From an optimization exercise on the open Yosys and OpenROAD flow, aimed at small area and a short achievable clock period; shortcuts taken in it are not production practice.
Where RTL was checked, it was by simulation tests only, not by an equivalence proof against the original.
Not every run is shown, and edits may drop behaviour that the tests do not exercise.
Function not checked in runs 2, 3, 5 to 7 and 11: the RTL went through the layout flow alone.
No activity file was given, so power comes from the tool's default toggle rates.

**Run 1: wiring by layer**

Only two layers are drawn.
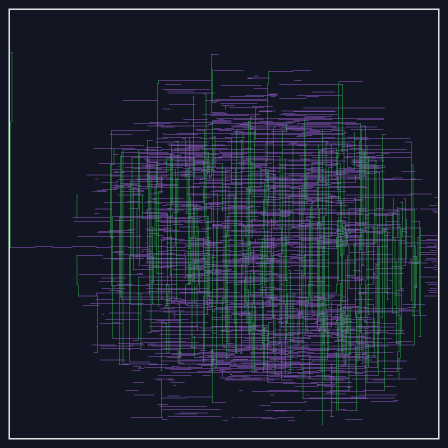
**Run 1: gate families picked out**

Scale bar: 100 µm.
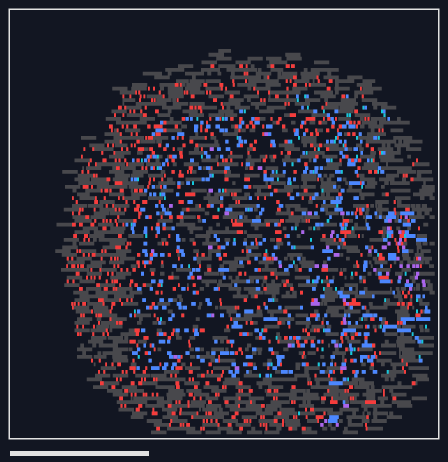
**Run 1: sizing map**

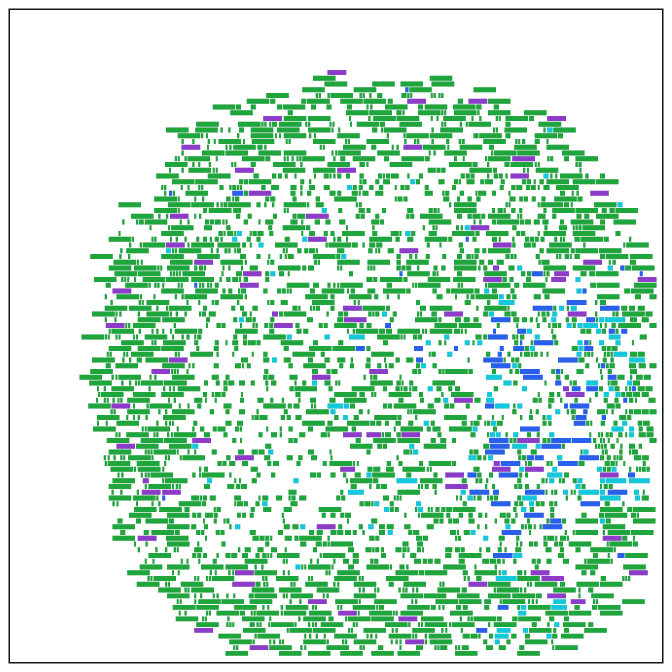
**Run 1: the whole layout, all layers**

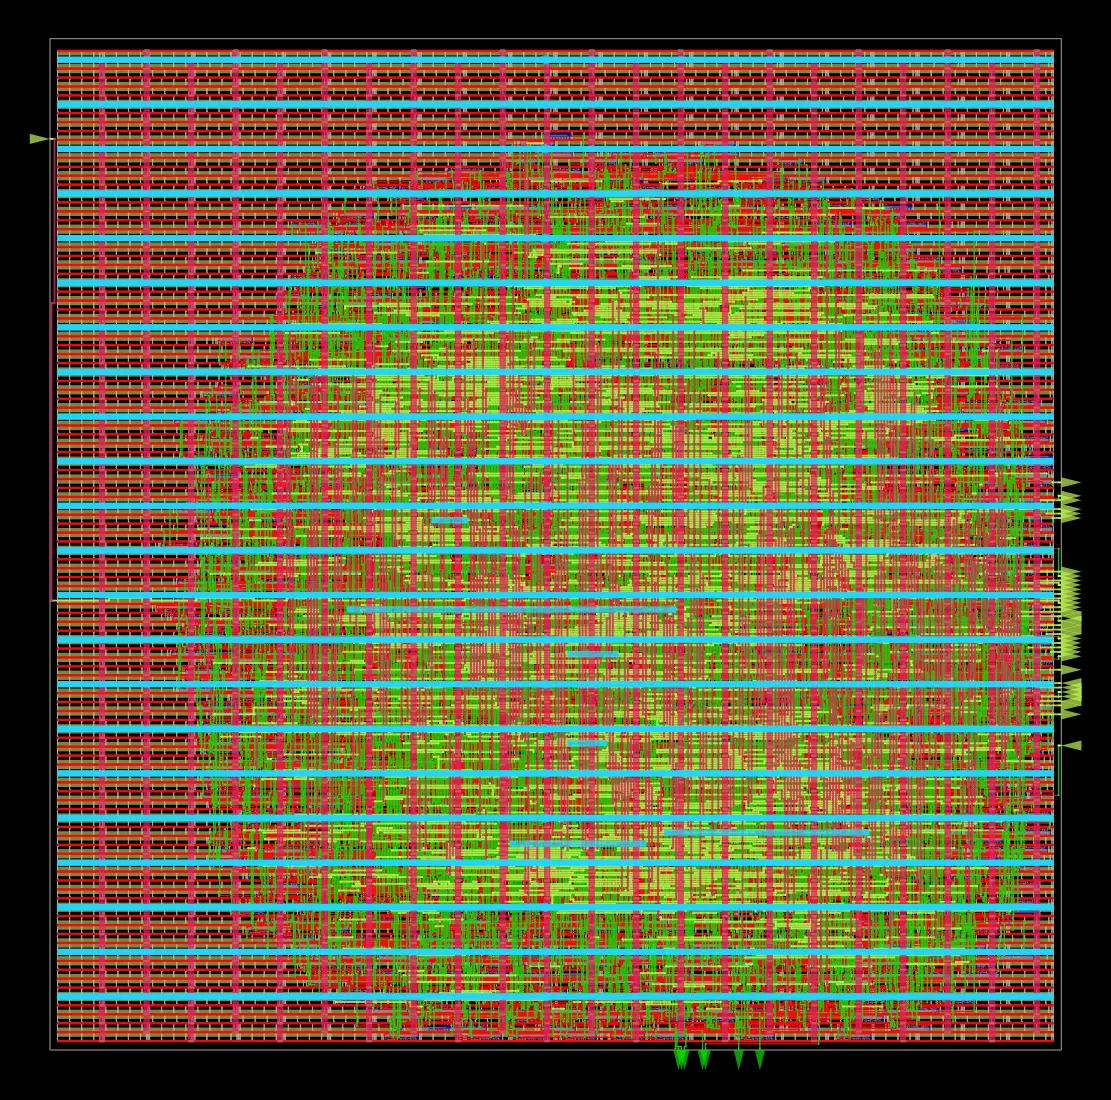
--- run.sh ---
#!/bin/bash
# synth_recipe.tcl (not shown) runs the flow's synth.tcl, then flattens the netlist and writes it again
# the make line also repeats each setting of config.mk as NAME=value (left out here)
make -C /OpenROAD-flow-scripts/flow DESIGN_CONFIG=/design/flow/config.mk WORK_HOME=/design/flow/orfs CLKGATE_MAP_FILE= SYNTH_SCRIPT=/design/flow/synth_recipe.tcl finish
--- config.mk ---
export PLATFORM = sky130hd
export DESIGN_NAME = lru
export DESIGN_NICKNAME = lru
export VERILOG_FILES = /design/flow/design.v
export SDC_FILE = /design/flow/constraint.sdc
export NUM_CORES = 4
export LEC_CHECK = 0
export CAP_MARGIN = 20
export CORE_MARGIN = 2
export CORE_UTILIZATION = 30
export SETUP_SLACK_MARGIN = 0.5
export SLEW_MARGIN = 20
--- constraint.sdc ---
create_clock -name core_clock -period 7.5 [get_ports {clk}]
set_input_delay 1.5000 -clock core_clock [delete_from_list [all_inputs] [get_ports {clk}]]
set_output_delay 1.5000 -clock core_clock [all_outputs]
set_load 0.01 [all_outputs]
--- design.v ---
module lru #(
  parameter NUM_WAYS = 32
)(
  input   logic                         clk,
  input   logic                         reset,
  input   logic                         ls_valid_i,
  input   logic [1:0]                   ls_op_i,
  input   logic [$clog2(NUM_WAYS)-1:0]  ls_way_i,
  output  logic                         lru_valid_o,
  output  logic [NUM_WAYS-1:0]          lru_way_o
);
  localparam WAYS_LOG2 = $clog2(NUM_WAYS);
  typedef enum logic [1:0] {
    LOAD       = 2'b01,
    STORE      = 2'b10,
    INVALIDATE = 2'b11
  } op_t;
  logic                ld_valid;
  logic [NUM_WAYS-1:0] ld_way;
  logic                st_valid;
  logic                inv_valid;
  logic [NUM_WAYS-1:0] inv_way;
  assign ld_valid = ls_valid_i & (ls_op_i == LOAD);
  for (genvar i = 0; i < NUM_WAYS; i++) begin : ld_one_hot_signal
    assign ld_way[i] = ld_valid & (ls_way_i == i[WAYS_LOG2-1:0]);
  end
  assign st_valid = ls_valid_i & (ls_op_i == STORE);
  assign inv_valid = ls_valid_i & (ls_op_i == INVALIDATE);
  for (genvar i = 0; i < NUM_WAYS; i++) begin : inv_one_hot_signal
    assign inv_way[i] = inv_valid & (ls_way_i == i[WAYS_LOG2-1:0]);
  end
  logic [NUM_WAYS-1:0] available_ways_q;
  logic [NUM_WAYS-1:0] nxt_available_ways;
  logic [NUM_WAYS-1:0] valid_ways;
  logic [NUM_WAYS-1:0] selected_way;
  logic [NUM_WAYS-1:0] [NUM_WAYS-1:0] lru_matrix;
  logic [NUM_WAYS-1:0] active_ways;
  logic [NUM_WAYS-1:0] oldest_way;
  always_ff @(posedge clk or posedge reset) begin
    if (reset)
      available_ways_q <= {NUM_WAYS{1'b1}};
    else
      available_ways_q <= nxt_available_ways;
  end
  assign nxt_available_ways = inv_way | (available_ways_q & ~selected_way);
  assign valid_ways = ~available_ways_q;
  assign oldest_way[0] = ~|(lru_matrix[0] & valid_ways);
  assign selected_way[0] = st_valid & (available_ways_q[0] | (~|available_ways_q & oldest_way[0]));
  for (genvar i = 1; i < NUM_WAYS; i++) begin
    assign oldest_way[i] = ~|(lru_matrix[i] & valid_ways);
    assign selected_way[i] = st_valid & ~|selected_way[i-1:0] & (available_ways_q[i] | (~|available_ways_q & oldest_way[i]));
  end
  assign active_ways = selected_way | ld_way;
  for (genvar i = 0; i < NUM_WAYS; i++) begin
    for (genvar j = 0; j < NUM_WAYS; j++) begin
      if (i == j) begin
        assign lru_matrix[i][j] = 1'b0;
      end else if (i < j) begin
        assign lru_matrix[i][j] = ~lru_matrix[j][i];
      end else begin
        logic value_q;
        logic nxt_value;
        assign nxt_value = (active_ways[i] | lru_matrix[i][j]) & ~active_ways[j];
        always_ff @(posedge clk)
          if (|active_ways)
            value_q <= nxt_value;
        assign lru_matrix[i][j] = value_q;
      end
    end
  end
  assign lru_valid_o = st_valid;
  assign lru_way_o = selected_way;
endmodule
==> flow_summary.toml, run 1 <==
[pwr]
pwr-share-clk_pct = 26.3
p_leak_nw = 10.95
internal-power_mw = 7.201
switching_share_pct = 38.73
vdd_ir_drop_max_uv = 197.7
power_per_cell_area_nw_per_um2 = 364.2
p_switching_mw = 4.552
power_mw = 11.75
seq_power_share_pct = 48.0
power.share.combinational_pct = 25.7

[sta]
min_period_over_period_pct = 93.68
achievable-frequency_mhz = 142.3
clock_skew_ns = 0.02749
setup_ws_ns = 0.4743
final_hold_viol_count = 0
tns_ns = 0
unrepaired_setup_endpoints_after_global_routing = "no"
max_slew.worst_pin.slew_ns = 1.272
hold-worst-slack_ns = 0.5817
tmin_final_ns = 7.026
final-setup-viol-count = 0
finalMaxSlewViolations = 0
slew_headroom_pct = 14.92

[synth]
cell_area_after_synthesis_um2 = 27780
synth_commonest_cells = "nor2_1, edfxtp_1, o22ai_1"
synth.most_common_cell = "nor2_1"
netlist.area_leader.share_pct = 53.61
post_synth_num_cell_types = 73
postSynthRegisterBits = 528
synth.net_count = 2737
synth.area.top_cells = "edfxtp_1, nor2_1, o22ai_1"
synth_largest_area_cell = "edfxtp_1"
avg_synthesized_cell_area_um2 = 10.19
ys.warnings.count = 1
async_flop_share_pct = 6.061
syn-instance-count = 2727
edff_count_synth = 496
synth_sequential_area_ratio_pct = 56.64
synth_top_flop_cell = "edfxtp_1"

[global_route]
global_route.peak_usage_layer = "met2"
grt_start_max_net_pins = 109
wire_length_of_the_first_global_routing_pass_um = 218300
first_global_vias = 24290
grtUsageMet2_pct = 46.93
overflow = 0
grt_antenna_before_repair = 14
grt.met1_usage_pct = 43.66
grtUsageMet3_pct = 11.79

[floorplan]
floorplan.die.height_um = 308.3
placementRows = 111
initial_utilization_pct = 30.31
core_area_um2 = 91660
chipWidth_um = 308.3

[cells_and_area]
area.sequential_um2 = 15740
design.final.nets = 2751
layout-drive-gt1-share_pct = 11.25
final.fill_count = 9263
area.growth.synth_to_final_pct = 16.14
multi_input_comb_area_um2 = 11310

[clock_tree]
cts.sink_count = 528
clk_pin_slew_worst_paths_ns = 0.06
tritoncts_clock_tree = "built"
maximum_count_of_clock_buffers_along_a_single_path = 3
cts.htree.levels = 2
root_buffer_master = "clkbuf_16"
worstSkewPairLatency_ns = 0.66
tritoncts.num_buffers = 60
cts_hold_buf = 0
post_cts_buffers = 0

[job]
timing.max_cap.violations = 0

[route]
route.detailed.drc = 0
initialDrtViolationCount = 5286
via_per_inst = 6.711
number_of_vias_in_the_routed_layout = 26730
drt_pass1_iterations = 9
antenna_violating_nets_post_route = 0

[placement]
pre_cts_ws_ns = 0.3290
finalWeightedCongestion = 1.095
detailed_place_hpwl_um = 114500
placement.io_buffers = 42

[worst_setup_path]
cp_data_required_time_ns = 6.00
timing.critical_path.slowest_cell_delay_ns = 0.93
crit_path_end_kind = "primary output"
critical_path_arrival_ns = 5.53
maximum_fanout_along_the_worst_path = 20
slowest_stage = "dfstp_2"
startpoint_type = "register"
timing.reg2reg.worst_path_depth = 15
worst-setup-path-type = "register to primary output"
crit_chain = "nor3_1 > nand4_1 > nor4_2 > buf_4 > a31oi_1 > nand3_1 > or4_1 > nor4bb_1 > and2_1 > clkdlybuf4s50_1"

[run_status]
outcome = "finished clean"

[worst_hold_path]
worstHoldPathType = "register to register"
timing.hold.worst_path_depth = 2
Back to the opening pictures, 'wiring by layer':
purple -> met3  # wire length 23.6 mm
green -> met4  # wire length 14900 µm
wire per inst: 41.30 µm
all-layer global routing usage: 33.84%

Back to the opening pictures, 'gate families picked out':
blue -> inverting AOI/OAI gates  # cells 480, most used o22ai_1
purple -> AND and OR gates  # cells 62, most used and2_1
red -> NOR gates  # cells 992, most used nor2_1
cyan -> inverters  # cells 97, most used inv_1

Back to the opening pictures, 'sizing map':
blue -> drive 2  # cells 82, share 2.9%
cyan -> drive 3 to 4  # cells 153, share 5.5%
purple -> drive 6 and up  # cells 79, share 2.8%
green -> drive 1 or less  # cells 2476, share 89%

Back to the opening pictures, 'the whole layout, all layers':
post-route non-filler standard cell count: 3982
num ports: 43
final WL: 164500 µm
Die Area: 95060 µm²

[run 1: metrics by stage]
step	instances	util [%]	cell area, µm²
floorplan	2727	-	27920
global placement	3865	32.95	30210
detailed placement	3865	32.96	30210
CTS	3976	35.15	32220
global route	3976	35.19	32250
finish	3982	35.20	32270
[run 1: routing by layer]
layer / vias up / wire (µm)
met5: - / 231
met4: 12 / 14900
met3: 692 / 23600
met2: 2614 / 65090
met1: 13210 / 60650
li1: 10190 / -
[run 1: placed cells by master, fill, tap and decap left out, drive strengths merged, types with 18 or more instances in the layout]
cell / instances
nor4: 56
nand4: 22
a221oi: 18
edfxtp: 496
a2111o: 38
o21a: 140
clkdlybuf4s50: 42
nor2: 753
a21boi: 20
dfstp: 32
nor2b: 145
a22o: 29
nand2: 46
clkbuf: 70
o22ai: 196
a21oi: 59
inv: 99
buf: 117
nor3: 28
clkinv: 23
a211oi: 21
o21ai: 23
a2111oi: 45
o2bb2ai: 30
nand3: 21
[run 1: worst paths after layout]
path | from | end | slack (ns)
max | available_ways_q[29] | lru_way_o[31] | 0.47
min | genblk4[27].genblk1[17].genblk1.genblk1.value_q | genblk4[27].genblk1[17].genblk1.genblk1.value_q | 0.58
max reg2reg | available_ways_q[20] | genblk4[23].genblk1[5].genblk1.genblk1.value_q | 1.06
min reg2reg | genblk4[27].genblk1[17].genblk1.genblk1.value_q | genblk4[27].genblk1[17].genblk1.genblk1.value_q | 0.58
max in group asynchronous | reset | available_ways_q[9] | 5.84
min in group asynchronous | reset | available_ways_q[20] | 1.60
[run 1: power by group through the flow]
stage,Clock (mW),Combinational (mW),Sequential (mW)
finish,3.09,3.03,5.64
CTS,3.10,2.82,5.53
global placement,0,2.78,5.58
floorplan,0,1.73,5.05
global route,3.20,3.10,5.61
detailed placement,0,2.81,5.58
[run 1: worst max-delay path, delay by kind of cell, from the launching register on]
family / cells / cell delay [ns]
buffers and inverters: 2 / 0.81
AO/OA/AOI/OAI: 1 / 0.77
flip-flops: 1 / 0.93
AND/OR/NAND/NOR: 7 / 2.35
[run 1: flip-flops by register name (all words and copies together) (netlist names)]
signal                                   flops
genblk4.genblk1.genblk1.genblk1.value_q    496
available_ways_q                            32
[run 1: cell type report]
type	instances	area share (%)
Clock buffer	70	4.835
Timing Repair Buffer	159	4.219
Inverter	97	1.132
Multi-Input combinational cell	1895	35.05
Antenna cell	6	0.04653
Sequential cell	528	48.76
Tap cell	1186	4.599
Clock inverter	41	1.357
[run 1: cell families (layout without fill, tap and decap cells)]
kind of cell    after synthesis  count (layout)  synth area share (%)
flops                       528             528                 56.64
compound gates              736             736                 19.93
buf+inv                     304             367                 4.296
xor+xnor                      1               1               0.03153
other cells                   0               6                     0
simple gates               1158            1158                 19.11
[run 1: repair_timing]
| item | 4_1_cts | 5_1_grt |
|---|---|---|
| gates resized for setup | 1 | 6 |
| gates cloned | 0 | 0 |
| pin swaps | 0 | 1 |
| hold endpoints to repair | 0 | 0 |
| endpoints found under the setup margin | 1 | 10 |
==> run 1 -> run 2 <==
==> design.v (replaced) <==
module lru #(
  parameter NUM_WAYS = 32
)(
  input   logic                         clk,
  input   logic                         reset,
  input   logic                         ls_valid_i,
  input   logic [1:0]                   ls_op_i,
  input   logic [$clog2(NUM_WAYS)-1:0]  ls_way_i,
  output  logic                         lru_valid_o,
  output  logic [NUM_WAYS-1:0]          lru_way_o
);
  localparam W = $clog2(NUM_WAYS);
  logic ld, st, inv, act;
  assign ld  = ls_valid_i & ~ls_op_i[1] &  ls_op_i[0];
  assign st  = ls_valid_i &  ls_op_i[1] & ~ls_op_i[0];
  assign inv = ls_valid_i &  ls_op_i[1] &  ls_op_i[0];
  assign act = ls_valid_i & (ls_op_i[1] ^ ls_op_i[0]);
  logic [NUM_WAYS-1:0] valid_q;    
  logic [W-1:0]        slot_q [NUM_WAYS];
  logic [NUM_WAYS:0]   all_below;
  logic [NUM_WAYS-1:0] first_free;
  logic                full;
  logic [W-1:0]        ff_idx;
  logic [W-1:0]        lru_idx;
  logic [NUM_WAYS-1:0] choice;
  always_comb begin
    for (int i = 0; i <= NUM_WAYS; i++) begin
      all_below[i] = 1'b1;
      for (int j = 0; j < i; j++)
        all_below[i] = all_below[i] & valid_q[j];
    end
  end
  assign full    = all_below[NUM_WAYS];
  assign lru_idx = slot_q[NUM_WAYS-1];
  for (genvar i = 0; i < NUM_WAYS; i++) begin : g_sel
    assign first_free[i] = ~valid_q[i] & all_below[i];
    assign choice[i]     = first_free[i] | (full & (lru_idx == i));
  end
  always_comb begin
    ff_idx = '0;
    for (int i = 0; i < NUM_WAYS; i++)
      ff_idx = ff_idx | (i[W-1:0] & {W{first_free[i]}});
  end
  assign lru_valid_o = st;
  assign lru_way_o   = choice & {NUM_WAYS{st}};
  logic [W-1:0] use_idx;
  assign use_idx = ls_op_i[0] ? ls_way_i : (full ? lru_idx : ff_idx);
  logic [NUM_WAYS-1:0] hit;
  logic [NUM_WAYS:0]   nohit_below;    
  for (genvar k = 0; k < NUM_WAYS; k++) begin : g_hit
    assign hit[k] = (slot_q[k] == use_idx);
  end
  always_comb begin
    for (int k = 0; k <= NUM_WAYS; k++) begin
      nohit_below[k] = 1'b1;
      for (int j = 0; j < k; j++)
        nohit_below[k] = nohit_below[k] & ~hit[j];
    end
  end
  always_ff @(posedge clk) begin
    if (act)
      slot_q[0] <= use_idx;
    for (int k = 1; k < NUM_WAYS; k++)
      if (act & nohit_below[k])
        slot_q[k] <= slot_q[k-1];
  end
  always_ff @(posedge clk or posedge reset) begin
    if (reset)
      valid_q <= '0;
    else
      for (int i = 0; i < NUM_WAYS; i++)
        valid_q[i] <= (inv & (ls_way_i == i)) ? 1'b0 : (valid_q[i] | (st & first_free[i]));
  end
endmodule
--- a/config.mk
+++ b/config.mk
@@ -10,3 +10,3 @@
 export CORE_UTILIZATION = 30
-export SETUP_SLACK_MARGIN = 0.5
+export SETUP_SLACK_MARGIN = 4.0
 export SLEW_MARGIN = 20
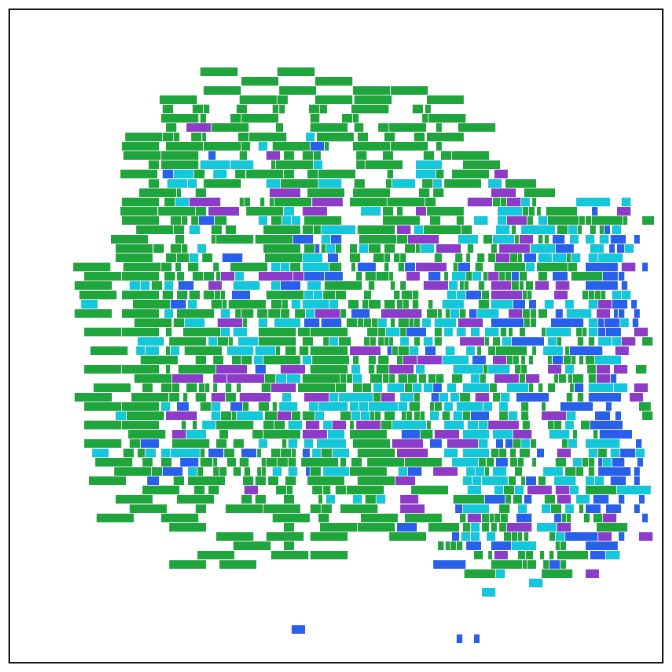
**Above:** run 2 (sizing map).
cyan -> drive 3 to 4  # cells 254, share 22%
green -> drive 1 or less  # cells 684, share 59%
blue -> drive 2  # cells 129, share 11%
purple -> drive 6 and up  # cells 100, share 8.6%
setup slack after layout: 2.967 ns
Buffers excl. clock: 242
area delta synth->final: 43.64%
post-route cell area: 15040 µm²

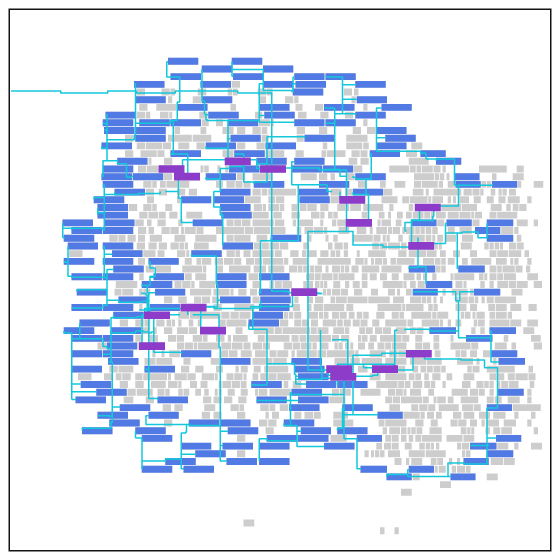
**Above:** run 2 (routed clock nets over the placement).
purple -> cells driving clock nets  # count 17
cyan -> clock wires  # length 2560 µm
blue -> flip-flops  # count 192
flops lie = widely spread
routed clock nets = 18

==> flow_summary.toml, run 2 <==
[run_status]
outcome = "finished clean"

[floorplan]
placementRows = 68
chipWidth_um = 190.8
ios = 43
floorplan.die_area_um2 = 36410

[worst_setup_path]
worst-setup-path-type = "input pin to primary output"
maximum_fanout_along_the_worst_path = 4
crit_path_end_kind = "primary output"
cp_data_required_time_ns = 6.00
critical_path_arrival_ns = 3.03

[synth]
ys.warnings.count = 2
syn-instance-count = 932
synth_commonest_cells = "edfxtp_1, xnor2_1, nand2_1"
synth_sequential_area_ratio_pct = 53.53
cell_area_after_synthesis_um2 = 10470
edff_count_synth = 160
synth_top_flop_cell = "edfxtp_1"
synth.net_count = 942
synth.most_common_cell = "edfxtp_1"
synth_largest_area_cell = "edfxtp_1"
netlist.area_leader.share_pct = 45.88
async_flop_share_pct = 16.67

[sta]
achievable-frequency_mhz = 220.6
final_hold_viol_count = 0
slew_headroom_pct = 29.76
min_period_over_period_pct = 60.44
tmin_final_ns = 4.533
max_slew.worst_pin.slew_ns = 1.051
clock_skew_ns = 0.01590

[pwr]
internal-power_mw = 2.671
switching_share_pct = 38.05
pwr-share-clk_pct = 21.3
power_per_cell_area_nw_per_um2 = 286.6
vdd_ir_drop_max_uv = 175.3
seq_power_share_pct = 39.0
power.share.combinational_pct = 39.7

[job]
timing.max_cap.violations = 0

[placement]
placement.io_buffers = 42
pre_cts_ws_ns = 1.505
detailed_place_hpwl_um = 22290

[cells_and_area]
largest_register_ffs = 160
commonest_non_fill_non_tap_cell_in_the_layout = "edfxtp_1"
design.final.nets = 1164
layout_common_cells = "edfxtp_1, buf_4, xnor2_1"
largest_registers = "slot_q (160), valid_q (32)"

[global_route]
overflow = 0
grt_usage_pct = 18.70
first_global_vias = 8502
grt_start_max_net_pins = 33

[clock_tree]
clk_pin_slew_worst_paths_ns = 0.07
cts_hold_buf = 0
cts.htree.levels = 4
worstSkewPairLatency_ns = 0.44
tritoncts.num_buffers = 17
cts.sink_count = 192

[route]
routedWlPerCell_um = 21.99
number_of_vias_in_the_routed_layout = 9045
route.detailed.drc = 0
initialDrtViolationCount = 1141
run 2: area by class of cell:
class                           instances  area [µm²]
Tap cell                              455       569.3
Fill cell                            3134       19420
Clock inverter                         13       146.4
Multi-Input combinational cell        675        5929
Sequential cell                       192        5624
Timing Repair Buffer                  242        2190
Clock buffer                           19       432.9
Timing Repair inverter                  1       8.758
Inverter                               25       140.1
run 2: kinds of logic after synthesis:
logic type                count (synthesis)  synth area share (%)
muxes                                    11                 1.063
xor gates and xnor gates                128                 10.71
DFF                                     192                 53.53
AOI/OAI and AO/OA                       215                 13.72
and+or+nand+nor                         318                 17.72
buffers and inverters                    68                 3.262
run 2: through the flow:
step / hold slack [ns] / util (%) / instances / total power, mW / instance area (µm²)
2_1_floorplan: 0.4446 / - / 932 / 2.567 / 11220
3_3_place_gp: 0.4534 / 34.85 / 1396 / 2.866 / 12010
3_5_place_dp: 0.4563 / 34.85 / 1396 / 2.881 / 12010
4_1_cts: 0.4742 / 40.73 / 1544 / 4.080 / 14030
5_1_grt: 0.4809 / 43.65 / 1622 / 4.481 / 15040
6_report: 0.4724 / 43.65 / 1622 / 4.311 / 15040
run 2: metal layers:
| metal | wire (µm) | up-vias | global-route usage, % |
|---|---|---|---|
| met5 | 0 | - | 0 |
| met4 | 1337 | 0 | 7.096 |
| met1 | 14730 | 4468 | 24.96 |
| met2 | 16460 | 480 | 29.64 |
| li1 | - | 3998 | - |
| met3 | 3136 | 99 | 4.030 |
run 2: final timing paths:
path	start	end	slack [ns]	cells after the start
worst min-delay path	slot_q[29][0]	slot_q[30][0]	0.47	0
worst min register to register	slot_q[29][0]	slot_q[30][0]	0.47	0
max in group asynchronous	reset	valid_q[16]	5.68	3
min in group asynchronous	reset	valid_q[27]	1.47	3
worst max-delay path	ls_op_i[0]	lru_way_o[20]	2.97	11
worst max register to register	valid_q[17]	slot_q[31][0]	3.07	14
run 2: power groups by stage:
stage	sequential, mW	clock, mW	combinational (mW)
6_report	1.68	0.918	1.71
5_1_grt	1.70	0.972	1.81
4_1_cts	1.67	0.930	1.48
3_5_place_dp	1.68	0	1.20
3_3_place_gp	1.68	0	1.19
2_1_floorplan	1.58	0	0.982
run 2: what timing repair did:
| action | CTS | global route |
|---|---|---|
| resized for setup | 274 | 97 |
| pin swaps | 44 | 43 |
| cloned | 5 | 1 |
| buffers inserted | 111 | 77 |
| setup endpoints to repair | 190 | 188 |
run 2: worst max-delay path, cell delays in order:
cell	delay (ns)
buf_8	0.10
buf_12	0.13
inv_16	0.05
nand3_4	0.12
buf_6	0.16
nor3_4	0.17
nand2_4	0.10
nor2_4	0.15
nand2_4	0.08
o32ai_2	0.28
buf_2	0.18
==> run 2 -> run 3 <==
--- a/config.mk
+++ b/config.mk
@@ -10,3 +10,3 @@
 export CORE_UTILIZATION = 30
-export SETUP_SLACK_MARGIN = 4.0
+export SETUP_SLACK_MARGIN = 0.5
 export SLEW_MARGIN = 20
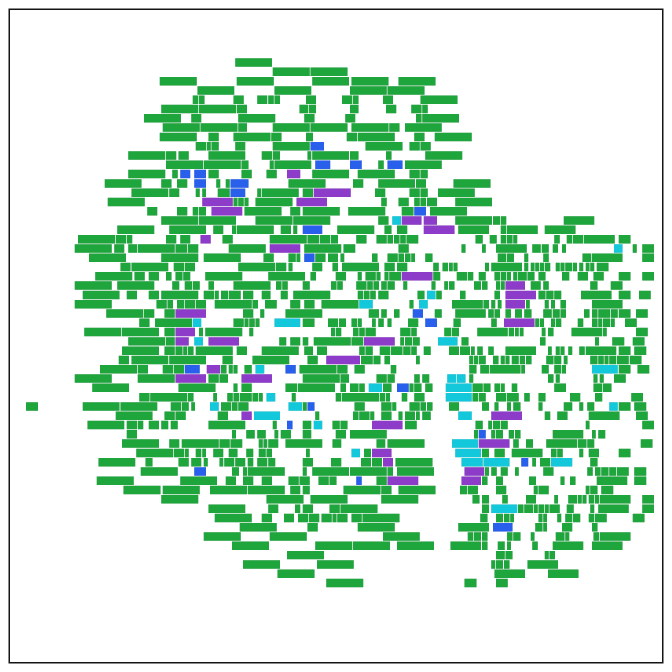
**Above:** run 3 (sizing map).
cyan -> drive 3 to 4  # cells 30, share 3.1%
blue -> drive 2  # cells 24, share 2.5%
green -> drive 1 or less  # cells 890, share 91%
purple -> drive 6 and up  # cells 33, share 3.4%
Buffers excl. clock: 56
post-route cell area: 12000 µm²
setup slack after layout: 0.7635 ns
area delta synth->final: 14.61%

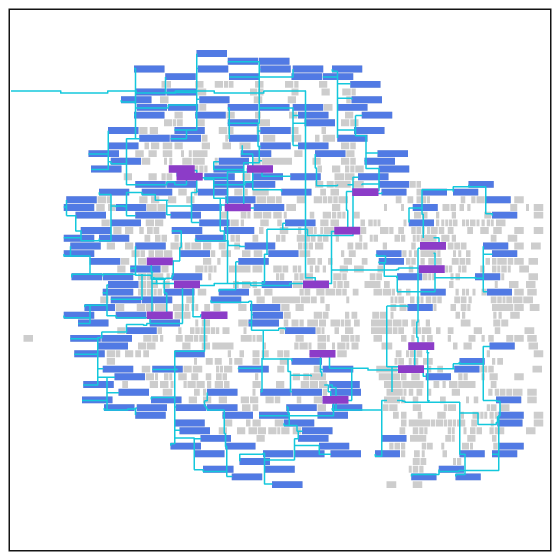
**Above:** run 3 (routed clock nets over the placement).
blue -> flip-flops  # count 192
purple -> cells driving clock nets  # count 17
cyan -> clock wires  # length 2630 µm
routed clock nets = 18
Clk power: 1.00 mW
Clock Skew: 0.01597 ns

==> flow_summary.toml, run 3 <==
[run_status]
outcome = "finished clean"

[route]
via_per_inst = 5.525
initialDrtViolationCount = 953
number_of_vias_in_the_routed_layout = 7912
routed_wl_um = 30320
drt_pass1_iterations = 8
route.detailed.drc = 0
routedWlPerCell_um = 21.18
antenna_violating_nets_post_route = 0

[synth]
synth_sequential_area_ratio_pct = 53.53
synth_commonest_cells = "edfxtp_1, xnor2_1, nand2_1"
post_synth_num_cell_types = 85
postSynthRegisterBits = 192
synth.area.top_cells = "edfxtp_1, dfrtp_1, xnor2_1"
synth_largest_area_cell = "edfxtp_1"
synth.most_common_cell = "edfxtp_1"
synth_top_flop_cell = "edfxtp_1"
avg_synthesized_cell_area_um2 = 11.24
syn-instance-count = 932
cell_area_after_synthesis_um2 = 10470
synth_compound_gate_area_share_pct = 13.72
synth.net_count = 942
dominant_combinational_cell_family_by_area_after_synthesis = "simple AND/OR/NAND/NOR gates"
async_flop_share_pct = 16.67
ys.warnings.count = 2
edff_count_synth = 160
synth_fa_ha_area_share_pct = 0
synth.area.mux_share_pct = 1.063
synth-xor-area-share_pct = 10.71
yosys.area_share.simple_pct = 17.72
netlist.area_leader.share_pct = 45.88

[worst_setup_path]
startpoint_type = "input pin"
maximum_fanout_along_the_worst_path = 12
timing.reg2reg.worst_path_depth = 11
timing.critical_path.slowest_cell_delay_ns = 0.70
cp_data_required_time_ns = 6.00
crit_chain = "clkdlybuf4s50_1 > clkinvlp_4 > nand3_1 > clkinv_1 > nand2_1 > nor3_1 > nand2_1 > nor3_1 > nand2_1 > o22ai_1 > clkdlybuf4s50_1"
slowest_stage = "clkdlybuf4s50_1"
crit_path_end_kind = "primary output"
critical_path_arrival_ns = 5.24
worst-setup-path-type = "input pin to primary output"
critical-path-top-cell-by-count = "nand2_1"

[global_route]
grt_start_max_net_pins = 34
wire_length_of_the_first_global_routing_pass_um = 46860
overflow = 0
grt_antenna_before_repair = 0
grt_usage_pct = 16.88
first_global_vias = 7671

[worst_hold_path]
worstHoldPathType = "register to register"
timing.hold.worst_path_depth = 0

[floorplan]
floorplan.die_area_um2 = 36410
placementRows = 68
chipWidth_um = 190.8
initial_utilization_pct = 30.39
floorplan.die.height_um = 190.8
ios = 43

[cells_and_area]
antenna-diode-count = 0
largest_registers = "slot_q (160), valid_q (32)"
regMostFlops = "slot_q"
design.final.nets = 974
final_cells = 1432
layout-drive-gt1-share_pct = 8.905
largest_register_ffs = 160
final.fill_count = 3421
commonest_non_fill_non_tap_cell_in_the_layout = "edfxtp_1"
layout_common_cells = "edfxtp_1, xnor2_1, nand2_1"

[placement]
detailed_place_hpwl_um = 21640
placedInstanceArea_um2 = 11360
placement.io_buffers = 42
finalWeightedCongestion = 0.9294
place.detailed.instances = 1400

[sta]
finalMaxSlewViolations = 0
slew_headroom_pct = 28.42
max_slew.worst_pin.slew_ns = 1.074
achievable-frequency_mhz = 148.4
tns_ns = 0
final-setup-viol-count = 0
min_period_over_period_pct = 89.82
unrepaired_setup_endpoints_after_global_routing = "no"
final_hold_viol_count = 0
tmin_final_ns = 6.737

[clock_tree]
tritoncts.num_buffers = 17
maximum_count_of_clock_buffers_along_a_single_path = 2
tritoncts_clock_tree = "built"
worstSkewPairLatency_ns = 0.45
post_cts_buffers = 0
cts.sink_count = 192
cts.htree.levels = 4
clk_pin_slew_worst_paths_ns = 0.08

[pwr]
power_per_cell_area_nw_per_um2 = 313.3
vdd_ir_drop_max_uv = 137.8
p_leak_nw = 3.864
power_mw = 3.760

[job]
timing.max_cap.violations = 0
==> run 3: changes by cell type in the layout (fill, tap and decap cells not counted), moves of 15 or more <==
cell	delta
buf_12	-16
buf_2	-26
buf_4	-133
buf_6	-44
clkdlybuf4s50_1	+40
dfrtp_1	+15
dfrtp_2	-15
nand2_1	+19
nor2_1	+21
nor2_4	-17
o22ai_1	+21
o22ai_2	-15
==> run 3: kinds of logic after synthesis <==
kind of cell | Yosys count
buf+inv | 68
flops | 192
simple gates | 318
xor+xnor | 128
compound gates | 215
mux | 11
==> run 3: layout make-up <==
| class | instances | area (µm²) | share of cell area, % |
|---|---|---|---|
| timing repair buffer | 56 | 545.5 | 4.545 |
| multi-input combinational | 672 | 4541 | 37.83 |
| clock buffer | 17 | 425.4 | 3.545 |
| sequential | 192 | 5605 | 46.71 |
| inverter | 25 | 100.1 | 0.8340 |
| clock inverter | 15 | 215.2 | 1.793 |
| tap | 455 | 569.3 | 4.744 |
==> run 3: power by group <==
group / internal (mW) / switching (mW) / leakage [nW]
combinational: 0.403 / 0.705 / 1.68
sequential: 1.45 / 0.202 / 1.87
clock: 0.499 / 0.501 / 0.312
total: 2.35 / 1.41 / 3.86
==> run 3: path summary, 6_finish.rpt <==
kind	slack [ns]	endpoint	from
setup reg to reg	1.83	slot_q[31][3]	valid_q[10]
hold / removal	0.48	slot_q[28][1]	slot_q[27][1]
hold reg to reg	0.48	slot_q[28][1]	slot_q[27][1]
min in group asynchronous	1.45	valid_q[28]	reset
max in group asynchronous	5.74	valid_q[13]	reset
setup / recovery	0.76	lru_way_o[22]	ls_op_i[0]
==> run 3: per-layer routing <==
metal  up-vias  GRT usage, %  wire [µm]
li1       3600             -          -
met1      3908         23.57      13540
met2       364         26.85      14070
met3        40         2.944       2240
met4         0         4.681        470
met5         -             0          0
==> run 3: what timing repair did <==
| item | 4_1_cts | 5_1_grt |
|---|---|---|
| setup endpoints to repair | 0 | 5 |
| resized for setup | 0 | 1 |
| hold buffers | 0 | 0 |
==> run 3: metrics by stage <==
stage,hold slack [ns],setup WS [ns],util [%]
floorplan,0.4446,2.642,-
global placement,0.4506,0.9393,32.88
detailed placement,0.4550,0.7744,32.96
CTS,0.4725,0.7394,34.82
global route,0.4808,0.5114,34.83
finish,0.4762,0.7635,34.83
==> run 3: worst max-delay path: cells and delay by family <==
family          cells  cell delay [ns]
simple gates        6             1.62
buf+inv             4             1.97
compound gates      1             0.14
==> run 3 -> run 4 <==
==> design.v (replaced) <==
module lru #(
  parameter NUM_WAYS = 32
)(
  input   logic                         clk,
  input   logic                         reset,
  input   logic                         ls_valid_i,
  input   logic [1:0]                   ls_op_i,
  input   logic [$clog2(NUM_WAYS)-1:0]  ls_way_i,
  output  logic                         lru_valid_o,
  output  logic [NUM_WAYS-1:0]          lru_way_o
);
  localparam W = $clog2(NUM_WAYS);
  logic ld, st, inv;
  assign ld  = ls_valid_i & (ls_op_i == 2'b01);
  assign st  = ls_valid_i & (ls_op_i == 2'b10);
  assign inv = ls_valid_i & (ls_op_i == 2'b11);
  logic [NUM_WAYS-1:0] valid_q;    
  logic [W-1:0]        slot_q [NUM_WAYS];
  logic                full;
  logic [NUM_WAYS-1:0] first_free;
  logic [NUM_WAYS-1:0] oldest;
  logic [NUM_WAYS-1:0] choice;
  logic [W-1:0]        ff_idx;
  assign full = &valid_q;
  for (genvar i = 0; i < NUM_WAYS; i++) begin : g_sel
    if (i == 0) begin : g0
      assign first_free[i] = ~valid_q[i];
    end else begin : gn
      assign first_free[i] = ~valid_q[i] & (&valid_q[i-1:0]);
    end
    assign oldest[i] = (slot_q[NUM_WAYS-1] == i);
  end
  always_comb begin
    ff_idx = '0;
    for (int i = 0; i < NUM_WAYS; i++)
      ff_idx = ff_idx | (i[W-1:0] & {W{first_free[i]}});
  end
  assign choice = full ? oldest : first_free;
  assign lru_valid_o = st;
  assign lru_way_o   = st ? choice : '0;
  logic [W-1:0] use_idx;
  assign use_idx = ld ? ls_way_i : (full ? slot_q[NUM_WAYS-1] : ff_idx);
  logic act;
  assign act = ld | st;
  logic [NUM_WAYS-1:0] hit;
  logic [NUM_WAYS-1:0] move;    
  for (genvar k = 0; k < NUM_WAYS; k++) begin : g_hit
    assign hit[k] = (slot_q[k] == use_idx);
    if (k == 0) begin : g0
      assign move[k] = act;
    end else begin : gn
      assign move[k] = act & ~(|hit[k-1:0]);
    end
  end
  for (genvar k = 0; k < NUM_WAYS; k++) begin : g_slot
    always_ff @(posedge clk)
      if (move[k])
        slot_q[k] <= (k == 0) ? use_idx : slot_q[(k == 0) ? 0 : k-1];
  end
  always_ff @(posedge clk or posedge reset) begin
    if (reset)
      valid_q <= '0;
    else
      for (int i = 0; i < NUM_WAYS; i++)
        valid_q[i] <= (inv & (ls_way_i == i)) ? 1'b0 : (valid_q[i] | (st & choice[i]));
  end
endmodule
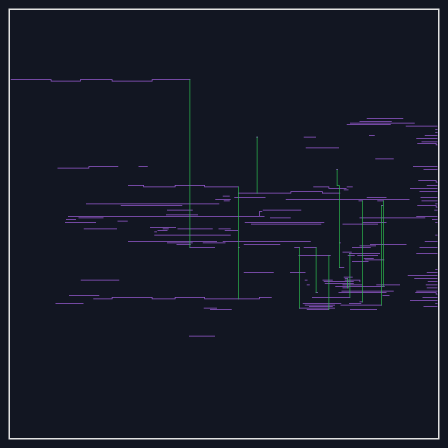
**Above:** run 4 (wiring by layer).
Only two layers are drawn.
purple -> met3  # wire length 1770 µm
green -> met4  # wire length 409 µm

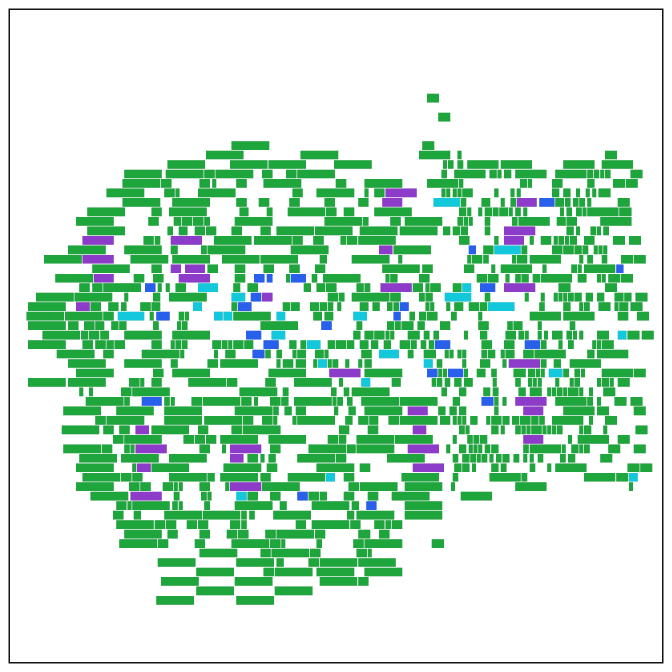
**Above:** run 4 (sizing map).
blue -> drive 2  # cells 25, share 2.7%
cyan -> drive 3 to 4  # cells 24, share 2.6%
green -> drive 1 or less  # cells 844, share 91%
purple -> drive 6 and up  # cells 33, share 3.6%

==> flow_summary.toml, run 4 <==
[run_status]
outcome = "finished clean"

[sta]
clock_skew_ns = 0.01504
finalMaxSlewViolations = 0
setup_ws_ns = 1.235
final_hold_viol_count = 0
achievable-frequency_mhz = 159.6
final-setup-viol-count = 0

[synth]
async_flop_share_pct = 16.67
avg_synthesized_cell_area_um2 = 11.42
synth.area.top_cells = "edfxtp_1, xnor2_1, dfrtp_1"
edff_count_synth = 160
synth_sequential_area_ratio_pct = 55.70
synth_largest_area_cell = "edfxtp_1"
postSynthRegisterBits = 192
syn-instance-count = 881
synth_top_flop_cell = "edfxtp_1"
netlist.area_leader.share_pct = 47.74
synth.net_count = 891
synth_commonest_cells = "edfxtp_1, nor2_1, xnor2_1"

[worst_setup_path]
critical-path-top-delay-family = "simple AND/OR/NAND/NOR gates"
crit_path_end_kind = "register"
startpoint_type = "input pin"
worst-setup-path-type = "input pin to register"
slowest_stage = "nor4_1"

[cells_and_area]
largest_registers = "slot_q (160), valid_q (32)"
design.final.nets = 923
area.growth.synth_to_final_pct = 14.20
fin_util_pct = 34.53
final_cells = 1374
stdcell_area_um2 = 11490
regMostFlops = "slot_q"
layout-drive-gt1-share_pct = 8.855
final.fill_count = 3326
commonest_non_fill_non_tap_cell_in_the_layout = "edfxtp_1"

[clock_tree]
worstSkewPairLatency_ns = 0.45
maximum_count_of_clock_buffers_along_a_single_path = 2
cts.htree.levels = 4
clk_pin_slew_worst_paths_ns = 0.09
cts_repair_resize_count = 0
cts_hold_buf = 0
post_cts_buffers = 0

[pwr]
p_leak_nw = 3.735
power_mw = 3.891
vdd_ir_drop_max_uv = 163.6

[route]
via_per_inst = 5.201
number_of_vias_in_the_routed_layout = 7146
route.detailed.drc = 0
initialDrtViolationCount = 710
routed_wl_um = 25740
antenna_violating_nets_post_route = 0

[global_route]
first_global_vias = 6979
grt_start_max_net_pins = 33
grt_usage_pct = 14.77
grt_antenna_before_repair = 0

[floorplan]
initial_utilization_pct = 30.24
floorplan.die.height_um = 187.2
floorplan.die_area_um2 = 35030

[worst_hold_path]
worstHoldPathType = "register to register"

[placement]
place.detailed.instances = 1342
placement.io_buffers = 42
detailed_place_hpwl_um = 18430
pre_cts_ws_ns = 0.7832
-- run 4: path summary, 6_finish.rpt --
kind | slack [ns] | depth (start not counted) | to | from
min reg2reg | 0.47 | 0 | slot_q[26][2] | slot_q[25][2]
min | 0.47 | 0 | slot_q[26][2] | slot_q[25][2]
max reg2reg | 1.48 | 13 | slot_q[30][0] | valid_q[0]
max | 1.23 | 11 | slot_q[30][0] | ls_op_i[1]
min in group asynchronous | 1.44 | 3 | valid_q[27] | reset
max in group asynchronous | 5.73 | 3 | valid_q[1] | reset
-- run 4: cell families (layout without fill, tap and decap cells) --
logic type | Yosys count | in the layout | synth area share [%]
AO/OA/AOI/OAI | 165 | 165 | 10.94
XOR/XNOR | 124 | 124 | 10.79
buffers and inverters | 70 | 115 | 3.892
flip-flops | 192 | 192 | 55.70
multiplexers | 4 | 4 | 0.4227
AND/OR/NAND/NOR | 326 | 326 | 18.25
-- run 4: report_power, final --
group	total, mW	internal [mW]	leakage, nW	switching [mW]
clock network	0.972	0.470	0.307	0.502
registers	1.72	1.51	1.89	0.211
logic	1.19	0.453	1.54	0.742
total	3.89	2.44	3.74	1.46
-- run 4: cell type report --
| class | count | area [µm²] | area share (%) |
|---|---|---|---|
| clock buffers | 17 | 425.4 | 3.702 |
| repair buffers | 53 | 503.0 | 4.377 |
| multi-input cells | 619 | 4068 | 35.39 |
| well taps | 448 | 560.5 | 4.878 |
| flip-flops and latches | 192 | 5605 | 48.78 |
| clock inverters | 15 | 206.4 | 1.796 |
| inverters | 30 | 123.9 | 1.078 |
-- run 4: worst reg2reg max path: stages (launching register included) --
cell,delay (ns)
dfrtp_1,0.48
nand4_1,0.56
nor4_4,0.38
buf_4,0.26
nand3_1,0.13
mux2i_1,0.34
or2_1,0.69
inv_6,0.25
xnor2_1,0.21
a41oi_2,0.44
nand4_4,0.24
nor3_4,0.51
nand3_2,0.29
nor4_1,0.88
-- run 4: routing by layer --
| metal | GRT usage, % | share of wire (%) | up-vias | wire length [µm] |
|---|---|---|---|---|
| met3 | 3.452 | 6.9 | 28 | 1774 |
| met5 | 0 | 0 | - | 0 |
| li1 | - | - | 3325 | - |
| met4 | 4.243 | 1.6 | 0 | 408 |
| met1 | 20.28 | 46 | 3536 | 11860 |
| met2 | 23.29 | 45 | 257 | 11690 |
==> run 4 -> run 5 <==
==> design.v (replaced) <==
module lru_choice #(
  parameter N = 32,
  parameter W = 5
)(
  input  logic [N-1:0] valid,
  input  logic [W-1:0] lru_idx,
  output logic [N-1:0] choice,
  output logic         full,
  output logic [W-1:0] st_idx
);
  logic [N:0]   all_below;    
  logic [N-1:0] first_free;
  logic [W-1:0] ff_idx;
  always_comb begin
    for (int i = 0; i <= N; i++) begin
      all_below[i] = 1'b1;
      for (int j = 0; j < i; j++)
        all_below[i] = all_below[i] & valid[j];
    end
  end
  assign full = all_below[N];
  for (genvar i = 0; i < N; i++) begin : g_sel
    assign first_free[i] = ~valid[i] & all_below[i];
    assign choice[i]     = first_free[i] | (full & (lru_idx == i));
  end
  always_comb begin
    ff_idx = '0;
    for (int i = 0; i < N; i++)
      ff_idx = ff_idx | (i[W-1:0] & {W{first_free[i]}});
  end
  assign st_idx = full ? lru_idx : ff_idx;
endmodule
module lru_move #(
  parameter N = 32,
  parameter W = 5
)(
  input  logic [N*W-1:0] slots,
  input  logic [W-1:0]   use_idx,
  input  logic           act,
  output logic [N-1:0]   move
);
  logic [N-1:0] hit;
  for (genvar k = 0; k < N; k++) begin : g_hit
    assign hit[k] = (slots[k*W +: W] == use_idx);
  end
  always_comb begin
    for (int k = 0; k < N; k++) begin
      move[k] = act;
      for (int j = 0; j < k; j++)
        move[k] = move[k] & ~hit[j];
    end
  end
endmodule
module lru_out #(
  parameter N = 32
)(
  input  logic         ls_valid_i,
  input  logic [1:0]   ls_op_i,
  input  logic [N-1:0] choice,
  output logic         lru_valid_o,
  output logic [N-1:0] lru_way_o
);
  logic st;
  assign st = ls_valid_i & ls_op_i[1] & ~ls_op_i[0];
  assign lru_valid_o = st;
  assign lru_way_o   = choice & {N{st}};
endmodule
module lru #(
  parameter NUM_WAYS = 32
)(
  input   logic                         clk,
  input   logic                         reset,
  input   logic                         ls_valid_i,
  input   logic [1:0]                   ls_op_i,
  input   logic [$clog2(NUM_WAYS)-1:0]  ls_way_i,
  output  logic                         lru_valid_o,
  output  logic [NUM_WAYS-1:0]          lru_way_o
);
  localparam W = $clog2(NUM_WAYS);
  logic st, inv, act;
  assign st  = ls_valid_i &  ls_op_i[1] & ~ls_op_i[0];
  assign inv = ls_valid_i &  ls_op_i[1] &  ls_op_i[0];
  assign act = ls_valid_i & (ls_op_i[1] ^ ls_op_i[0]);
  logic [NUM_WAYS-1:0]   valid_q;    
  logic [NUM_WAYS*W-1:0] slot_q;     
  logic [NUM_WAYS-1:0] choice;
  logic                full;
  logic [W-1:0]        st_idx;
  lru_choice #(.N(NUM_WAYS), .W(W)) u_choice (
    .valid(valid_q), .lru_idx(slot_q[(NUM_WAYS-1)*W +: W]),
    .choice(choice), .full(full), .st_idx(st_idx)
  );
  lru_out #(.N(NUM_WAYS)) u_out (
    .ls_valid_i(ls_valid_i), .ls_op_i(ls_op_i), .choice(choice),
    .lru_valid_o(lru_valid_o), .lru_way_o(lru_way_o)
  );
  logic [W-1:0]        use_idx;
  logic [NUM_WAYS-1:0] move;
  assign use_idx = ls_op_i[0] ? ls_way_i : st_idx;
  lru_move #(.N(NUM_WAYS), .W(W)) u_move (
    .slots(slot_q), .use_idx(use_idx), .act(act), .move(move)
  );
  always_ff @(posedge clk) begin
    if (move[0])
      slot_q[0 +: W] <= use_idx;
    for (int k = 1; k < NUM_WAYS; k++)
      if (move[k])
        slot_q[k*W +: W] <= slot_q[(k-1)*W +: W];
  end
  always_ff @(posedge clk or posedge reset) begin
    if (reset)
      valid_q <= '0;
    else
      for (int i = 0; i < NUM_WAYS; i++)
        valid_q[i] <= (inv & (ls_way_i == i)) ? 1'b0 : (valid_q[i] | (st & choice[i]));
  end
endmodule
--- a/config.mk
+++ b/config.mk
@@ -10,3 +10,5 @@
 export CORE_UTILIZATION = 30
-export SETUP_SLACK_MARGIN = 0.5
+export SETUP_SLACK_MARGIN = 3.9
 export SLEW_MARGIN = 20
+export SYNTH_HIERARCHICAL = 1
+export SYNTH_MINIMUM_KEEP_SIZE = 0
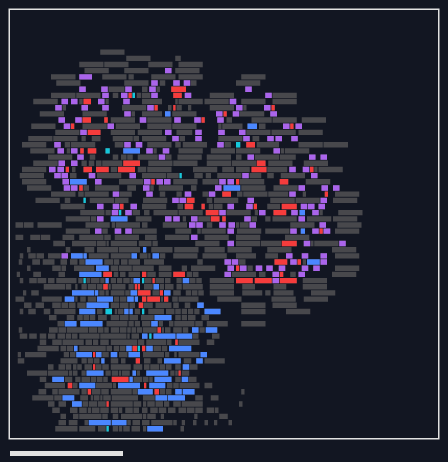
**Above:** run 5 (gate families picked out).
Scale bar: 50 µm.
red -> NOR gates  # cells 77, most used nor3_1
cyan -> inverters  # cells 13, most used inv_1
purple -> XOR/XNOR gates  # cells 156, most used xnor2_1
blue -> inverting AOI/OAI gates  # cells 77

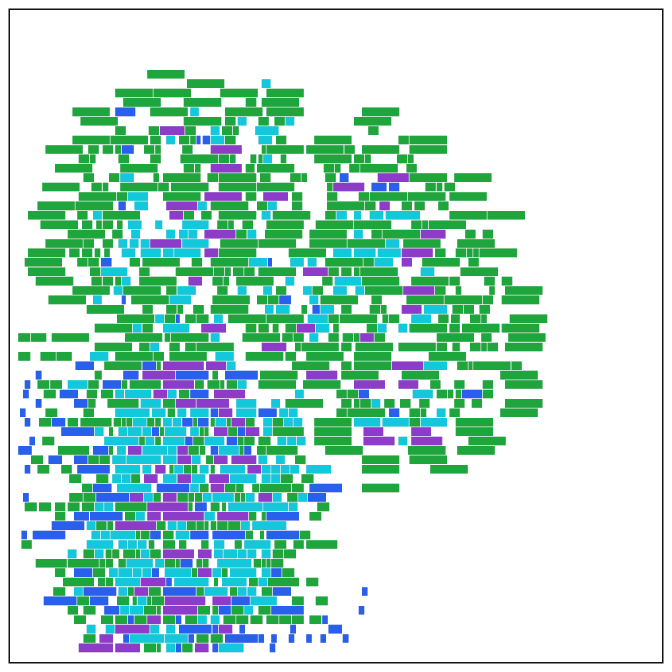
**Above:** run 5 (sizing map).
blue -> drive 2  # cells 104, share 11%
purple -> drive 6 and up  # cells 78, share 8.0%
cyan -> drive 3 to 4  # cells 225, share 23%
green -> drive 1 or less  # cells 572, share 58%
area delta synth->final: 37.35%
Buffers excl. clock: 211

==> flow_summary.toml, run 5 <==
[sta]
final_hold_viol_count = 0
finalMaxSlewViolations = 0
unrepaired_setup_endpoints_after_global_routing = "yes"
tmin_final_ns = 4.594
final-setup-viol-count = 0
clock_skew_ns = 0.02216
achievable-frequency_mhz = 217.7
min_period_over_period_pct = 61.25
tns_ns = 0
max_slew.worst_pin.slew_ns = 1.041
slew_headroom_pct = 29.83

[placement]
place.detailed.instances = 1228
placement.io_buffers = 42
detailed_place_hpwl_um = 15810
finalWeightedCongestion = 0.9442

[cells_and_area]
design.final.nets = 976
largest_registers = "slot_q (160), valid_q (32)"
antenna-diode-count = 0
final.fill_count = 3022
commonest_non_fill_non_tap_cell_in_the_layout = "edfxtp_1"
multi_input_comb_area_um2 = 5190
regMostFlops = "slot_q"
layout_common_cells = "edfxtp_1, buf_4, xnor2_1"
area.sequential_um2 = 5629
final_cells = 1427
largest_register_ffs = 160
layout-drive-gt1-share_pct = 41.57

[worst_setup_path]
cp_data_required_time_ns = 6.00
maximum_fanout_along_the_worst_path = 7
crit_chain = "nand3_2 > or4_4 > or4_4 > buf_6 > buf_4 > o32ai_4 > and4b_1 > clkdlybuf4s15_2"
startpoint_type = "register"
worst-path-buf-inv = 3
timing.critical_path.slowest_cell_delay_ns = 0.55
crit_path_end_kind = "primary output"
slowest_stage = "or4_4"
critical_path_arrival_ns = 3.09
critical-path-top-cell-by-count = "or4_4"
worst-setup-path-type = "register to primary output"
critical-path-top-delay-family = "simple AND/OR/NAND/NOR gates"

[clock_tree]
worstSkewPairLatency_ns = 0.45
maximum_count_of_clock_buffers_along_a_single_path = 2
cts.htree.levels = 4
tritoncts.num_buffers = 17
cts_hold_buf = 0
clk_pin_slew_worst_paths_ns = 0.08
tritoncts_clock_tree = "built"
root_buffer_master = "clkbuf_16"
cts.sink_count = 192

[route]
routedWlPerCell_um = 20.81
number_of_vias_in_the_routed_layout = 7753
initialDrtViolationCount = 913
drt_pass1_iterations = 5
via_per_inst = 5.433
routed_wl_um = 29690
route.detailed.drc = 0
antenna_violating_nets_post_route = 0

[synth]
netlist.area_leader.share_pct = 47.01
edff_count_synth = 160
avg_synthesized_cell_area_um2 = 13.04
ys.warnings.count = 9
cell_area_after_synthesis_um2 = 10220
async_flop_share_pct = 16.67
synth.area.top_cells = "edfxtp_1, dfrtp_1, xnor2_1"
synth.most_common_cell = "edfxtp_1"
synth_largest_area_cell = "edfxtp_1"
synth_top_flop_cell = "edfxtp_1"
synth_commonest_cells = "edfxtp_1, xnor2_1, xor2_1"
post_synth_num_cell_types = 69
postSynthRegisterBits = 192
syn-instance-count = 784
synth.net_count = 794
synth_sequential_area_ratio_pct = 54.85

[floorplan]
placementRows = 67
floorplan.die_area_um2 = 35560
floorplan.die.height_um = 188.6
ios = 43
core_area_um2 = 33530
initial_utilization_pct = 30.48
chipWidth_um = 188.6

[pwr]
p_leak_nw = 5.273
power_per_cell_area_nw_per_um2 = 280.9
vdd_ir_drop_max_uv = 190.7
power_mw = 3.944

[job]
timing.max_cap.violations = 0

[worst_hold_path]
worstHoldPathType = "register to register"

[global_route]
wire_length_of_the_first_global_routing_pass_um = 43690
grt_usage_pct = 15.74
grt_start_max_net_pins = 38
first_global_vias = 7335
overflow = 0
grt_antenna_before_repair = 0

[run_status]
outcome = "finished clean"
==> run 5: worst paths after layout <==
| check | from | end | slack (ns) | cells past startpoint |
|---|---|---|---|---|
| worst max register to register | valid_q[5] | slot_q[146] | 2.99 | 17 |
| min in group asynchronous | reset | valid_q[3] | 1.46 | 3 |
| worst min register to register | slot_q[79] | slot_q[84] | 0.47 | 0 |
| worst max-delay path | valid_q[5] | lru_way_o[16] | 2.91 | 8 |
| worst min-delay path | slot_q[79] | slot_q[84] | 0.47 | 0 |
| max in group asynchronous | reset | valid_q[22] | 5.67 | 3 |
==> run 5: what timing repair did <==
item | 4_1_cts | 5_1_grt
endpoints found under the setup margin | 188 | 189
hold endpoints to repair | 0 | 0
setup buffers | 93 | 62
gates cloned | 11 | 1
pin swaps | 47 | 49
gates resized for setup | 250 | 65
==> run 5: cell families after synthesis <==
kind of cell	Yosys count	synth area share [%]
muxes	5	0.5509
buffers and inverters	66	4.603
AOI/OAI and AO/OA	102	8.154
and+or+nand+nor	263	18.47
DFF	192	54.85
xor gates and xnor gates	156	13.37
==> run 5: cell type report <==
type,instances,area share [%]
well taps,448,3.993
flip-flops and latches,192,40.10
inverters,13,0.4189
clock buffers,17,3.031
clock inverters,15,1.497
repair buffers,211,13.99
multi-input cells,531,36.97
==> run 5: power by group <==
part           internal [mW]  switching, mW
Combinational          0.628          0.739
Clock                  0.486          0.467
Sequential              1.45          0.177
Total                   2.56           1.38
==> run 5: metal layers <==
metal	GRT usage, %	part of all wire, %
met5	0	0
met4	6.190	3.4
met3	2.272	6.4
met2	24.83	47
met1	21.83	43
==> run 5: stage by stage <==
stage	utilization, %	hold slack, ns	instance area [µm²]	setup WS (ns)
global route	41.86	0.4804	14040	2.862
finish	41.86	0.4676	14040	2.906
global placement	33.21	0.4507	11140	1.591
CTS	39.64	0.4753	13290	2.878
floorplan	-	0.4473	10600	3.095
detailed placement	33.21	0.4563	11140	1.623
==> run 5 -> run 6 <==
--- a/config.mk
+++ b/config.mk
@@ -10,3 +10,3 @@
 export CORE_UTILIZATION = 30
-export SETUP_SLACK_MARGIN = 3.9
+export SETUP_SLACK_MARGIN = 0.5
 export SLEW_MARGIN = 20
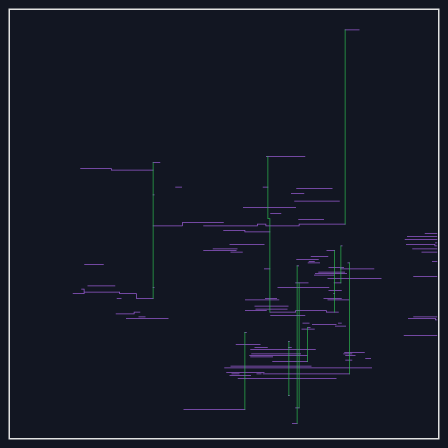
**Above:** run 6 (wiring by layer).
Only two layers are drawn.
purple -> met3  # wire length 1200 µm
green -> met4  # wire length 505 µm
number of vias in the routed layout: 6569
final WL: 23710 µm

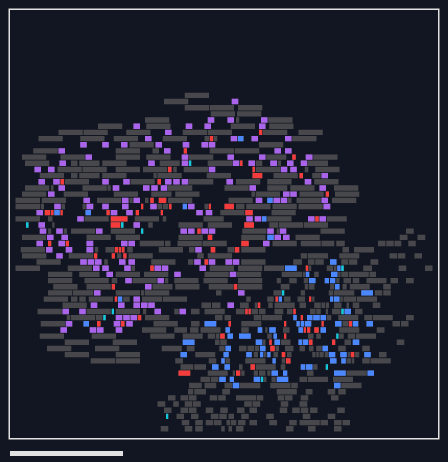
**Above:** run 6 (gate families picked out).
Scale bar: 50 µm.
red -> NOR gates  # cells 77, most used nor3_1
cyan -> inverters  # cells 13, most used inv_1
blue -> inverting AOI/OAI gates  # cells 77, most used o31ai_1
purple -> XOR/XNOR gates  # cells 156, most used xnor2_1

==> flow_summary.toml, run 6 <==
[run_status]
outcome = "finished clean"

[global_route]
grt_start_max_net_pins = 75
grt_usage_pct = 13.66

[route]
wl_met1_um = 11250
routed.top_layer = "met4"

[worst_hold_path]
whs_endpoint = "slot_q[101]"
timing.hold.worst_path_depth = 0

[job]
timing.max_cap.violations = 0

[pwr]
power_per_cell_area_nw_per_um2 = 301.2
p_leak_nw = 3.968

[synth]
synth_sequential_area_ratio_pct = 54.85
netlist.area_leader.share_pct = 47.01
postSynthRegisterBits = 192
synth.area.top_cells = "edfxtp_1, dfrtp_1, xnor2_1"
ys.warnings.count = 9
cell_area_after_synthesis_um2 = 10220

[cells_and_area]
final_cells = 1264
layout_common_cells = "edfxtp_1, xnor2_1, xor2_1"
largest_register_ffs = 160
largest_registers = "slot_q (160), valid_q (32)"
area.growth.synth_to_final_pct = 12.27
antenna-diode-count = 0

[worst_setup_path]
critical-path-top-delay-family = "simple AND/OR/NAND/NOR gates"
worst-path-buf-inv = 1
rr_endpoint = "slot_q[149]"
timing.rr.start = "valid_q[10]"
critical-path-top-cell-by-count = "or4_1"
worst-setup-path-type = "register to register"
slowest_stage = "nor4_1"
crit_path_end_kind = "register"

[clock_tree]
cts_hold_buf = 0
post_cts_buffers = 0
tritoncts.num_buffers = 17
cts.sink_count = 192

[floorplan]
ios = 43
core_area_um2 = 33530
chipWidth_um = 188.6

[sta]
clock_skew_ns = 0.01354
final-setup-viol-count = 0
final_hold_viol_count = 0
tmin_final_ns = 6.164
achievable-frequency_mhz = 162.2

[placement]
finalWeightedCongestion = 0.9188
## run 6: cell counts after synthesis
No cell type changed its count.
## run 6: cell type report
type                       instances  area share [%]
sequential                       192           48.86
multi-input combinational        526           36.17
tap                              448           4.886
timing repair buffer              53           4.253
clock buffer                      17           3.708
clock inverter                    15           1.701
inverter                          13          0.4253
## run 6: through the flow
stage | setup slack [ns] | hold slack (ns) | cell area, µm² | utilization (%)
after global placement | 1.532 | 0.4499 | 10850 | 32.35
after global routing | 0.9225 | 0.4793 | 11470 | 34.22
after CTS | 1.387 | 0.4690 | 11470 | 34.20
final | 1.336 | 0.4698 | 11470 | 34.22
after detailed placement | 1.354 | 0.4560 | 10850 | 32.35
after floorplan | 2.574 | 0.4473 | 10220 | -
## run 6: cells by family (layout without fill, tap and decap cells)
group | Yosys count | count (layout) | share of synthesized area (%)
AO/OA/AOI/OAI | 102 | 102 | 8.154
buffers and inverters | 66 | 98 | 4.603
AND/OR/NAND/NOR | 263 | 263 | 18.47
XOR/XNOR | 156 | 156 | 13.37
flip-flops | 192 | 192 | 54.85
multiplexers | 5 | 5 | 0.5509
## run 6: worst max path at each step
stage	depth (start not counted)	to	slack, ns
global placement	10	slot_q[158]	1.53
CTS	14	slot_q[149]	1.39
floorplan	17	slot_q[55]	2.57
global route	14	slot_q[154]	0.92
detailed placement	10	slot_q[149]	1.35
finish	14	slot_q[149]	1.34
## run 6: worst register-to-register path, stage by stage, from the launching register on
cell and delay [ns]:
dfrtp_1 0.47, nand4_2 0.18, or4_4 0.57, or4_1 0.87
nor2_1 0.21, a21oi_1 0.09, mux2_2 0.55, buf_4 0.33
xnor2_1 0.14, nand3_1 0.07, nor3_1 0.07, or4_1 0.55
a31oi_1 0.30, nand4bb_1 0.46, nor4_1 0.93
## run 6: per-layer routing
| layer | global-route usage (%) | vias up |
|---|---|---|
| li1 | - | 3047 |
| met5 | 0 | - |
| met4 | 4.688 | 0 |
| met2 | 20.79 | 178 |
| met3 | 3.036 | 30 |
| met1 | 19.18 | 3314 |
## run 6: report_power, final
group          total (mW)  internal (mW)  switching [mW]
Clock               0.951          0.509           0.442
Combinational       0.906          0.357           0.549
Sequential           1.60           1.45           0.154
Total                3.46           2.31            1.14
==> run 6 -> run 7 <==
--- a/config.mk
+++ b/config.mk
@@ -9,4 +9,4 @@
 export CORE_MARGIN = 2
-export CORE_UTILIZATION = 30
-export SETUP_SLACK_MARGIN = 0.5
+export CORE_UTILIZATION = 55
+export SETUP_SLACK_MARGIN = 3.9
 export SLEW_MARGIN = 20
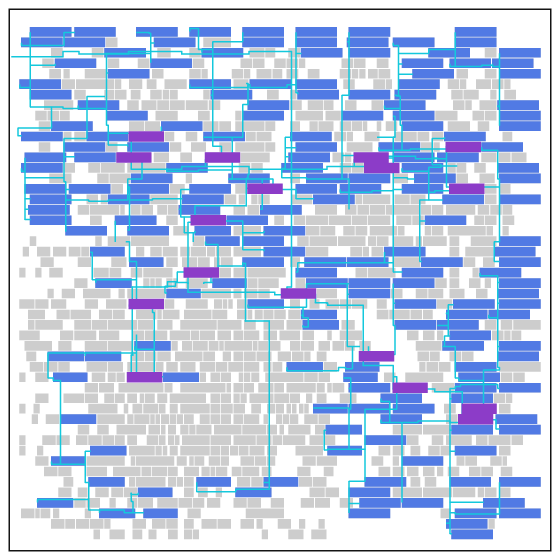
**Above:** run 7 (routed clock nets over the placement).
blue -> flip-flops  # count 192
cyan -> clock wires  # length 2210 µm
purple -> cells driving clock nets  # count 17
routed clock nets = 18
Clock Skew: 0.01428 ns
Clk pwr share: 22.4%
Clk power: 897 µW
clock latency on the worst-skew pair: 0.43 ns

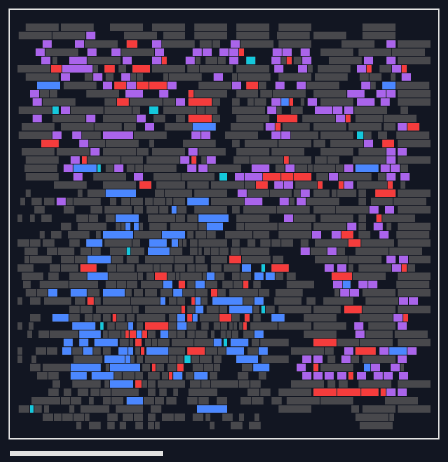
**Above:** run 7 (gate families picked out).
Scale bar: 50 µm.
blue -> inverting AOI/OAI gates  # cells 77
red -> NOR gates  # cells 77, most used nor3_1, where widely spread
purple -> XOR/XNOR gates  # cells 156, most used xnor2_1, where widely spread
cyan -> inverters  # cells 13, most used inv_1
commonest non-fill, non-tap cell in the layout: edfxtp_1
multi-input combinational area share: 38.88%

==> flow_summary.toml, run 7 <==
[clock_tree]
tritoncts.num_buffers = 17
maximum_count_of_clock_buffers_along_a_single_path = 2
tritoncts_clock_tree = "built"
cts.htree.levels = 4
clk_pin_slew_worst_paths_ns = 0.08
cts_hold_buf = 0
cts.sink_count = 192
root_buffer_master = "clkbuf_16"

[pwr]
p_leak_nw = 5.064
vdd_ir_drop_max_uv = 217.1
p_switching_mw = 1.401
power_per_cell_area_nw_per_um2 = 293.9
switching_share_pct = 34.99
internal-power_mw = 2.604
power.share.combinational_pct = 36.9
seq_power_share_pct = 40.7

[floorplan]
ios = 43
floorplan.die_area_um2 = 19690
placementRows = 49
core_area_um2 = 18090
floorplan.die.height_um = 140.3
initial_utilization_pct = 56.51
chipWidth_um = 140.3

[cells_and_area]
area.growth.synth_to_final_pct = 33.35
antenna-diode-count = 0
final.fill_count = 1096
regMostFlops = "slot_q"
design.final.nets = 945
layout-drive-gt1-share_pct = 40.17
layout_common_cells = "edfxtp_1, buf_4, xnor2_1"
largest_register_ffs = 160
fin_util_pct = 75.35
stdcell_area_um2 = 13630
largest_registers = "slot_q (160), valid_q (32)"

[synth]
edff_count_synth = 160
synth_largest_area_cell = "edfxtp_1"
synth_top_flop_cell = "edfxtp_1"
post_synth_num_cell_types = 69
synth.most_common_cell = "edfxtp_1"
netlist.area_leader.share_pct = 47.01
syn-instance-count = 784
async_flop_share_pct = 16.67
synth.net_count = 794
postSynthRegisterBits = 192
ys.warnings.count = 9
synth_sequential_area_ratio_pct = 54.85
avg_synthesized_cell_area_um2 = 13.04
cell_area_after_synthesis_um2 = 10220
synth_commonest_cells = "edfxtp_1, xnor2_1, xor2_1"
synth.area.top_cells = "edfxtp_1, dfrtp_1, xnor2_1"

[placement]
finalWeightedCongestion = 0.9475
pre_cts_ws_ns = 1.619
detailed_place_hpwl_um = 15620
placedInstanceArea_um2 = 10860
placement.io_buffers = 42

[worst_setup_path]
maximum_fanout_along_the_worst_path = 15
startpoint_type = "register"
worst-path-buf-inv = 5
cp_data_required_time_ns = 7.60
critical-path-top-delay-family = "simple AND/OR/NAND/NOR gates"
slowest_stage = "or4_4"
worst-setup-path-type = "register to register"
timing.critical_path.slowest_cell_delay_ns = 0.56
crit_chain = "buf_4 > buf_4 > nand3_1 > or3_1 > a311oi_1 > a211oi_1 > a31oi_1 > mux2_4 > buf_12 > xor2_1 > nor3_2 > or4_4 > nor4_4 > buf_6 > nand2_8 > buf_12 > nor3b_4"
crit_path_end_kind = "register"

[route]
route.detailed.drc = 0
number_of_vias_in_the_routed_layout = 7618
initialDrtViolationCount = 727
drt_pass1_iterations = 6
routedWlPerCell_um = 24.33
routed_wl_um = 28590

[job]
timing.max_cap.violations = 0

[global_route]
grt_usage_pct = 28.01
grt_antenna_before_repair = 0
grt_start_max_net_pins = 75
first_global_vias = 7406
wire_length_of_the_first_global_routing_pass_um = 42270
overflow = 0

[sta]
achievable-frequency_mhz = 216.8
tns_ns = 0
slew_headroom_pct = 28.15
finalMaxSlewViolations = 0
tmin_final_ns = 4.612
setup_ws_ns = 2.888
max_slew.worst_pin.slew_ns = 1.066
unrepaired_setup_endpoints_after_global_routing = "yes"
final-setup-viol-count = 0
final_hold_viol_count = 0

[run_status]
outcome = "finished clean"

[worst_hold_path]
worstHoldPathType = "register to register"
[run 7: cell counts after synthesis]
No cell type changed its count.
[run 7: final cells by class]
class	count	area (µm²)	area share, %
Sequential cell	192	5627	41.29
Inverter	13	70.07	0.5141
Tap cell	229	286.5	2.102
Multi-Input combinational cell	531	5299	38.88
Clock buffer	17	425.4	3.122
Timing Repair Buffer	180	1768	12.97
Clock inverter	13	152.6	1.120
[run 7: logic make-up (layout without fill, tap and decap cells)]
family          count (synthesis)  count (layout)  synth area share (%)
compound gates                102             102                 8.154
simple gates                  263             264                 18.47
mux                             5               9                0.5509
buf+inv                        66             223                 4.603
flops                         192             192                 54.85
xor+xnor                      156             156                 13.37
[run 7: worst reg2reg max path: stages (launching register included)]
cell	delay, ns
dfrtp_1	0.41
buf_4	0.13
buf_4	0.12
nand3_1	0.08
or3_1	0.43
a311oi_1	0.43
a211oi_1	0.12
a31oi_1	0.32
mux2_4	0.28
buf_12	0.19
xor2_1	0.19
nor3_2	0.07
or4_4	0.57
nor4_4	0.23
buf_6	0.16
nand2_8	0.08
buf_12	0.15
nor3b_4	0.31
[run 7: metrics by stage]
step | power [mW] | std cells | hold slack (ns)
final | 4.005 | 1175 | 0.4722
after global routing | 4.162 | 1175 | 0.4784
after CTS | 3.791 | 1121 | 0.4730
after detailed placement | 2.631 | 1008 | 0.4559
after global placement | 2.602 | 1008 | 0.4504
after floorplan | 2.463 | 784 | 0.4473
[run 7: final timing paths]
kind,from,endpoint,slack (ns),cells past startpoint
worst max-delay path,valid_q[11],slot_q[125],2.89,17
worst min-delay path,slot_q[134],slot_q[139],0.47,0
worst max register to register,valid_q[11],slot_q[125],2.89,17
worst min register to register,slot_q[134],slot_q[139],0.47,0
max in group asynchronous,reset,valid_q[27],5.67,3
min in group asynchronous,reset,valid_q[9],1.46,3
[run 7: routing by layer]
layer / GRT usage (%) / vias up / routed length (µm)
met1: 39.47 / 3816 / 11950
met4: 8.400 / 0 / 833
met5: 0 / - / 0
li1: - / 3311 / -
met3: 4.991 / 78 / 1972
met2: 44.84 / 413 / 13840
[run 7: repair_timing]
item,in CTS,in global routing
buffers inserted,76,53
pin swaps,47,47
setup endpoints to repair,188,188
resized for setup,258,78
cloned,7,1
[run 7: power groups by stage]
stage / clock (mW) / combinational [mW] / sequential (mW)
after floorplan: 0 / 0.906 / 1.56
after global placement: 0 / 0.976 / 1.63
after detailed placement: 0 / 1.00 / 1.63
after CTS: 0.908 / 1.27 / 1.61
after global routing: 0.943 / 1.57 / 1.65
final: 0.897 / 1.48 / 1.63
==> run 8: a larger rewrite; changed files in full <==
removed: run.sh
==> design.v <==
module lru_out #(
  parameter N = 32,
  parameter W = 5
)(
  input  logic         ls_valid_i,
  input  logic [1:0]   ls_op_i,
  input  logic [W-1:0] sel_idx,
  output logic         lru_valid_o,
  output logic [N-1:0] lru_way_o
);
  logic st;
  assign st = ls_valid_i & ls_op_i[1] & ~ls_op_i[0];
  assign lru_valid_o = st;
  for (genvar i = 0; i < N; i++) begin : g_out
    assign lru_way_o[i] = st & (sel_idx == i);
  end
endmodule
module lru_free #(
  parameter N = 32,
  parameter W = 5
)(
  input  logic [N-1:0] valid,
  output logic         full,
  output logic [W-1:0] ff_idx
);
  logic [N:0]   all_below;    
  logic [N-1:0] first_free;
  always_comb begin
    for (int i = 0; i <= N; i++) begin
      all_below[i] = 1'b1;
      for (int j = 0; j < i; j++)
        all_below[i] = all_below[i] & valid[j];
    end
  end
  assign full = all_below[N];
  for (genvar i = 0; i < N; i++) begin : g_ff
    assign first_free[i] = ~valid[i] & all_below[i];
  end
  always_comb begin
    ff_idx = '0;
    for (int i = 0; i < N; i++)
      ff_idx = ff_idx | (i[W-1:0] & {W{first_free[i]}});
  end
endmodule
module lru_move #(
  parameter N = 32,
  parameter W = 5
)(
  input  logic [N*W-1:0] slots,
  input  logic [W-1:0]   use_idx,
  input  logic           act,
  output logic [N-1:0]   move
);
  logic [N-1:0] hit;
  for (genvar k = 0; k < N; k++) begin : g_hit
    assign hit[k] = (slots[k*W +: W] == use_idx);
  end
  always_comb begin
    for (int k = 0; k < N; k++) begin
      move[k] = act;
      for (int j = 0; j < k; j++)
        move[k] = move[k] & ~hit[j];
    end
  end
endmodule
module lru #(
  parameter NUM_WAYS = 32
)(
  input   logic                         clk,
  input   logic                         reset,
  input   logic                         ls_valid_i,
  input   logic [1:0]                   ls_op_i,
  input   logic [$clog2(NUM_WAYS)-1:0]  ls_way_i,
  output  logic                         lru_valid_o,
  output  logic [NUM_WAYS-1:0]          lru_way_o
);
  localparam W = $clog2(NUM_WAYS);
  logic st, inv, act;
  assign st  = ls_valid_i &  ls_op_i[1] & ~ls_op_i[0];
  assign inv = ls_valid_i &  ls_op_i[1] &  ls_op_i[0];
  assign act = ls_valid_i & (ls_op_i[1] ^ ls_op_i[0]);
  logic [NUM_WAYS-1:0]   valid_q;    
  logic [NUM_WAYS*W-1:0] slot_q;     
  logic [W-1:0]          ff_q;
  logic                  full_q;
  logic [W-1:0] sel_idx;
  assign sel_idx = full_q ? slot_q[(NUM_WAYS-1)*W +: W] : ff_q;
  lru_out #(.N(NUM_WAYS), .W(W)) u_out (
    .ls_valid_i(ls_valid_i), .ls_op_i(ls_op_i), .sel_idx(sel_idx),
    .lru_valid_o(lru_valid_o), .lru_way_o(lru_way_o)
  );
  logic [W-1:0]        use_idx;
  logic [NUM_WAYS-1:0] move;
  assign use_idx = ls_op_i[0] ? ls_way_i : sel_idx;
  lru_move #(.N(NUM_WAYS), .W(W)) u_move (
    .slots(slot_q), .use_idx(use_idx), .act(act), .move(move)
  );
  always_ff @(posedge clk) begin
    if (move[0])
      slot_q[0 +: W] <= use_idx;
    for (int k = 1; k < NUM_WAYS; k++)
      if (move[k])
        slot_q[k*W +: W] <= slot_q[(k-1)*W +: W];
  end
  logic [NUM_WAYS-1:0] valid_d;
  logic                full_d;
  logic [W-1:0]        ff_d;
  for (genvar i = 0; i < NUM_WAYS; i++) begin : g_valid
    assign valid_d[i] = (inv & (ls_way_i == i)) ? 1'b0 : (valid_q[i] | lru_way_o[i]);
  end
  lru_free #(.N(NUM_WAYS), .W(W)) u_free (
    .valid(valid_d), .full(full_d), .ff_idx(ff_d)
  );
  always_ff @(posedge clk or posedge reset) begin
    if (reset) begin
      valid_q <= '0;
      ff_q    <= '0;
      full_q  <= 1'b0;
    end else begin
      valid_q <= valid_d;
      ff_q    <= ff_d;
      full_q  <= full_d;
    end
  end
endmodule
==> flow/run.sh <==
#!/bin/bash
# Standard layout (standard.sh), with slow many-input cells (or4, nor4, or3,
# nor3, a2111, ...) kept out of synthesis and repair in addition to the
# platform's own don't-use list. dont_use.txt holds the platform's list
# followed by the added cells; extra_vars.txt holds further ORFS make
# variables. standard.sh's make output goes to standard.log.
set -euo pipefail
here=$(cd "$(dirname "$0")" && pwd)
cells=$(tr '\n' ' ' < "$here/dont_use.txt")
read -r -a extra < "$here/extra_vars.txt" || true
bash standard.sh "DONT_USE_CELLS=$cells" "${extra[@]}" finish > standard.log 2>&1
==> flow/dont_use.txt <==
sky130_fd_sc_hd__probe_p_8
sky130_fd_sc_hd__probec_p_8
sky130_fd_sc_hd__lpflow_bleeder_1
sky130_fd_sc_hd__lpflow_clkbufkapwr_1
sky130_fd_sc_hd__lpflow_clkbufkapwr_16
sky130_fd_sc_hd__lpflow_clkbufkapwr_2
sky130_fd_sc_hd__lpflow_clkbufkapwr_4
sky130_fd_sc_hd__lpflow_clkbufkapwr_8
sky130_fd_sc_hd__lpflow_clkinvkapwr_1
sky130_fd_sc_hd__lpflow_clkinvkapwr_16
sky130_fd_sc_hd__lpflow_clkinvkapwr_2
sky130_fd_sc_hd__lpflow_clkinvkapwr_4
sky130_fd_sc_hd__lpflow_clkinvkapwr_8
sky130_fd_sc_hd__lpflow_decapkapwr_12
sky130_fd_sc_hd__lpflow_decapkapwr_3
sky130_fd_sc_hd__lpflow_decapkapwr_4
sky130_fd_sc_hd__lpflow_decapkapwr_6
sky130_fd_sc_hd__lpflow_decapkapwr_8
sky130_fd_sc_hd__lpflow_inputiso0n_1
sky130_fd_sc_hd__lpflow_inputiso0p_1
sky130_fd_sc_hd__lpflow_inputiso1n_1
sky130_fd_sc_hd__lpflow_inputiso1p_1
sky130_fd_sc_hd__lpflow_inputisolatch_1
sky130_fd_sc_hd__lpflow_isobufsrc_1
sky130_fd_sc_hd__lpflow_isobufsrc_16
sky130_fd_sc_hd__lpflow_isobufsrc_2
sky130_fd_sc_hd__lpflow_isobufsrc_4
sky130_fd_sc_hd__lpflow_isobufsrc_8
sky130_fd_sc_hd__lpflow_isobufsrckapwr_16
sky130_fd_sc_hd__lpflow_lsbuf_lh_hl_isowell_tap_1
sky130_fd_sc_hd__lpflow_lsbuf_lh_hl_isowell_tap_2
sky130_fd_sc_hd__lpflow_lsbuf_lh_hl_isowell_tap_4
sky130_fd_sc_hd__lpflow_lsbuf_lh_isowell_4
sky130_fd_sc_hd__lpflow_lsbuf_lh_isowell_tap_1
sky130_fd_sc_hd__lpflow_lsbuf_lh_isowell_tap_2
sky130_fd_sc_hd__lpflow_lsbuf_lh_isowell_tap_4
sky130_fd_sc_hd__a2111o_1
sky130_fd_sc_hd__a2111o_2
sky130_fd_sc_hd__a2111o_4
sky130_fd_sc_hd__a2111oi_0
sky130_fd_sc_hd__a2111oi_1
sky130_fd_sc_hd__a2111oi_2
sky130_fd_sc_hd__a2111oi_4
sky130_fd_sc_hd__nor4_1
sky130_fd_sc_hd__nor4_2
sky130_fd_sc_hd__nor4_4
sky130_fd_sc_hd__nor4b_1
sky130_fd_sc_hd__nor4b_2
sky130_fd_sc_hd__nor4b_4
sky130_fd_sc_hd__nor4bb_1
sky130_fd_sc_hd__nor4bb_2
sky130_fd_sc_hd__nor4bb_4
sky130_fd_sc_hd__o2111a_1
sky130_fd_sc_hd__o2111a_2
sky130_fd_sc_hd__o2111a_4
sky130_fd_sc_hd__o2111ai_1
sky130_fd_sc_hd__o2111ai_2
sky130_fd_sc_hd__o2111ai_4
sky130_fd_sc_hd__or4_1
sky130_fd_sc_hd__or4_2
sky130_fd_sc_hd__or4_4
sky130_fd_sc_hd__or4b_1
sky130_fd_sc_hd__or4b_2
sky130_fd_sc_hd__or4b_4
sky130_fd_sc_hd__or4bb_1
sky130_fd_sc_hd__or4bb_2
sky130_fd_sc_hd__or4bb_4
sky130_fd_sc_hd__a311o_1
sky130_fd_sc_hd__a311o_2
sky130_fd_sc_hd__a311o_4
sky130_fd_sc_hd__a311oi_1
sky130_fd_sc_hd__a311oi_2
sky130_fd_sc_hd__a311oi_4
sky130_fd_sc_hd__a32o_1
sky130_fd_sc_hd__a32o_2
sky130_fd_sc_hd__a32o_4
sky130_fd_sc_hd__a32oi_1
sky130_fd_sc_hd__a32oi_2
sky130_fd_sc_hd__a32oi_4
sky130_fd_sc_hd__a41o_1
sky130_fd_sc_hd__a41o_2
sky130_fd_sc_hd__a41o_4
sky130_fd_sc_hd__a41oi_1
sky130_fd_sc_hd__a41oi_2
sky130_fd_sc_hd__a41oi_4
sky130_fd_sc_hd__nor3_1
sky130_fd_sc_hd__nor3_2
sky130_fd_sc_hd__nor3_4
sky130_fd_sc_hd__nor3b_1
sky130_fd_sc_hd__nor3b_2
sky130_fd_sc_hd__nor3b_4
sky130_fd_sc_hd__o311a_1
sky130_fd_sc_hd__o311a_2
sky130_fd_sc_hd__o311a_4
sky130_fd_sc_hd__o311ai_0
sky130_fd_sc_hd__o311ai_1
sky130_fd_sc_hd__o311ai_2
sky130_fd_sc_hd__o311ai_4
sky130_fd_sc_hd__o32a_1
sky130_fd_sc_hd__o32a_2
sky130_fd_sc_hd__o32a_4
sky130_fd_sc_hd__o32ai_1
sky130_fd_sc_hd__o32ai_2
sky130_fd_sc_hd__o32ai_4
sky130_fd_sc_hd__o41a_1
sky130_fd_sc_hd__o41a_2
sky130_fd_sc_hd__o41a_4
sky130_fd_sc_hd__o41ai_1
sky130_fd_sc_hd__o41ai_2
sky130_fd_sc_hd__o41ai_4
sky130_fd_sc_hd__or3_1
sky130_fd_sc_hd__or3_2
sky130_fd_sc_hd__or3_4
sky130_fd_sc_hd__or3b_1
sky130_fd_sc_hd__or3b_2
sky130_fd_sc_hd__or3b_4
==> flow/extra_vars.txt <==

==> standard.sh <==
#!/bin/bash
# synth_recipe.tcl (not shown) runs the flow's synth.tcl, then flattens the netlist and writes it again
# the make line also repeats each setting of config.mk as NAME=value (left out here)
make -C /OpenROAD-flow-scripts/flow DESIGN_CONFIG=/design/flow/config.mk WORK_HOME=/design/flow/orfs CLKGATE_MAP_FILE= SYNTH_SCRIPT=/design/flow/synth_recipe.tcl "${@:-finish}"
==> config.mk <==
export PLATFORM = sky130hd
export DESIGN_NAME = lru
export DESIGN_NICKNAME = lru
export VERILOG_FILES = /design/flow/design.v
export SDC_FILE = /design/flow/constraint.sdc
export NUM_CORES = 4
export LEC_CHECK = 0
export CAP_MARGIN = 20
export CORE_MARGIN = 2
export CORE_UTILIZATION = 50
export PLACE_DENSITY = 0.75
export SETUP_SLACK_MARGIN = 3.9
export SLEW_MARGIN = 20
export SYNTH_HIERARCHICAL = 1
export SYNTH_MINIMUM_KEEP_SIZE = 0
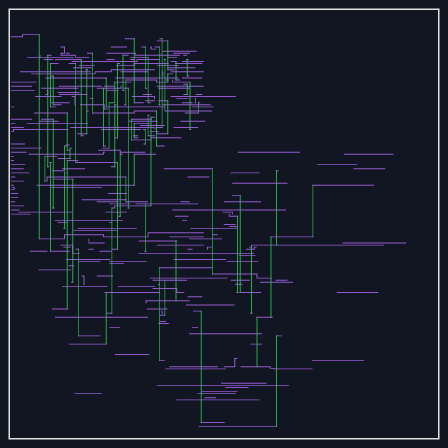
**Above:** run 8 (wiring by layer).
Only two layers are drawn.
green -> met4  # wire length 1300 µm
purple -> met3  # wire length 2420 µm
number of vias in the routed layout: 7018
wire per inst: 25.44 µm
final WL: 28520 µm
all-layer global routing usage: 26.40%

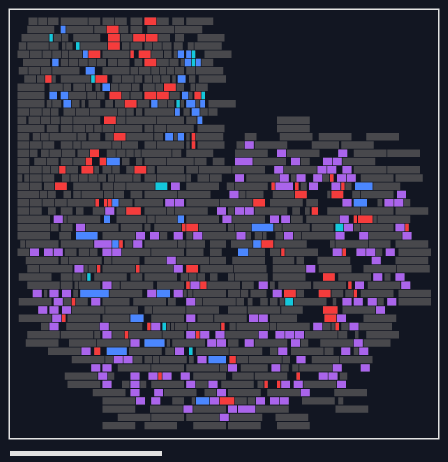
**Above:** run 8 (gate families picked out).
Scale bar: 50 µm.
purple -> XOR/XNOR gates  # cells 156, most used xnor2_1
cyan -> inverters  # cells 13, most used inv_1
blue -> inverting AOI/OAI gates  # cells 40, most used a31oi_1
red -> NOR gates  # cells 76, most used nor2_1

==> flow_summary.toml, run 8 <==
[placement]
finalWeightedCongestion = 0.9191
placedInstanceArea_um2 = 9952
placement.io_buffers = 42
pre_cts_ws_ns = 1.742

[synth]
syn-instance-count = 692
avg_synthesized_cell_area_um2 = 13.58
synth.net_count = 702
synth.area.top_cells = "edfxtp_1, xnor2_1, dfrtp_1"
synth_commonest_cells = "edfxtp_1, xnor2_1, nor2_1"
postSynthRegisterBits = 198
synth_top_flop_cell = "edfxtp_1"
netlist.area_leader.share_pct = 51.15
edff_count_synth = 160

[cells_and_area]
layout-drive-gt1-share_pct = 38.33
area.growth.synth_to_final_pct = 34.31
final.fill_count = 1100
design.final.nets = 884
commonest_non_fill_non_tap_cell_in_the_layout = "edfxtp_1"
largest_register_ffs = 160

[worst_setup_path]
startpoint_type = "input pin"

[route]
drt_pass1_iterations = 6
initialDrtViolationCount = 845

[floorplan]
placementRows = 50
initial_utilization_pct = 50.56
chipWidth_um = 141.1
floorplan.die_area_um2 = 19900
ios = 43
core_area_um2 = 18580

[pwr]
vdd_ir_drop_max_uv = 222.5
internal-power_mw = 2.380
power.share.combinational_pct = 32.0
switching_share_pct = 32.71
seq_power_share_pct = 43.2

[clock_tree]
cts.htree.levels = 4
cts.sink_count = 198
clk_pin_slew_worst_paths_ns = 0.07

[sta]
final-setup-viol-count = 0
achievable-frequency_mhz = 254.0
final_hold_viol_count = 0
finalMaxSlewViolations = 0
tmin_final_ns = 3.937
setup_ws_ns = 3.563
tns_ns = 0
hold-worst-slack_ns = 0.4703

[run_status]
outcome = "finished clean"
## run 8: kinds of logic (layout without fill, tap and decap cells)
group,after synthesis,in the layout,share of synthesized area [%]
multiplexers,9,15,1.079
AO/OA/AOI/OAI,75,76,6.407
AND/OR/NAND/NOR,211,211,13.13
flip-flops,198,198,61.27
XOR/XNOR,156,156,14.54
buffers and inverters,43,231,3.570
## run 8: path summary, 6_finish.rpt
kind | from | slack, ns | cells after the start | endpoint
setup / recovery | ls_op_i[0] | 3.56 | 5 | lru_way_o[19]
hold / removal | slot_q[20] | 0.47 | 0 | slot_q[25]
setup reg to reg | full_q | 4.10 | 10 | slot_q[156]
hold reg to reg | slot_q[20] | 0.47 | 0 | slot_q[25]
max in group asynchronous | reset | 5.63 | 3 | valid_q[24]
min in group asynchronous | reset | 1.50 | 3 | valid_q[13]
## run 8: power groups by stage
stage	combinational (mW)	clock, mW	sequential, mW
6_report	1.13	0.879	1.53
5_1_grt	1.18	0.922	1.54
4_1_cts	0.912	0.870	1.52
3_5_place_dp	0.708	0	1.54
3_3_place_gp	0.681	0	1.53
2_1_floorplan	0.610	0	1.50
## run 8: per-layer routing
layer	GRT usage [%]	wire length, µm	up-vias
met4	12.42	1298	0
met2	42.34	13830	479
met3	6.012	2424	143
met1	34.35	10960	3489
li1	-	-	2907
met5	0	0	-
## run 8: what timing repair did
action / CTS / global route
pin swaps: 31 / 33
hold buffers: 0 / 0
resized for setup: 292 / 72
setup endpoints to repair: 194 / 166
cloned: 9 / 0
setup buffers: 82 / 58
## run 8: per-stage QoR
stage	power, mW	instances	util (%)
finish	3.537	1121	67.91
floorplan	2.111	692	-
CTS	3.302	1063	63.70
detailed placement	2.246	940	53.56
global placement	2.215	940	53.56
global route	3.647	1121	67.91
## run 8: cell type report
| cell class | count | area [µm²] | area share, % |
|---|---|---|---|
| Sequential cell | 198 | 5756 | 45.62 |
| Tap cell | 234 | 292.8 | 2.321 |
| Multi-Input combinational cell | 458 | 4074 | 32.29 |
| Clock inverter | 13 | 105.1 | 0.8330 |
| Inverter | 13 | 63.81 | 0.5058 |
| Timing Repair Buffer | 186 | 1893 | 15.00 |
| Clock buffer | 19 | 432.9 | 3.431 |
## run 8: worst max-delay path, stage by stage
cell	delay (ns)
buf_16	0.12
nand4b_1	0.22
buf_4	0.21
nor2_2	0.20
buf_2	0.19
==> run 8 -> run 9 <==
--- a/config.mk
+++ b/config.mk
@@ -10,3 +10,2 @@
 export CORE_UTILIZATION = 50
-export PLACE_DENSITY = 0.75
 export SETUP_SLACK_MARGIN = 3.9
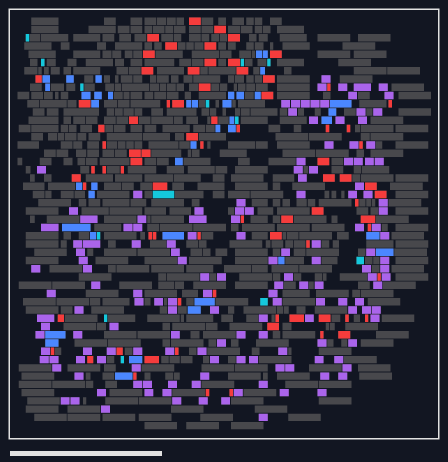
**Above:** run 9 (gate families picked out).
Scale bar: 50 µm.
red -> NOR gates  # cells 77, where widely spread
purple -> XOR/XNOR gates  # cells 156, most used xnor2_1, where widely spread
cyan -> inverters  # cells 13, most used inv_1
blue -> inverting AOI/OAI gates  # cells 40, most used a31oi_1
multi-input combinational area share: 32.82%
post-route non-filler standard cell count: 1106

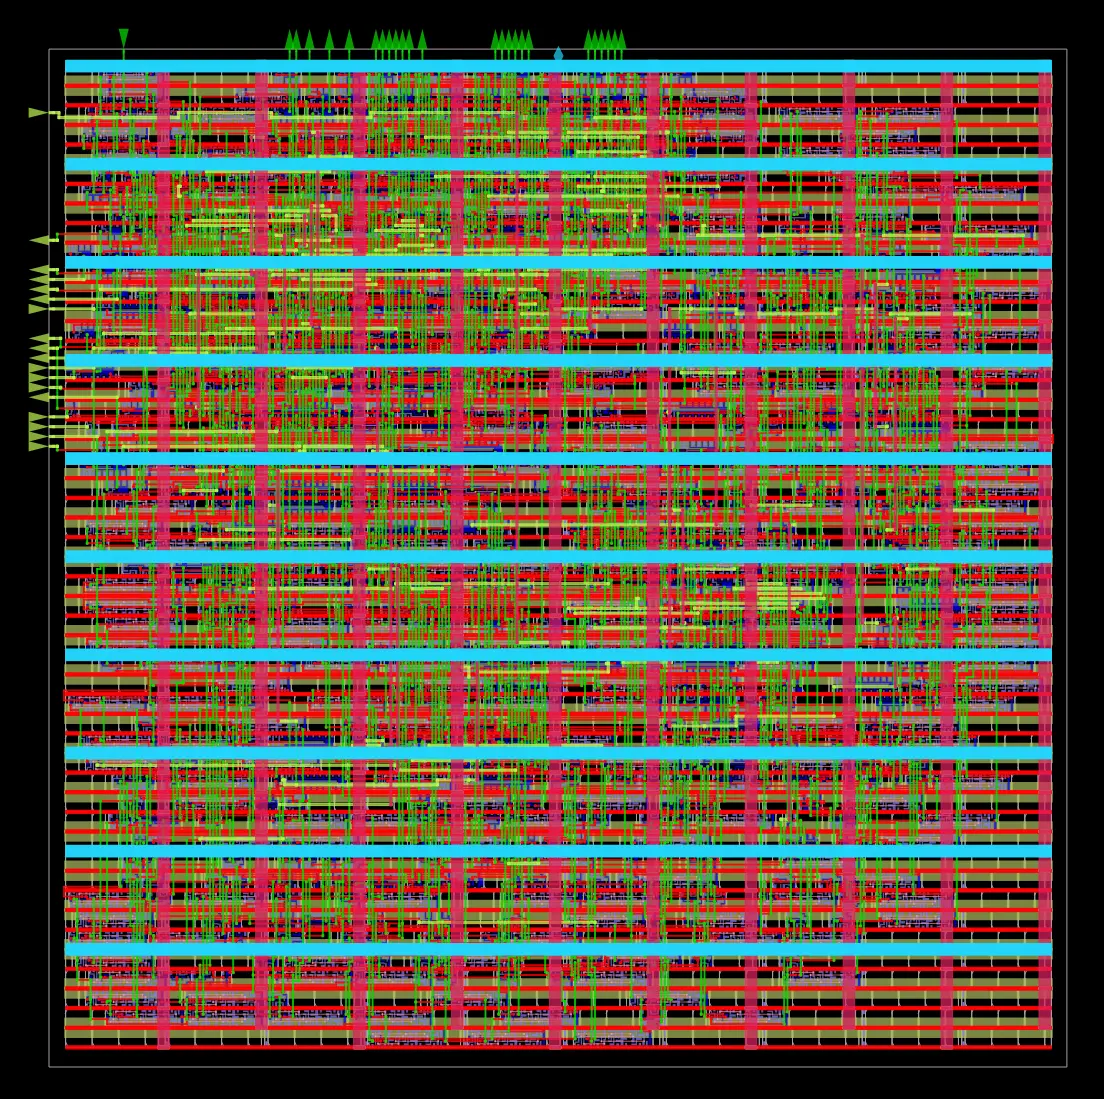
**Above:** run 9 (the whole layout, all layers).
final core utilization: 67.29%
Die Area: 19900 µm²
final WL: 24860 µm
placement row count: 50

==> flow_summary.toml, run 9 <==
[placement]
placedInstanceArea_um2 = 9967
place.detailed.instances = 942
pre_cts_ws_ns = 1.827
finalWeightedCongestion = 0.8965
detailed_place_hpwl_um = 13800
placement.io_buffers = 42

[run_status]
outcome = "finished clean"

[cells_and_area]
design.final.nets = 869
commonest_non_fill_non_tap_cell_in_the_layout = "edfxtp_1"
layout-drive-gt1-share_pct = 37.73
stdcell_area_um2 = 12500
area.growth.synth_to_final_pct = 33.08
final.fill_count = 1266
layout_common_cells = "edfxtp_1, xnor2_1, buf_4"
regMostFlops = "slot_q"
largest_register_ffs = 160
largest_registers = "slot_q (160), valid_q (32), ff_q (5)"

[synth]
ys.warnings.count = 9
netlist.area_leader.share_pct = 51.15
cell_area_after_synthesis_um2 = 9394
edff_count_synth = 160
synth.most_common_cell = "edfxtp_1"
synth_commonest_cells = "edfxtp_1, xnor2_1, nor2_1"
postSynthRegisterBits = 198
synth.area.top_cells = "edfxtp_1, xnor2_1, dfrtp_1"
synth.net_count = 702
syn-instance-count = 692
synth_top_flop_cell = "edfxtp_1"
synth_largest_area_cell = "edfxtp_1"
avg_synthesized_cell_area_um2 = 13.58
synth_sequential_area_ratio_pct = 61.27

[pwr]
power_per_cell_area_nw_per_um2 = 276.9
vdd_ir_drop_max_uv = 220.4
power_mw = 3.461

[worst_setup_path]
startpoint_type = "input pin"
cp_data_required_time_ns = 6.00
worst-setup-path-type = "input pin to primary output"
slowest_stage = "and4b_1"
crit_chain = "buf_12 > and4b_1 > buf_6 > and3_4 > buf_6"
critical-path-top-cell-by-count = "buf_6"
maximum_fanout_along_the_worst_path = 5
timing.critical_path.slowest_cell_delay_ns = 0.26

[sta]
final_hold_viol_count = 0
final-setup-viol-count = 0
achievable-frequency_mhz = 264.1
slew_headroom_pct = 53.93
unrepaired_setup_endpoints_after_global_routing = "yes"
finalMaxSlewViolations = 0
setup_ws_ns = 3.713
tmin_final_ns = 3.787
hold-worst-slack_ns = 0.4639
clock_skew_ns = 0.01640
max_slew.worst_pin.slew_ns = 0.6879
tns_ns = 0

[route]
drt_pass1_iterations = 5
via_per_inst = 5.866
routedWlPerCell_um = 22.48
initialDrtViolationCount = 485
number_of_vias_in_the_routed_layout = 6488
route.detailed.drc = 0

[clock_tree]
clk_pin_slew_worst_paths_ns = 0.07
cts_hold_buf = 0
cts.sink_count = 198
tritoncts_clock_tree = "built"
cts.htree.levels = 4
tritoncts.num_buffers = 17
worstSkewPairLatency_ns = 0.44

[floorplan]
core_area_um2 = 18580
initial_utilization_pct = 50.56
ios = 43
chipWidth_um = 141.1

[global_route]
wire_length_of_the_first_global_routing_pass_um = 36860
grt_usage_pct = 24.70
first_global_vias = 6500
grt_start_max_net_pins = 39
grt_antenna_before_repair = 0

[worst_hold_path]
worstHoldPathType = "register to register"
## run 9: worst paths after layout
check                      startpoint           end  slack (ns)  cells after the start
setup / recovery           ls_op_i[1]  lru_way_o[8]        3.71                      5
hold / removal             slot_q[82]    slot_q[87]        0.46                      0
setup reg to reg               full_q       ff_q[0]        4.06                     13
hold reg to reg            slot_q[82]    slot_q[87]        0.46                      0
max in group asynchronous       reset       ff_q[4]        5.64                      3
min in group asynchronous       reset    valid_q[4]        1.49                      3
## run 9: area by class of cell
cell class / instances / area [µm²] / area share, %
sequential: 198 / 5756 / 46.04
multi-input combinational: 461 / 4103 / 32.82
timing repair buffer: 168 / 1692 / 13.53
clock buffer: 18 / 429.2 / 3.433
tap: 234 / 292.8 / 2.342
clock inverter: 14 / 157.7 / 1.261
inverter: 13 / 72.57 / 0.5805
## run 9: kinds of logic (layout without fill, tap and decap cells)
| group | after synthesis | after routing | share of synthesized area, % |
|---|---|---|---|
| xor+xnor | 156 | 156 | 14.54 |
| buf+inv | 43 | 213 | 3.570 |
| mux | 9 | 18 | 1.079 |
| flops | 198 | 198 | 61.27 |
| compound gates | 75 | 75 | 6.407 |
| simple gates | 211 | 212 | 13.13 |
## run 9: power breakdown
part | internal, mW | total (mW) | switching, mW | leakage (nW)
clock network | 0.476 | 0.918 | 0.442 | 0.284
registers | 1.42 | 1.52 | 0.105 | 1.99
logic | 0.459 | 1.02 | 0.561 | 2.36
## run 9: repair_timing
action,4_1_cts,5_1_grt
pin swaps,44,40
endpoints found under the setup margin,194,129
resized for setup,321,52
setup buffers,81,37
cloned,12,2
## run 9: per-layer routing
metal,share of wire (%),GRT usage [%]
met1,44,33.81
met4,2.4,9.421
met2,48,39.14
met5,0,0
met3,5.9,5.095
## run 9: critical path, delay by kind of cell
kind          cells  cell delay, ns
buf+inv           3            0.32
simple gates      2            0.46
==> run 9 -> run 10 <==
==> flow/run.sh (replaced) <==
#!/bin/bash
# Standard layout (standard.sh), with slow many-input cells (or4, nor4, or3,
# nor3, a2111, ...) kept out of synthesis and repair in addition to the
# platform's own don't-use list. dont_use.txt holds the platform's list
# followed by the added cells. standard.sh's make output goes to standard.log.
set -euo pipefail
here=$(cd "$(dirname "$0")" && pwd)
cells=$(tr '\n' ' ' < "$here/dont_use.txt")
bash standard.sh "DONT_USE_CELLS=$cells" finish > standard.log 2>&1
--- a/config.mk
+++ b/config.mk
@@ -9,3 +9,3 @@
 export CORE_MARGIN = 2
-export CORE_UTILIZATION = 50
+export CORE_UTILIZATION = 30
 export SETUP_SLACK_MARGIN = 3.9
removed: flow/extra_vars.txt
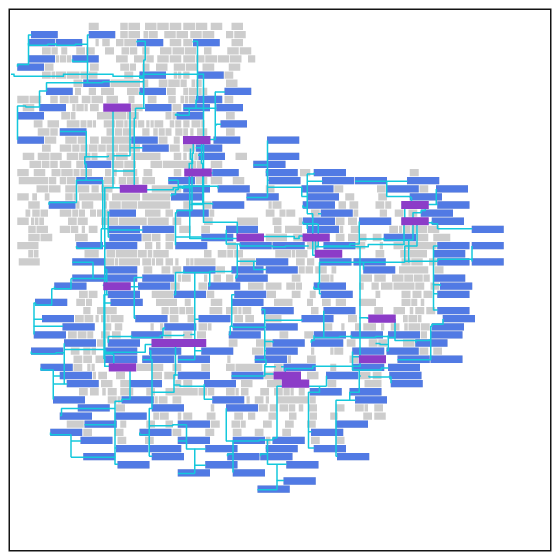
**Above:** run 10 (routed clock nets over the placement).
blue -> flip-flops  # count 198
purple -> cells driving clock nets  # count 17
cyan -> clock wires  # length 2400 µm
routed clock nets = 18

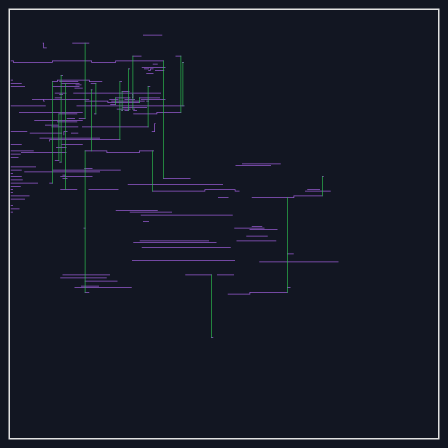
**Above:** run 10 (wiring by layer).
Only two layers are drawn.
purple -> met3  # wire length 1490 µm
green -> met4  # wire length 553 µm
number of vias in the routed layout: 6174
all-layer global routing usage: 14.50%

==> flow_summary.toml, run 10 <==
[floorplan]
initial_utilization_pct = 30.55
ios = 43
placementRows = 64
floorplan.die_area_um2 = 32740
core_area_um2 = 30750

[sta]
setup_ws_ns = 3.739
clock_skew_ns = 0.01395
unrepaired_setup_endpoints_after_global_routing = "yes"
slew_headroom_pct = 48.69
achievable-frequency_mhz = 265.9
finalMaxSlewViolations = 0
tns_ns = 0
final_hold_viol_count = 0
tmin_final_ns = 3.761
final-setup-viol-count = 0
max_slew.worst_pin.slew_ns = 0.7660

[worst_setup_path]
critical_path_cell_count = 5
slowest_stage = "and4_4"
crit_chain = "buf_12 > buf_12 > and4_4 > and3_4 > buf_6"
worst-path-buf-inv = 3
worst-setup-path-type = "input pin to primary output"
startpoint_type = "input pin"
critical-path-top-cell-by-count = "buf_12"
timing.reg2reg.worst_path_depth = 9
critical-path-top-delay-family = "simple AND/OR/NAND/NOR gates"
timing.critical_path.slowest_cell_delay_ns = 0.24
cp_data_required_time_ns = 6.00
maximum_fanout_along_the_worst_path = 4

[global_route]
first_global_vias = 6252
wire_length_of_the_first_global_routing_pass_um = 36230
grt_start_max_net_pins = 39
grt_antenna_before_repair = 0

[placement]
place.detailed.instances = 1104
pre_cts_ws_ns = 1.974
finalWeightedCongestion = 0.8457
detailed_place_hpwl_um = 13660
placedInstanceArea_um2 = 10170
placement.io_buffers = 42

[worst_hold_path]
worstHoldPathType = "register to register"
timing.hold.worst_path_depth = 0

[synth]
synth.net_count = 702
synth_largest_area_cell = "edfxtp_1"
avg_synthesized_cell_area_um2 = 13.58
synth_sequential_area_ratio_pct = 61.27
syn-instance-count = 692
synth_commonest_cells = "edfxtp_1, xnor2_1, nor2_1"
cell_area_after_synthesis_um2 = 9394
synth_top_flop_cell = "edfxtp_1"
netlist.area_leader.share_pct = 51.15
synth.most_common_cell = "edfxtp_1"
edff_count_synth = 160
postSynthRegisterBits = 198

[cells_and_area]
area.growth.synth_to_final_pct = 31.07
fin_util_pct = 40.04
commonest_non_fill_non_tap_cell_in_the_layout = "edfxtp_1"
layout-drive-gt1-share_pct = 33.49
largest_register_ffs = 160
largest_registers = "slot_q (160), valid_q (32), ff_q (5)"
final_cells = 1226
regMostFlops = "slot_q"
final.fill_count = 2878

[route]
routedWlPerCell_um = 19.65
initialDrtViolationCount = 522
via_per_inst = 5.036
routed_wl_um = 24090
route.detailed.drc = 0
drt_pass1_iterations = 6

[clock_tree]
worstSkewPairLatency_ns = 0.44
clk_pin_slew_worst_paths_ns = 0.07
cts.htree.levels = 4
cts_hold_buf = 0
tritoncts.num_buffers = 17
cts.sink_count = 198
tritoncts_clock_tree = "built"

[pwr]
switching_share_pct = 31.07
internal-power_mw = 2.402
pwr-share-clk_pct = 27.8
p_switching_mw = 1.082
vdd_ir_drop_max_uv = 146.4
power_per_cell_area_nw_per_um2 = 283.0
power.share.combinational_pct = 28.6
power_mw = 3.484
seq_power_share_pct = 43.7

[run_status]
outcome = "finished clean"
[run 10: cell counts after synthesis]
Identical to the previous run, type by type.
[run 10: power groups by stage]
stage	combinational, mW	clock [mW]	sequential, mW
floorplan	0.610	0	1.50
global placement	0.702	0	1.54
detailed placement	0.709	0	1.54
CTS	0.886	0.981	1.52
global route	1.07	1.02	1.54
finish	0.995	0.968	1.52
[run 10: kinds of logic (layout without fill, tap and decap cells)]
group / after synthesis / count (layout) / synth area share (%)
flops: 198 / 198 / 61.27
simple gates: 211 / 212 / 13.13
mux: 9 / 15 / 1.079
xor+xnor: 156 / 156 / 14.54
compound gates: 75 / 75 / 6.407
buf+inv: 43 / 174 / 3.570
[run 10: path summary, 6_finish.rpt]
check                             from             to  slack, ns
max                         ls_op_i[1]  lru_way_o[28]       3.74
min                        slot_q[103]    slot_q[108]       0.47
max reg2reg                     full_q    slot_q[157]       4.14
min reg2reg                slot_q[103]    slot_q[108]       0.47
max in group asynchronous        reset        ff_q[3]       5.65
min in group asynchronous        reset     valid_q[3]       1.49
[run 10: area by class of cell]
| cell class | instances | area (µm²) | area share (%) |
|---|---|---|---|
| Tap cell | 396 | 495.5 | 4.024 |
| Clock inverter | 15 | 193.9 | 1.575 |
| Multi-Input combinational cell | 458 | 3998 | 32.47 |
| Sequential cell | 198 | 5756 | 46.74 |
| Clock buffer | 17 | 425.4 | 3.455 |
| Timing Repair Buffer | 129 | 1370 | 11.13 |
| Inverter | 13 | 75.07 | 0.6097 |
[run 10: repair_timing]
action | in CTS | in global routing
buffers inserted | 55 | 23
setup endpoints to repair | 194 | 117
pin swaps | 31 | 20
cloned | 10 | 2
resized for setup | 328 | 24
[run 10: per-layer routing]
metal | GRT usage, % | vias up | share of wire, %
li1 | - | 2802 | -
met2 | 23.63 | 225 | 48
met5 | 0 | - | 0
met4 | 5.203 | 0 | 2.3
met1 | 19.21 | 3097 | 44
met3 | 2.923 | 50 | 6.2
[run 10: worst register-to-register path, delay by kind of cell, from the launching register on]
kind	cells	cell delay, ns
DFF	1	0.44
buffers and inverters	1	0.17
muxes	2	0.84
xor gates and xnor gates	1	0.13
AOI/OAI and AO/OA	1	0.21
and+or+nand+nor	4	1.29
==> run 10 -> run 11 <==
--- a/design.v
+++ b/design.v
@@ -1,17 +1,41 @@
-module lru_out #(
-  parameter N = 32,
+module lru_predec #(
   parameter W = 5
 )(
-  input  logic         ls_valid_i,
-  input  logic [1:0]   ls_op_i,
   input  logic [W-1:0] sel_idx,
-  output logic         lru_valid_o,
+  output logic [3:0]   lo,       
+  output logic [7:0]   hi        
+);
+  for (genvar i = 0; i < 4; i++) begin : g_lo
+    assign lo[i] = (sel_idx[1:0] == i);
+  end
+  for (genvar i = 0; i < 8; i++) begin : g_hi
+    assign hi[i] = (sel_idx[4:2] == i);
+  end
+endmodule
+module lru_selgate #(
+  parameter N = 32
+)(
+  input  logic [3:0]   lo,
+  input  logic [7:0]   hi,
+  output logic [N-1:0] sel_n
+);
+  for (genvar i = 0; i < N; i++) begin : g_sel
+    assign sel_n[i] = ~(lo[i%4] & hi[i/4]);
+  end
+endmodule
+module lru_stn (
+  input  logic       ls_valid_i,
+  input  logic [1:0] ls_op_i,
+  output logic       st_n
+);
+  assign st_n = ~(ls_valid_i & ls_op_i[1] & ~ls_op_i[0]);
+endmodule
+module lru_outgate #(
+  parameter N = 32
+)(
+  input  logic         st_n,
+  input  logic [N-1:0] sel_n,
   output logic [N-1:0] lru_way_o
 );
-  logic st;
-  assign st = ls_valid_i & ls_op_i[1] & ~ls_op_i[0];
-  assign lru_valid_o = st;
-  for (genvar i = 0; i < N; i++) begin : g_out
-    assign lru_way_o[i] = st & (sel_idx == i);
-  end
+  assign lru_way_o = ~(sel_n | {N{st_n}});
 endmodule
@@ -87,6 +111,11 @@
   assign sel_idx = full_q ? slot_q[(NUM_WAYS-1)*W +: W] : ff_q;
-  lru_out #(.N(NUM_WAYS), .W(W)) u_out (
-    .ls_valid_i(ls_valid_i), .ls_op_i(ls_op_i), .sel_idx(sel_idx),
-    .lru_valid_o(lru_valid_o), .lru_way_o(lru_way_o)
-  );
+  logic [3:0]          sel_lo;
+  logic [7:0]          sel_hi;
+  logic [NUM_WAYS-1:0] sel_n;
+  logic                st_n;
+  lru_predec #(.W(W)) u_predec (.sel_idx(sel_idx), .lo(sel_lo), .hi(sel_hi));
+  lru_selgate #(.N(NUM_WAYS)) u_selgate (.lo(sel_lo), .hi(sel_hi), .sel_n(sel_n));
+  lru_stn u_stn (.ls_valid_i(ls_valid_i), .ls_op_i(ls_op_i), .st_n(st_n));
+  lru_outgate #(.N(NUM_WAYS)) u_outgate (.st_n(st_n), .sel_n(sel_n), .lru_way_o(lru_way_o));
+  assign lru_valid_o = st;
   logic [W-1:0]        use_idx;
==> flow/run.sh (replaced) <==
#!/bin/bash
# Standard layout (standard.sh), with slow many-input cells (or4, nor4, or3,
# nor3, a2111, ...) kept out of synthesis and repair in addition to the
# platform's own don't-use list. dont_use.txt holds the platform's list
# followed by the added cells; extra_vars.txt holds further ORFS make
# variables. standard.sh's make output goes to standard.log.
set -euo pipefail
here=$(cd "$(dirname "$0")" && pwd)
cells=$(tr '\n' ' ' < "$here/dont_use.txt")
read -r -a extra < "$here/extra_vars.txt" || true
bash standard.sh "DONT_USE_CELLS=$cells" "${extra[@]}" finish > standard.log 2>&1
==> flow/extra_vars.txt (new file) <==

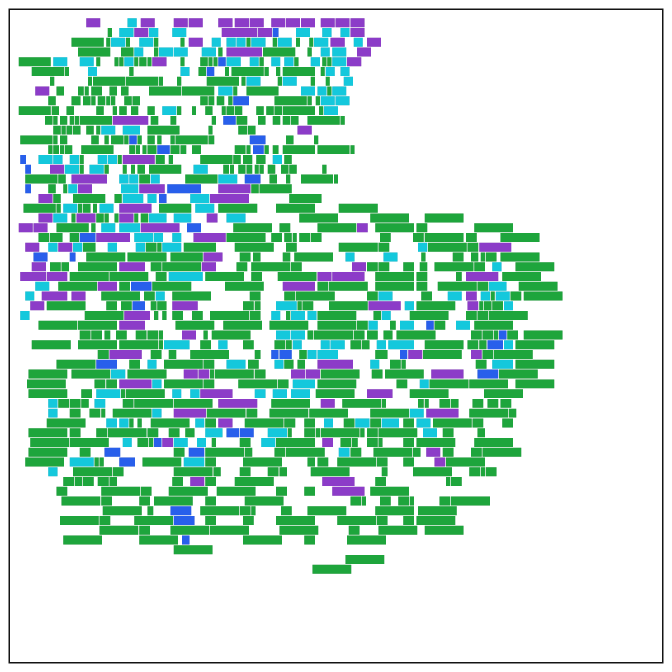
**Above:** run 11 (sizing map).
blue -> drive 2  # cells 38, share 4.2%
purple -> drive 6 and up  # cells 95, share 11%
cyan -> drive 3 to 4  # cells 157, share 18%
green -> drive 1 or less  # cells 607, share 68%
Buffers excl. clock: 139
area delta synth->final: 30.87%

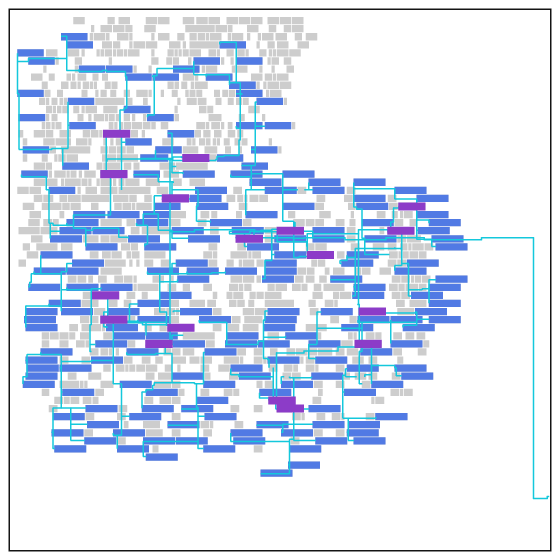
**Above:** run 11 (routed clock nets over the placement).
cyan -> clock wires  # length 2390 µm
purple -> cells driving clock nets  # count 17
blue -> flip-flops  # count 198
routed clock nets = 18
Clock Skew: 0.01280 ns
Clk pwr share: 27.9%
Clk power: 981 µW
clock latency on the worst-skew pair: 0.44 ns

==> flow_summary.toml, run 11 <==
[run_status]
outcome = "finished clean"

[worst_hold_path]
whs_endpoint = "slot_q[71]"
timing.hold.worst_path_depth = 0
min-delay-start = "slot_q[66]"

[cells_and_area]
final.fill_count = 2848
regMostFlops = "slot_q"
fin_util_pct = 39.60
largest_registers = "slot_q (160), valid_q (32), ff_q (5)"
commonest_non_fill_non_tap_cell_in_the_layout = "edfxtp_1"
largest_register_ffs = 160
layout-drive-gt1-share_pct = 32.33

[pwr]
p_switching_mw = 1.104
power_mw = 3.511
switching_share_pct = 31.43
vdd_ir_drop_max_uv = 139.6
internal-power_mw = 2.407
power_per_cell_area_nw_per_um2 = 283.1
power.share.combinational_pct = 29.0

[floorplan]
floorplan.die_area_um2 = 33020
ios = 43

[worst_setup_path]
crit_chain = "buf_12 > nand3b_1 > buf_6 > buf_6 > buf_16 > nor2_4 > buf_6"
critical-path-top-cell-by-count = "buf_6"
ff2ff_setup_slack_ns = 4.30
timing.critical_path.slowest_cell_delay_ns = 0.18
timing.reg2reg.worst_path_depth = 12
critical-path-top-delay-family = "buffers and inverters"
startpoint_type = "input pin"
slowest_stage = "buf_6"
maximum_fanout_along_the_worst_path = 5
worst-path-buf-inv = 5
timing.rr.start = "full_q"

[global_route]
wire_length_of_the_first_global_routing_pass_um = 35870
grt_start_max_net_pins = 39
grt_usage_pct = 14.23

[sta]
unrepaired_setup_endpoints_after_global_routing = "yes"
final_hold_viol_count = 0
finalMaxSlewViolations = 0
slew_headroom_pct = 66.44
tns_ns = 0
max_slew.worst_pin.slew_ns = 0.5011
tmin_final_ns = 3.950
achievable-frequency_mhz = 253.2

[synth]
synth.net_count = 770
synth_largest_area_cell = "edfxtp_1"
synth_top_flop_cell = "edfxtp_1"
synth_sequential_area_ratio_pct = 60.74
edff_count_synth = 160
avg_synthesized_cell_area_um2 = 12.47
netlist.area_leader.share_pct = 50.71
postSynthRegisterBits = 198
synth_commonest_cells = "edfxtp_1, nor2_1, xnor2_1"
syn-instance-count = 760

[route]
route.detailed.drc = 0
drt_pass1_iterations = 6
routedWlPerCell_um = 17.84
wl_met1_um = 10600
routed_wl_um = 23170
route.met2.wl_um = 11140

[clock_tree]
clk_pin_slew_worst_paths_ns = 0.07
tritoncts_clock_tree = "built"
cts.sink_count = 198
cts.htree.levels = 4

[placement]
detailed_place_hpwl_um = 13500
finalWeightedCongestion = 0.8404
[run 11: worst max path at each step]
stage / start / end / slack (ns) / cells after the start
after floorplan: ls_op_i[0] / slot_q[155] / 3.60 / 13
after global placement: ls_op_i[0] / lru_way_o[0] / 1.74 / 5
after detailed placement: ls_op_i[0] / lru_way_o[0] / 1.72 / 5
after CTS: ls_op_i[0] / lru_way_o[26] / 3.58 / 7
after global routing: ls_op_i[0] / lru_way_o[28] / 3.52 / 7
final: ls_op_i[0] / lru_way_o[28] / 3.55 / 7
[run 11: metrics by stage]
step,setup WS (ns),area [µm²],cells,hold slack [ns]
4_1_cts,3.576,11950,1269,0.4709
3_3_place_gp,1.744,10390,1172,0.4488
3_5_place_dp,1.716,10390,1172,0.4543
6_report,3.550,12400,1299,0.4696
2_1_floorplan,3.603,9791,760,0.4473
5_1_grt,3.521,12400,1299,0.4817
[run 11: per-module statistics from Yosys, one instance, submodules excluded, excerpt]
module / flops+latches / times used / cells
lru: 198 / 1 / 303
lru_stn: 0 / 1 / 1
[run 11: cells by family (layout without fill, tap and decap cells)]
family                    count (synthesis)  count (layout)  synth area share [%]
AOI/OAI and AO/OA                        76              77                 5.691
buffers and inverters                    52             185                 4.120
DFF                                     198             198                 60.74
muxes                                     8              11                 1.070
and+or+nand+nor                         270             270                 13.96
xor gates and xnor gates                156             156                 14.42
[run 11: metal layers]
metal	track usage (%)	vias up
met3	2.888	21
li1	-	2933
met5	0	-
met4	5.171	0
met1	19.18	3188
met2	22.73	177
[run 11: repair_timing]
action / in CTS / in global routing
buffers inserted: 57 / 30
endpoints found under the setup margin: 216 / 153
hold buffers: 0 / 0
cloned: 8 / 0
gates resized for setup: 257 / 70
pin swaps: 40 / 26
[run 11: area by class of cell]
| class | count | area (µm²) | share of cell area (%) |
|---|---|---|---|
| flip-flops and latches | 198 | 5757 | 46.42 |
| multi-input cells | 514 | 4005 | 32.30 |
| repair buffers | 139 | 1429 | 11.52 |
| well taps | 402 | 503.0 | 4.056 |
| clock buffers | 17 | 425.4 | 3.431 |
| clock inverters | 15 | 202.7 | 1.635 |
| inverters | 14 | 78.83 | 0.6357 |
[run 11: power by group through the flow]
| stage | Sequential [mW] | Combinational (mW) | Clock [mW] |
|---|---|---|---|
| after floorplan | 1.50 | 0.629 | 0 |
| after global placement | 1.53 | 0.729 | 0 |
| after detailed placement | 1.53 | 0.739 | 0 |
| after CTS | 1.51 | 0.906 | 1.00 |
| after global routing | 1.53 | 1.10 | 1.04 |
| final | 1.51 | 1.02 | 0.981 |
==> run 11 -> run 12 <==
--- a/design.v
+++ b/design.v
@@ -114,7 +114,12 @@
   logic [NUM_WAYS-1:0] sel_n;
-  logic                st_n;
+  logic [3:0]          st_n;       
   lru_predec #(.W(W)) u_predec (.sel_idx(sel_idx), .lo(sel_lo), .hi(sel_hi));
   lru_selgate #(.N(NUM_WAYS)) u_selgate (.lo(sel_lo), .hi(sel_hi), .sel_n(sel_n));
-  lru_stn u_stn (.ls_valid_i(ls_valid_i), .ls_op_i(ls_op_i), .st_n(st_n));
-  lru_outgate #(.N(NUM_WAYS)) u_outgate (.st_n(st_n), .sel_n(sel_n), .lru_way_o(lru_way_o));
+  for (genvar c = 0; c < 4; c++) begin : g_st
+    lru_stn u_stn (.ls_valid_i(ls_valid_i), .ls_op_i(ls_op_i), .st_n(st_n[c]));
+    lru_outgate #(.N(NUM_WAYS/4)) u_outgate (
+      .st_n(st_n[c]), .sel_n(sel_n[c*NUM_WAYS/4 +: NUM_WAYS/4]),
+      .lru_way_o(lru_way_o[c*NUM_WAYS/4 +: NUM_WAYS/4])
+    );
+  end
   assign lru_valid_o = st;
--- a/config.mk
+++ b/config.mk
@@ -10,2 +10,3 @@
 export CORE_UTILIZATION = 30
+export CTS_BUF_LIST = sky130_fd_sc_hd__clkbuf_8
 export SETUP_SLACK_MARGIN = 3.9
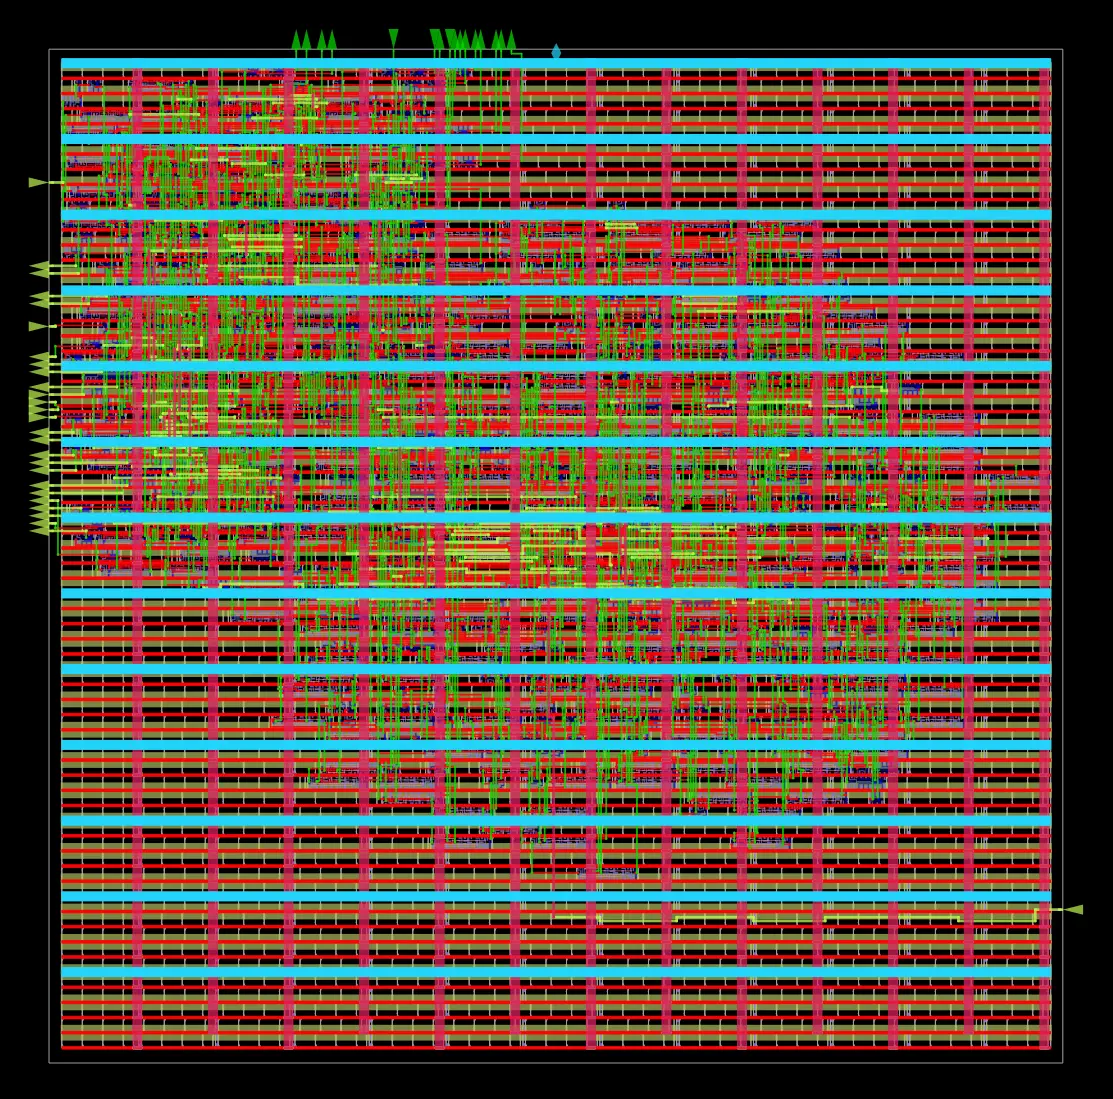
**Above:** run 12 (the whole layout, all layers).
placement row count: 65
post-route cell area: 12090 µm²
Die Area: 33140 µm²

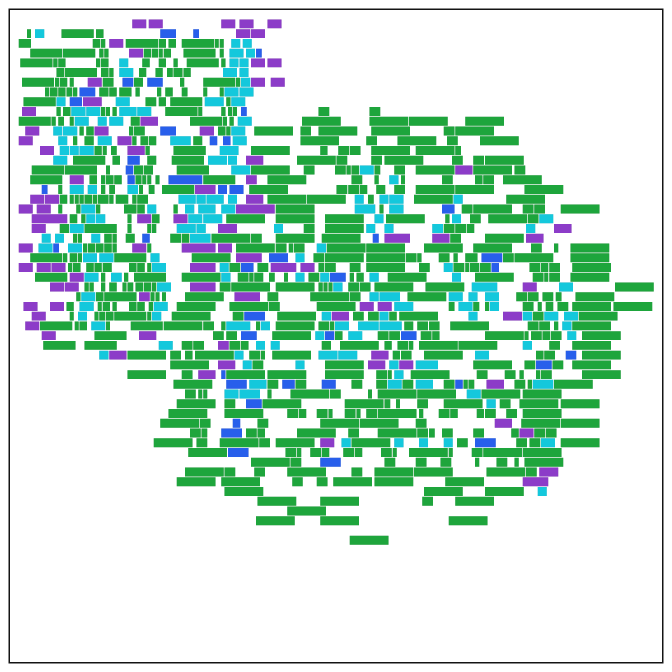
**Above:** run 12 (sizing map).
purple -> drive 6 and up  # cells 85, share 9.4%
blue -> drive 2  # cells 44, share 4.9%
cyan -> drive 3 to 4  # cells 158, share 17%
green -> drive 1 or less  # cells 617, share 68%
area delta synth->final: 27.16%
Buffers excl. clock: 143

==> flow_summary.toml, run 12 <==
[run_status]
outcome = "finished clean"

[cells_and_area]
multi_input_comb_area_um2 = 4034
clock_cell_area_share_pct = 2.866
largest_register_ffs = 160
commonest_non_fill_non_tap_cell_in_the_layout = "edfxtp_1"
fin_util_pct = 38.52
final-nonclk-buf-share_pct = 11.47
multi_input_area_share_pct = 33.36

[sta]
clock_skew_ns = 0.01600

[synth]
postSynthRegisterBits = 198
synth.net_count = 774
dominant_combinational_cell_family_by_area_after_synthesis = "XOR/XNOR gates"
synth_largest_area_cell = "edfxtp_1"

[placement]
pre_cts_ws_ns = 1.849
place.detailed.instances = 1174

[pwr]
pwr-share-clk_pct = 20.2
switching_share_pct = 33.09
power.share.combinational_pct = 31.5
seq-power_mw = 1.52

[worst_hold_path]
whs_endpoint = "slot_q[62]"

[global_route]
global_route.peak_usage_layer = "met2"
grt.met1_usage_pct = 20.56
grt_usage_pct = 14.66

[clock_tree]
post_cts_buffers = 65
worstSkewPairLatency_ns = 0.47
[run 12: changes by cell type in the layout (fill, tap and decap cells not counted), sizes merged, moves of 2 or more]
cell	delta
bufinv	-2
buf	+6
nand3b	+3
inv	-2
[run 12: worst max path at each step]
stage,to,startpoint,slack [ns],cells after the start
after CTS,lru_way_o[22],ls_op_i[0],3.78,5
after global routing,slot_q[155],ls_op_i[0],3.70,13
after floorplan,slot_q[155],ls_op_i[0],3.60,13
after detailed placement,slot_q[103],ls_op_i[0],1.85,10
final,lru_way_o[20],ls_op_i[0],3.72,5
after global placement,slot_q[102],ls_op_i[0],1.92,10
[run 12: per-module statistics from Yosys, one instance, submodules excluded, excerpt]
module   cell area, µm²  cells  flip-flops and latches
lru                6394    303                     198
lru_stn           7.507      1                       0
[run 12: critical path, stage by stage]
cell      delay (ns)
buf_16          0.12
nand3b_1        0.23
buf_6           0.20
nor2_4          0.12
buf_6           0.11

==> layout pictures side by side <==
Routed clock nets over the placement.
(a)
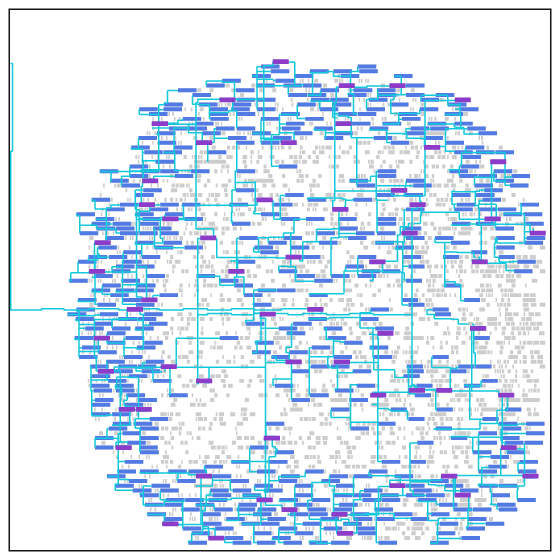
(b)
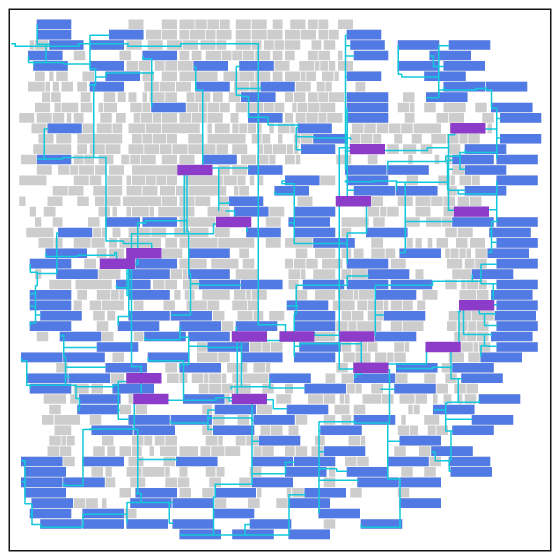
(c)
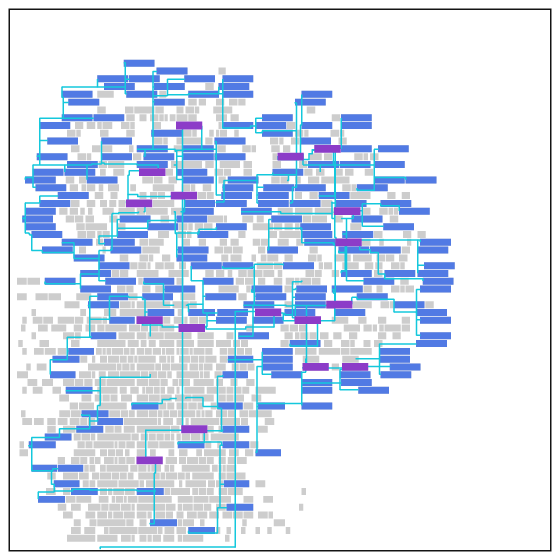
(d)
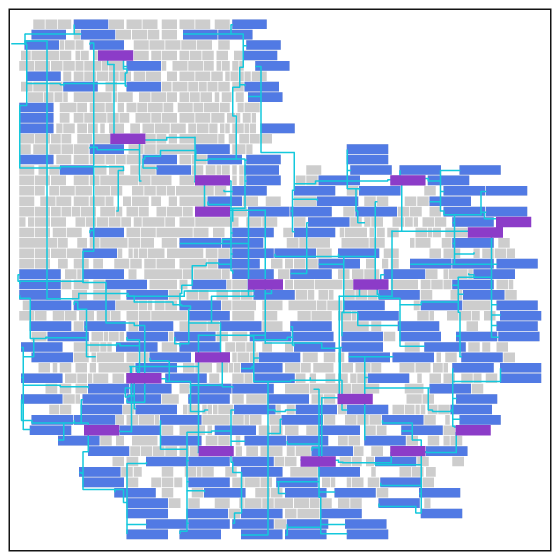
(e)
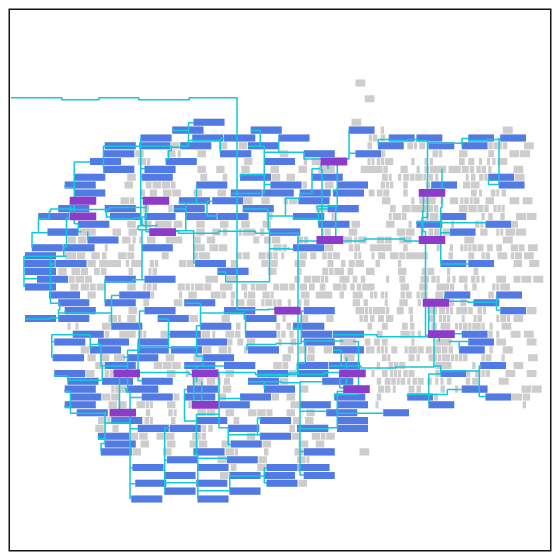
(f)
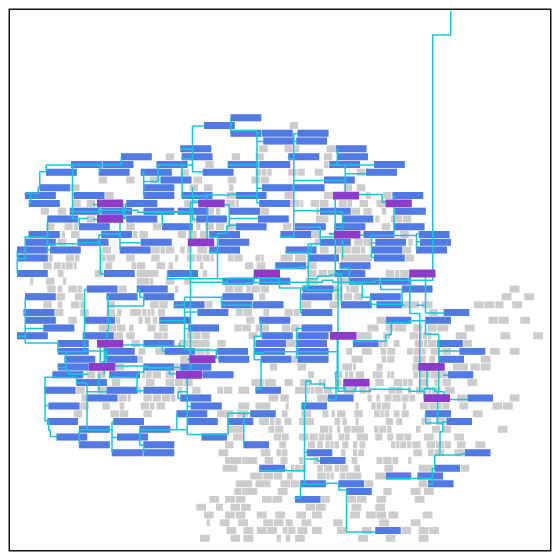
- run 5 = (c)
- run 4 = (e)
- run 6 = (f)
- run 8 = (d)
- run 1 = (a)
- run 9 = (b)


## Gallery

Wiring by layer.
Only two layers are drawn.
shot_01.png
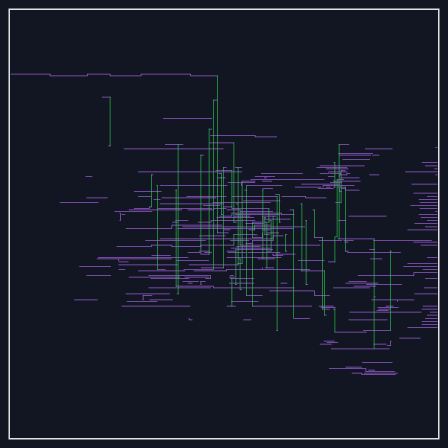
shot_02.png
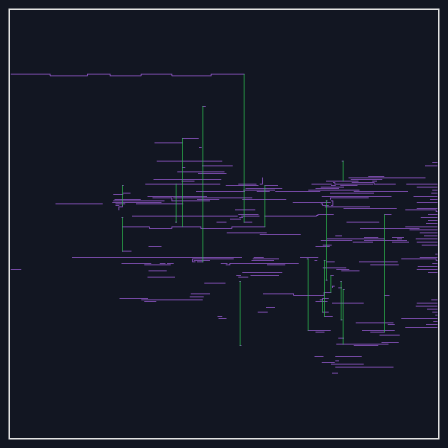
shot_03.png
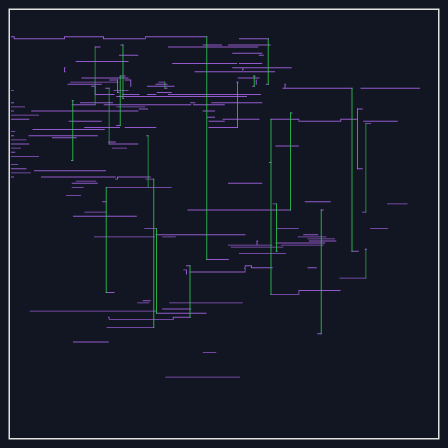
shot_04.png
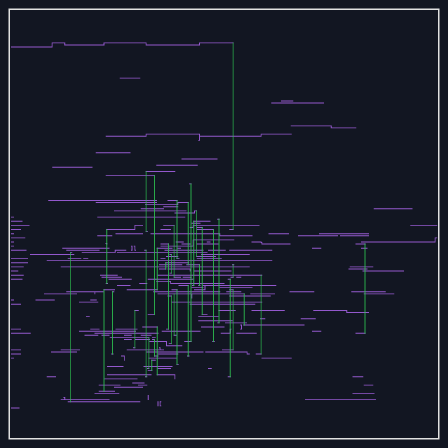
shot_05.png
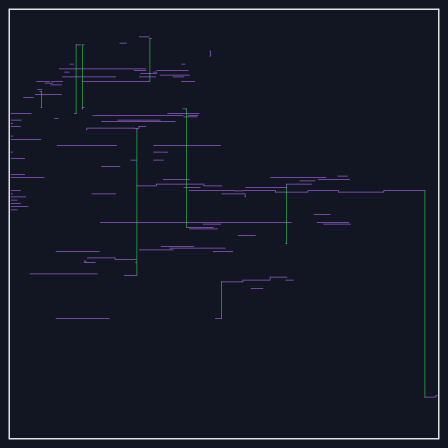
- shot_01.png = run 2
- shot_02.png = run 3
- shot_04.png = run 7
- shot_05.png = run 11
- shot_03.png = run 9

Re-timed with assumed drivers on the ports (clkbuf_16 on the clock, buf_2 on other inputs), run 12 has 3.654 ns of setup slack against 3.715 ns with ideal ports, and 3.227 ns once port delays also move by the mid clock arrival of 0.505 ns.
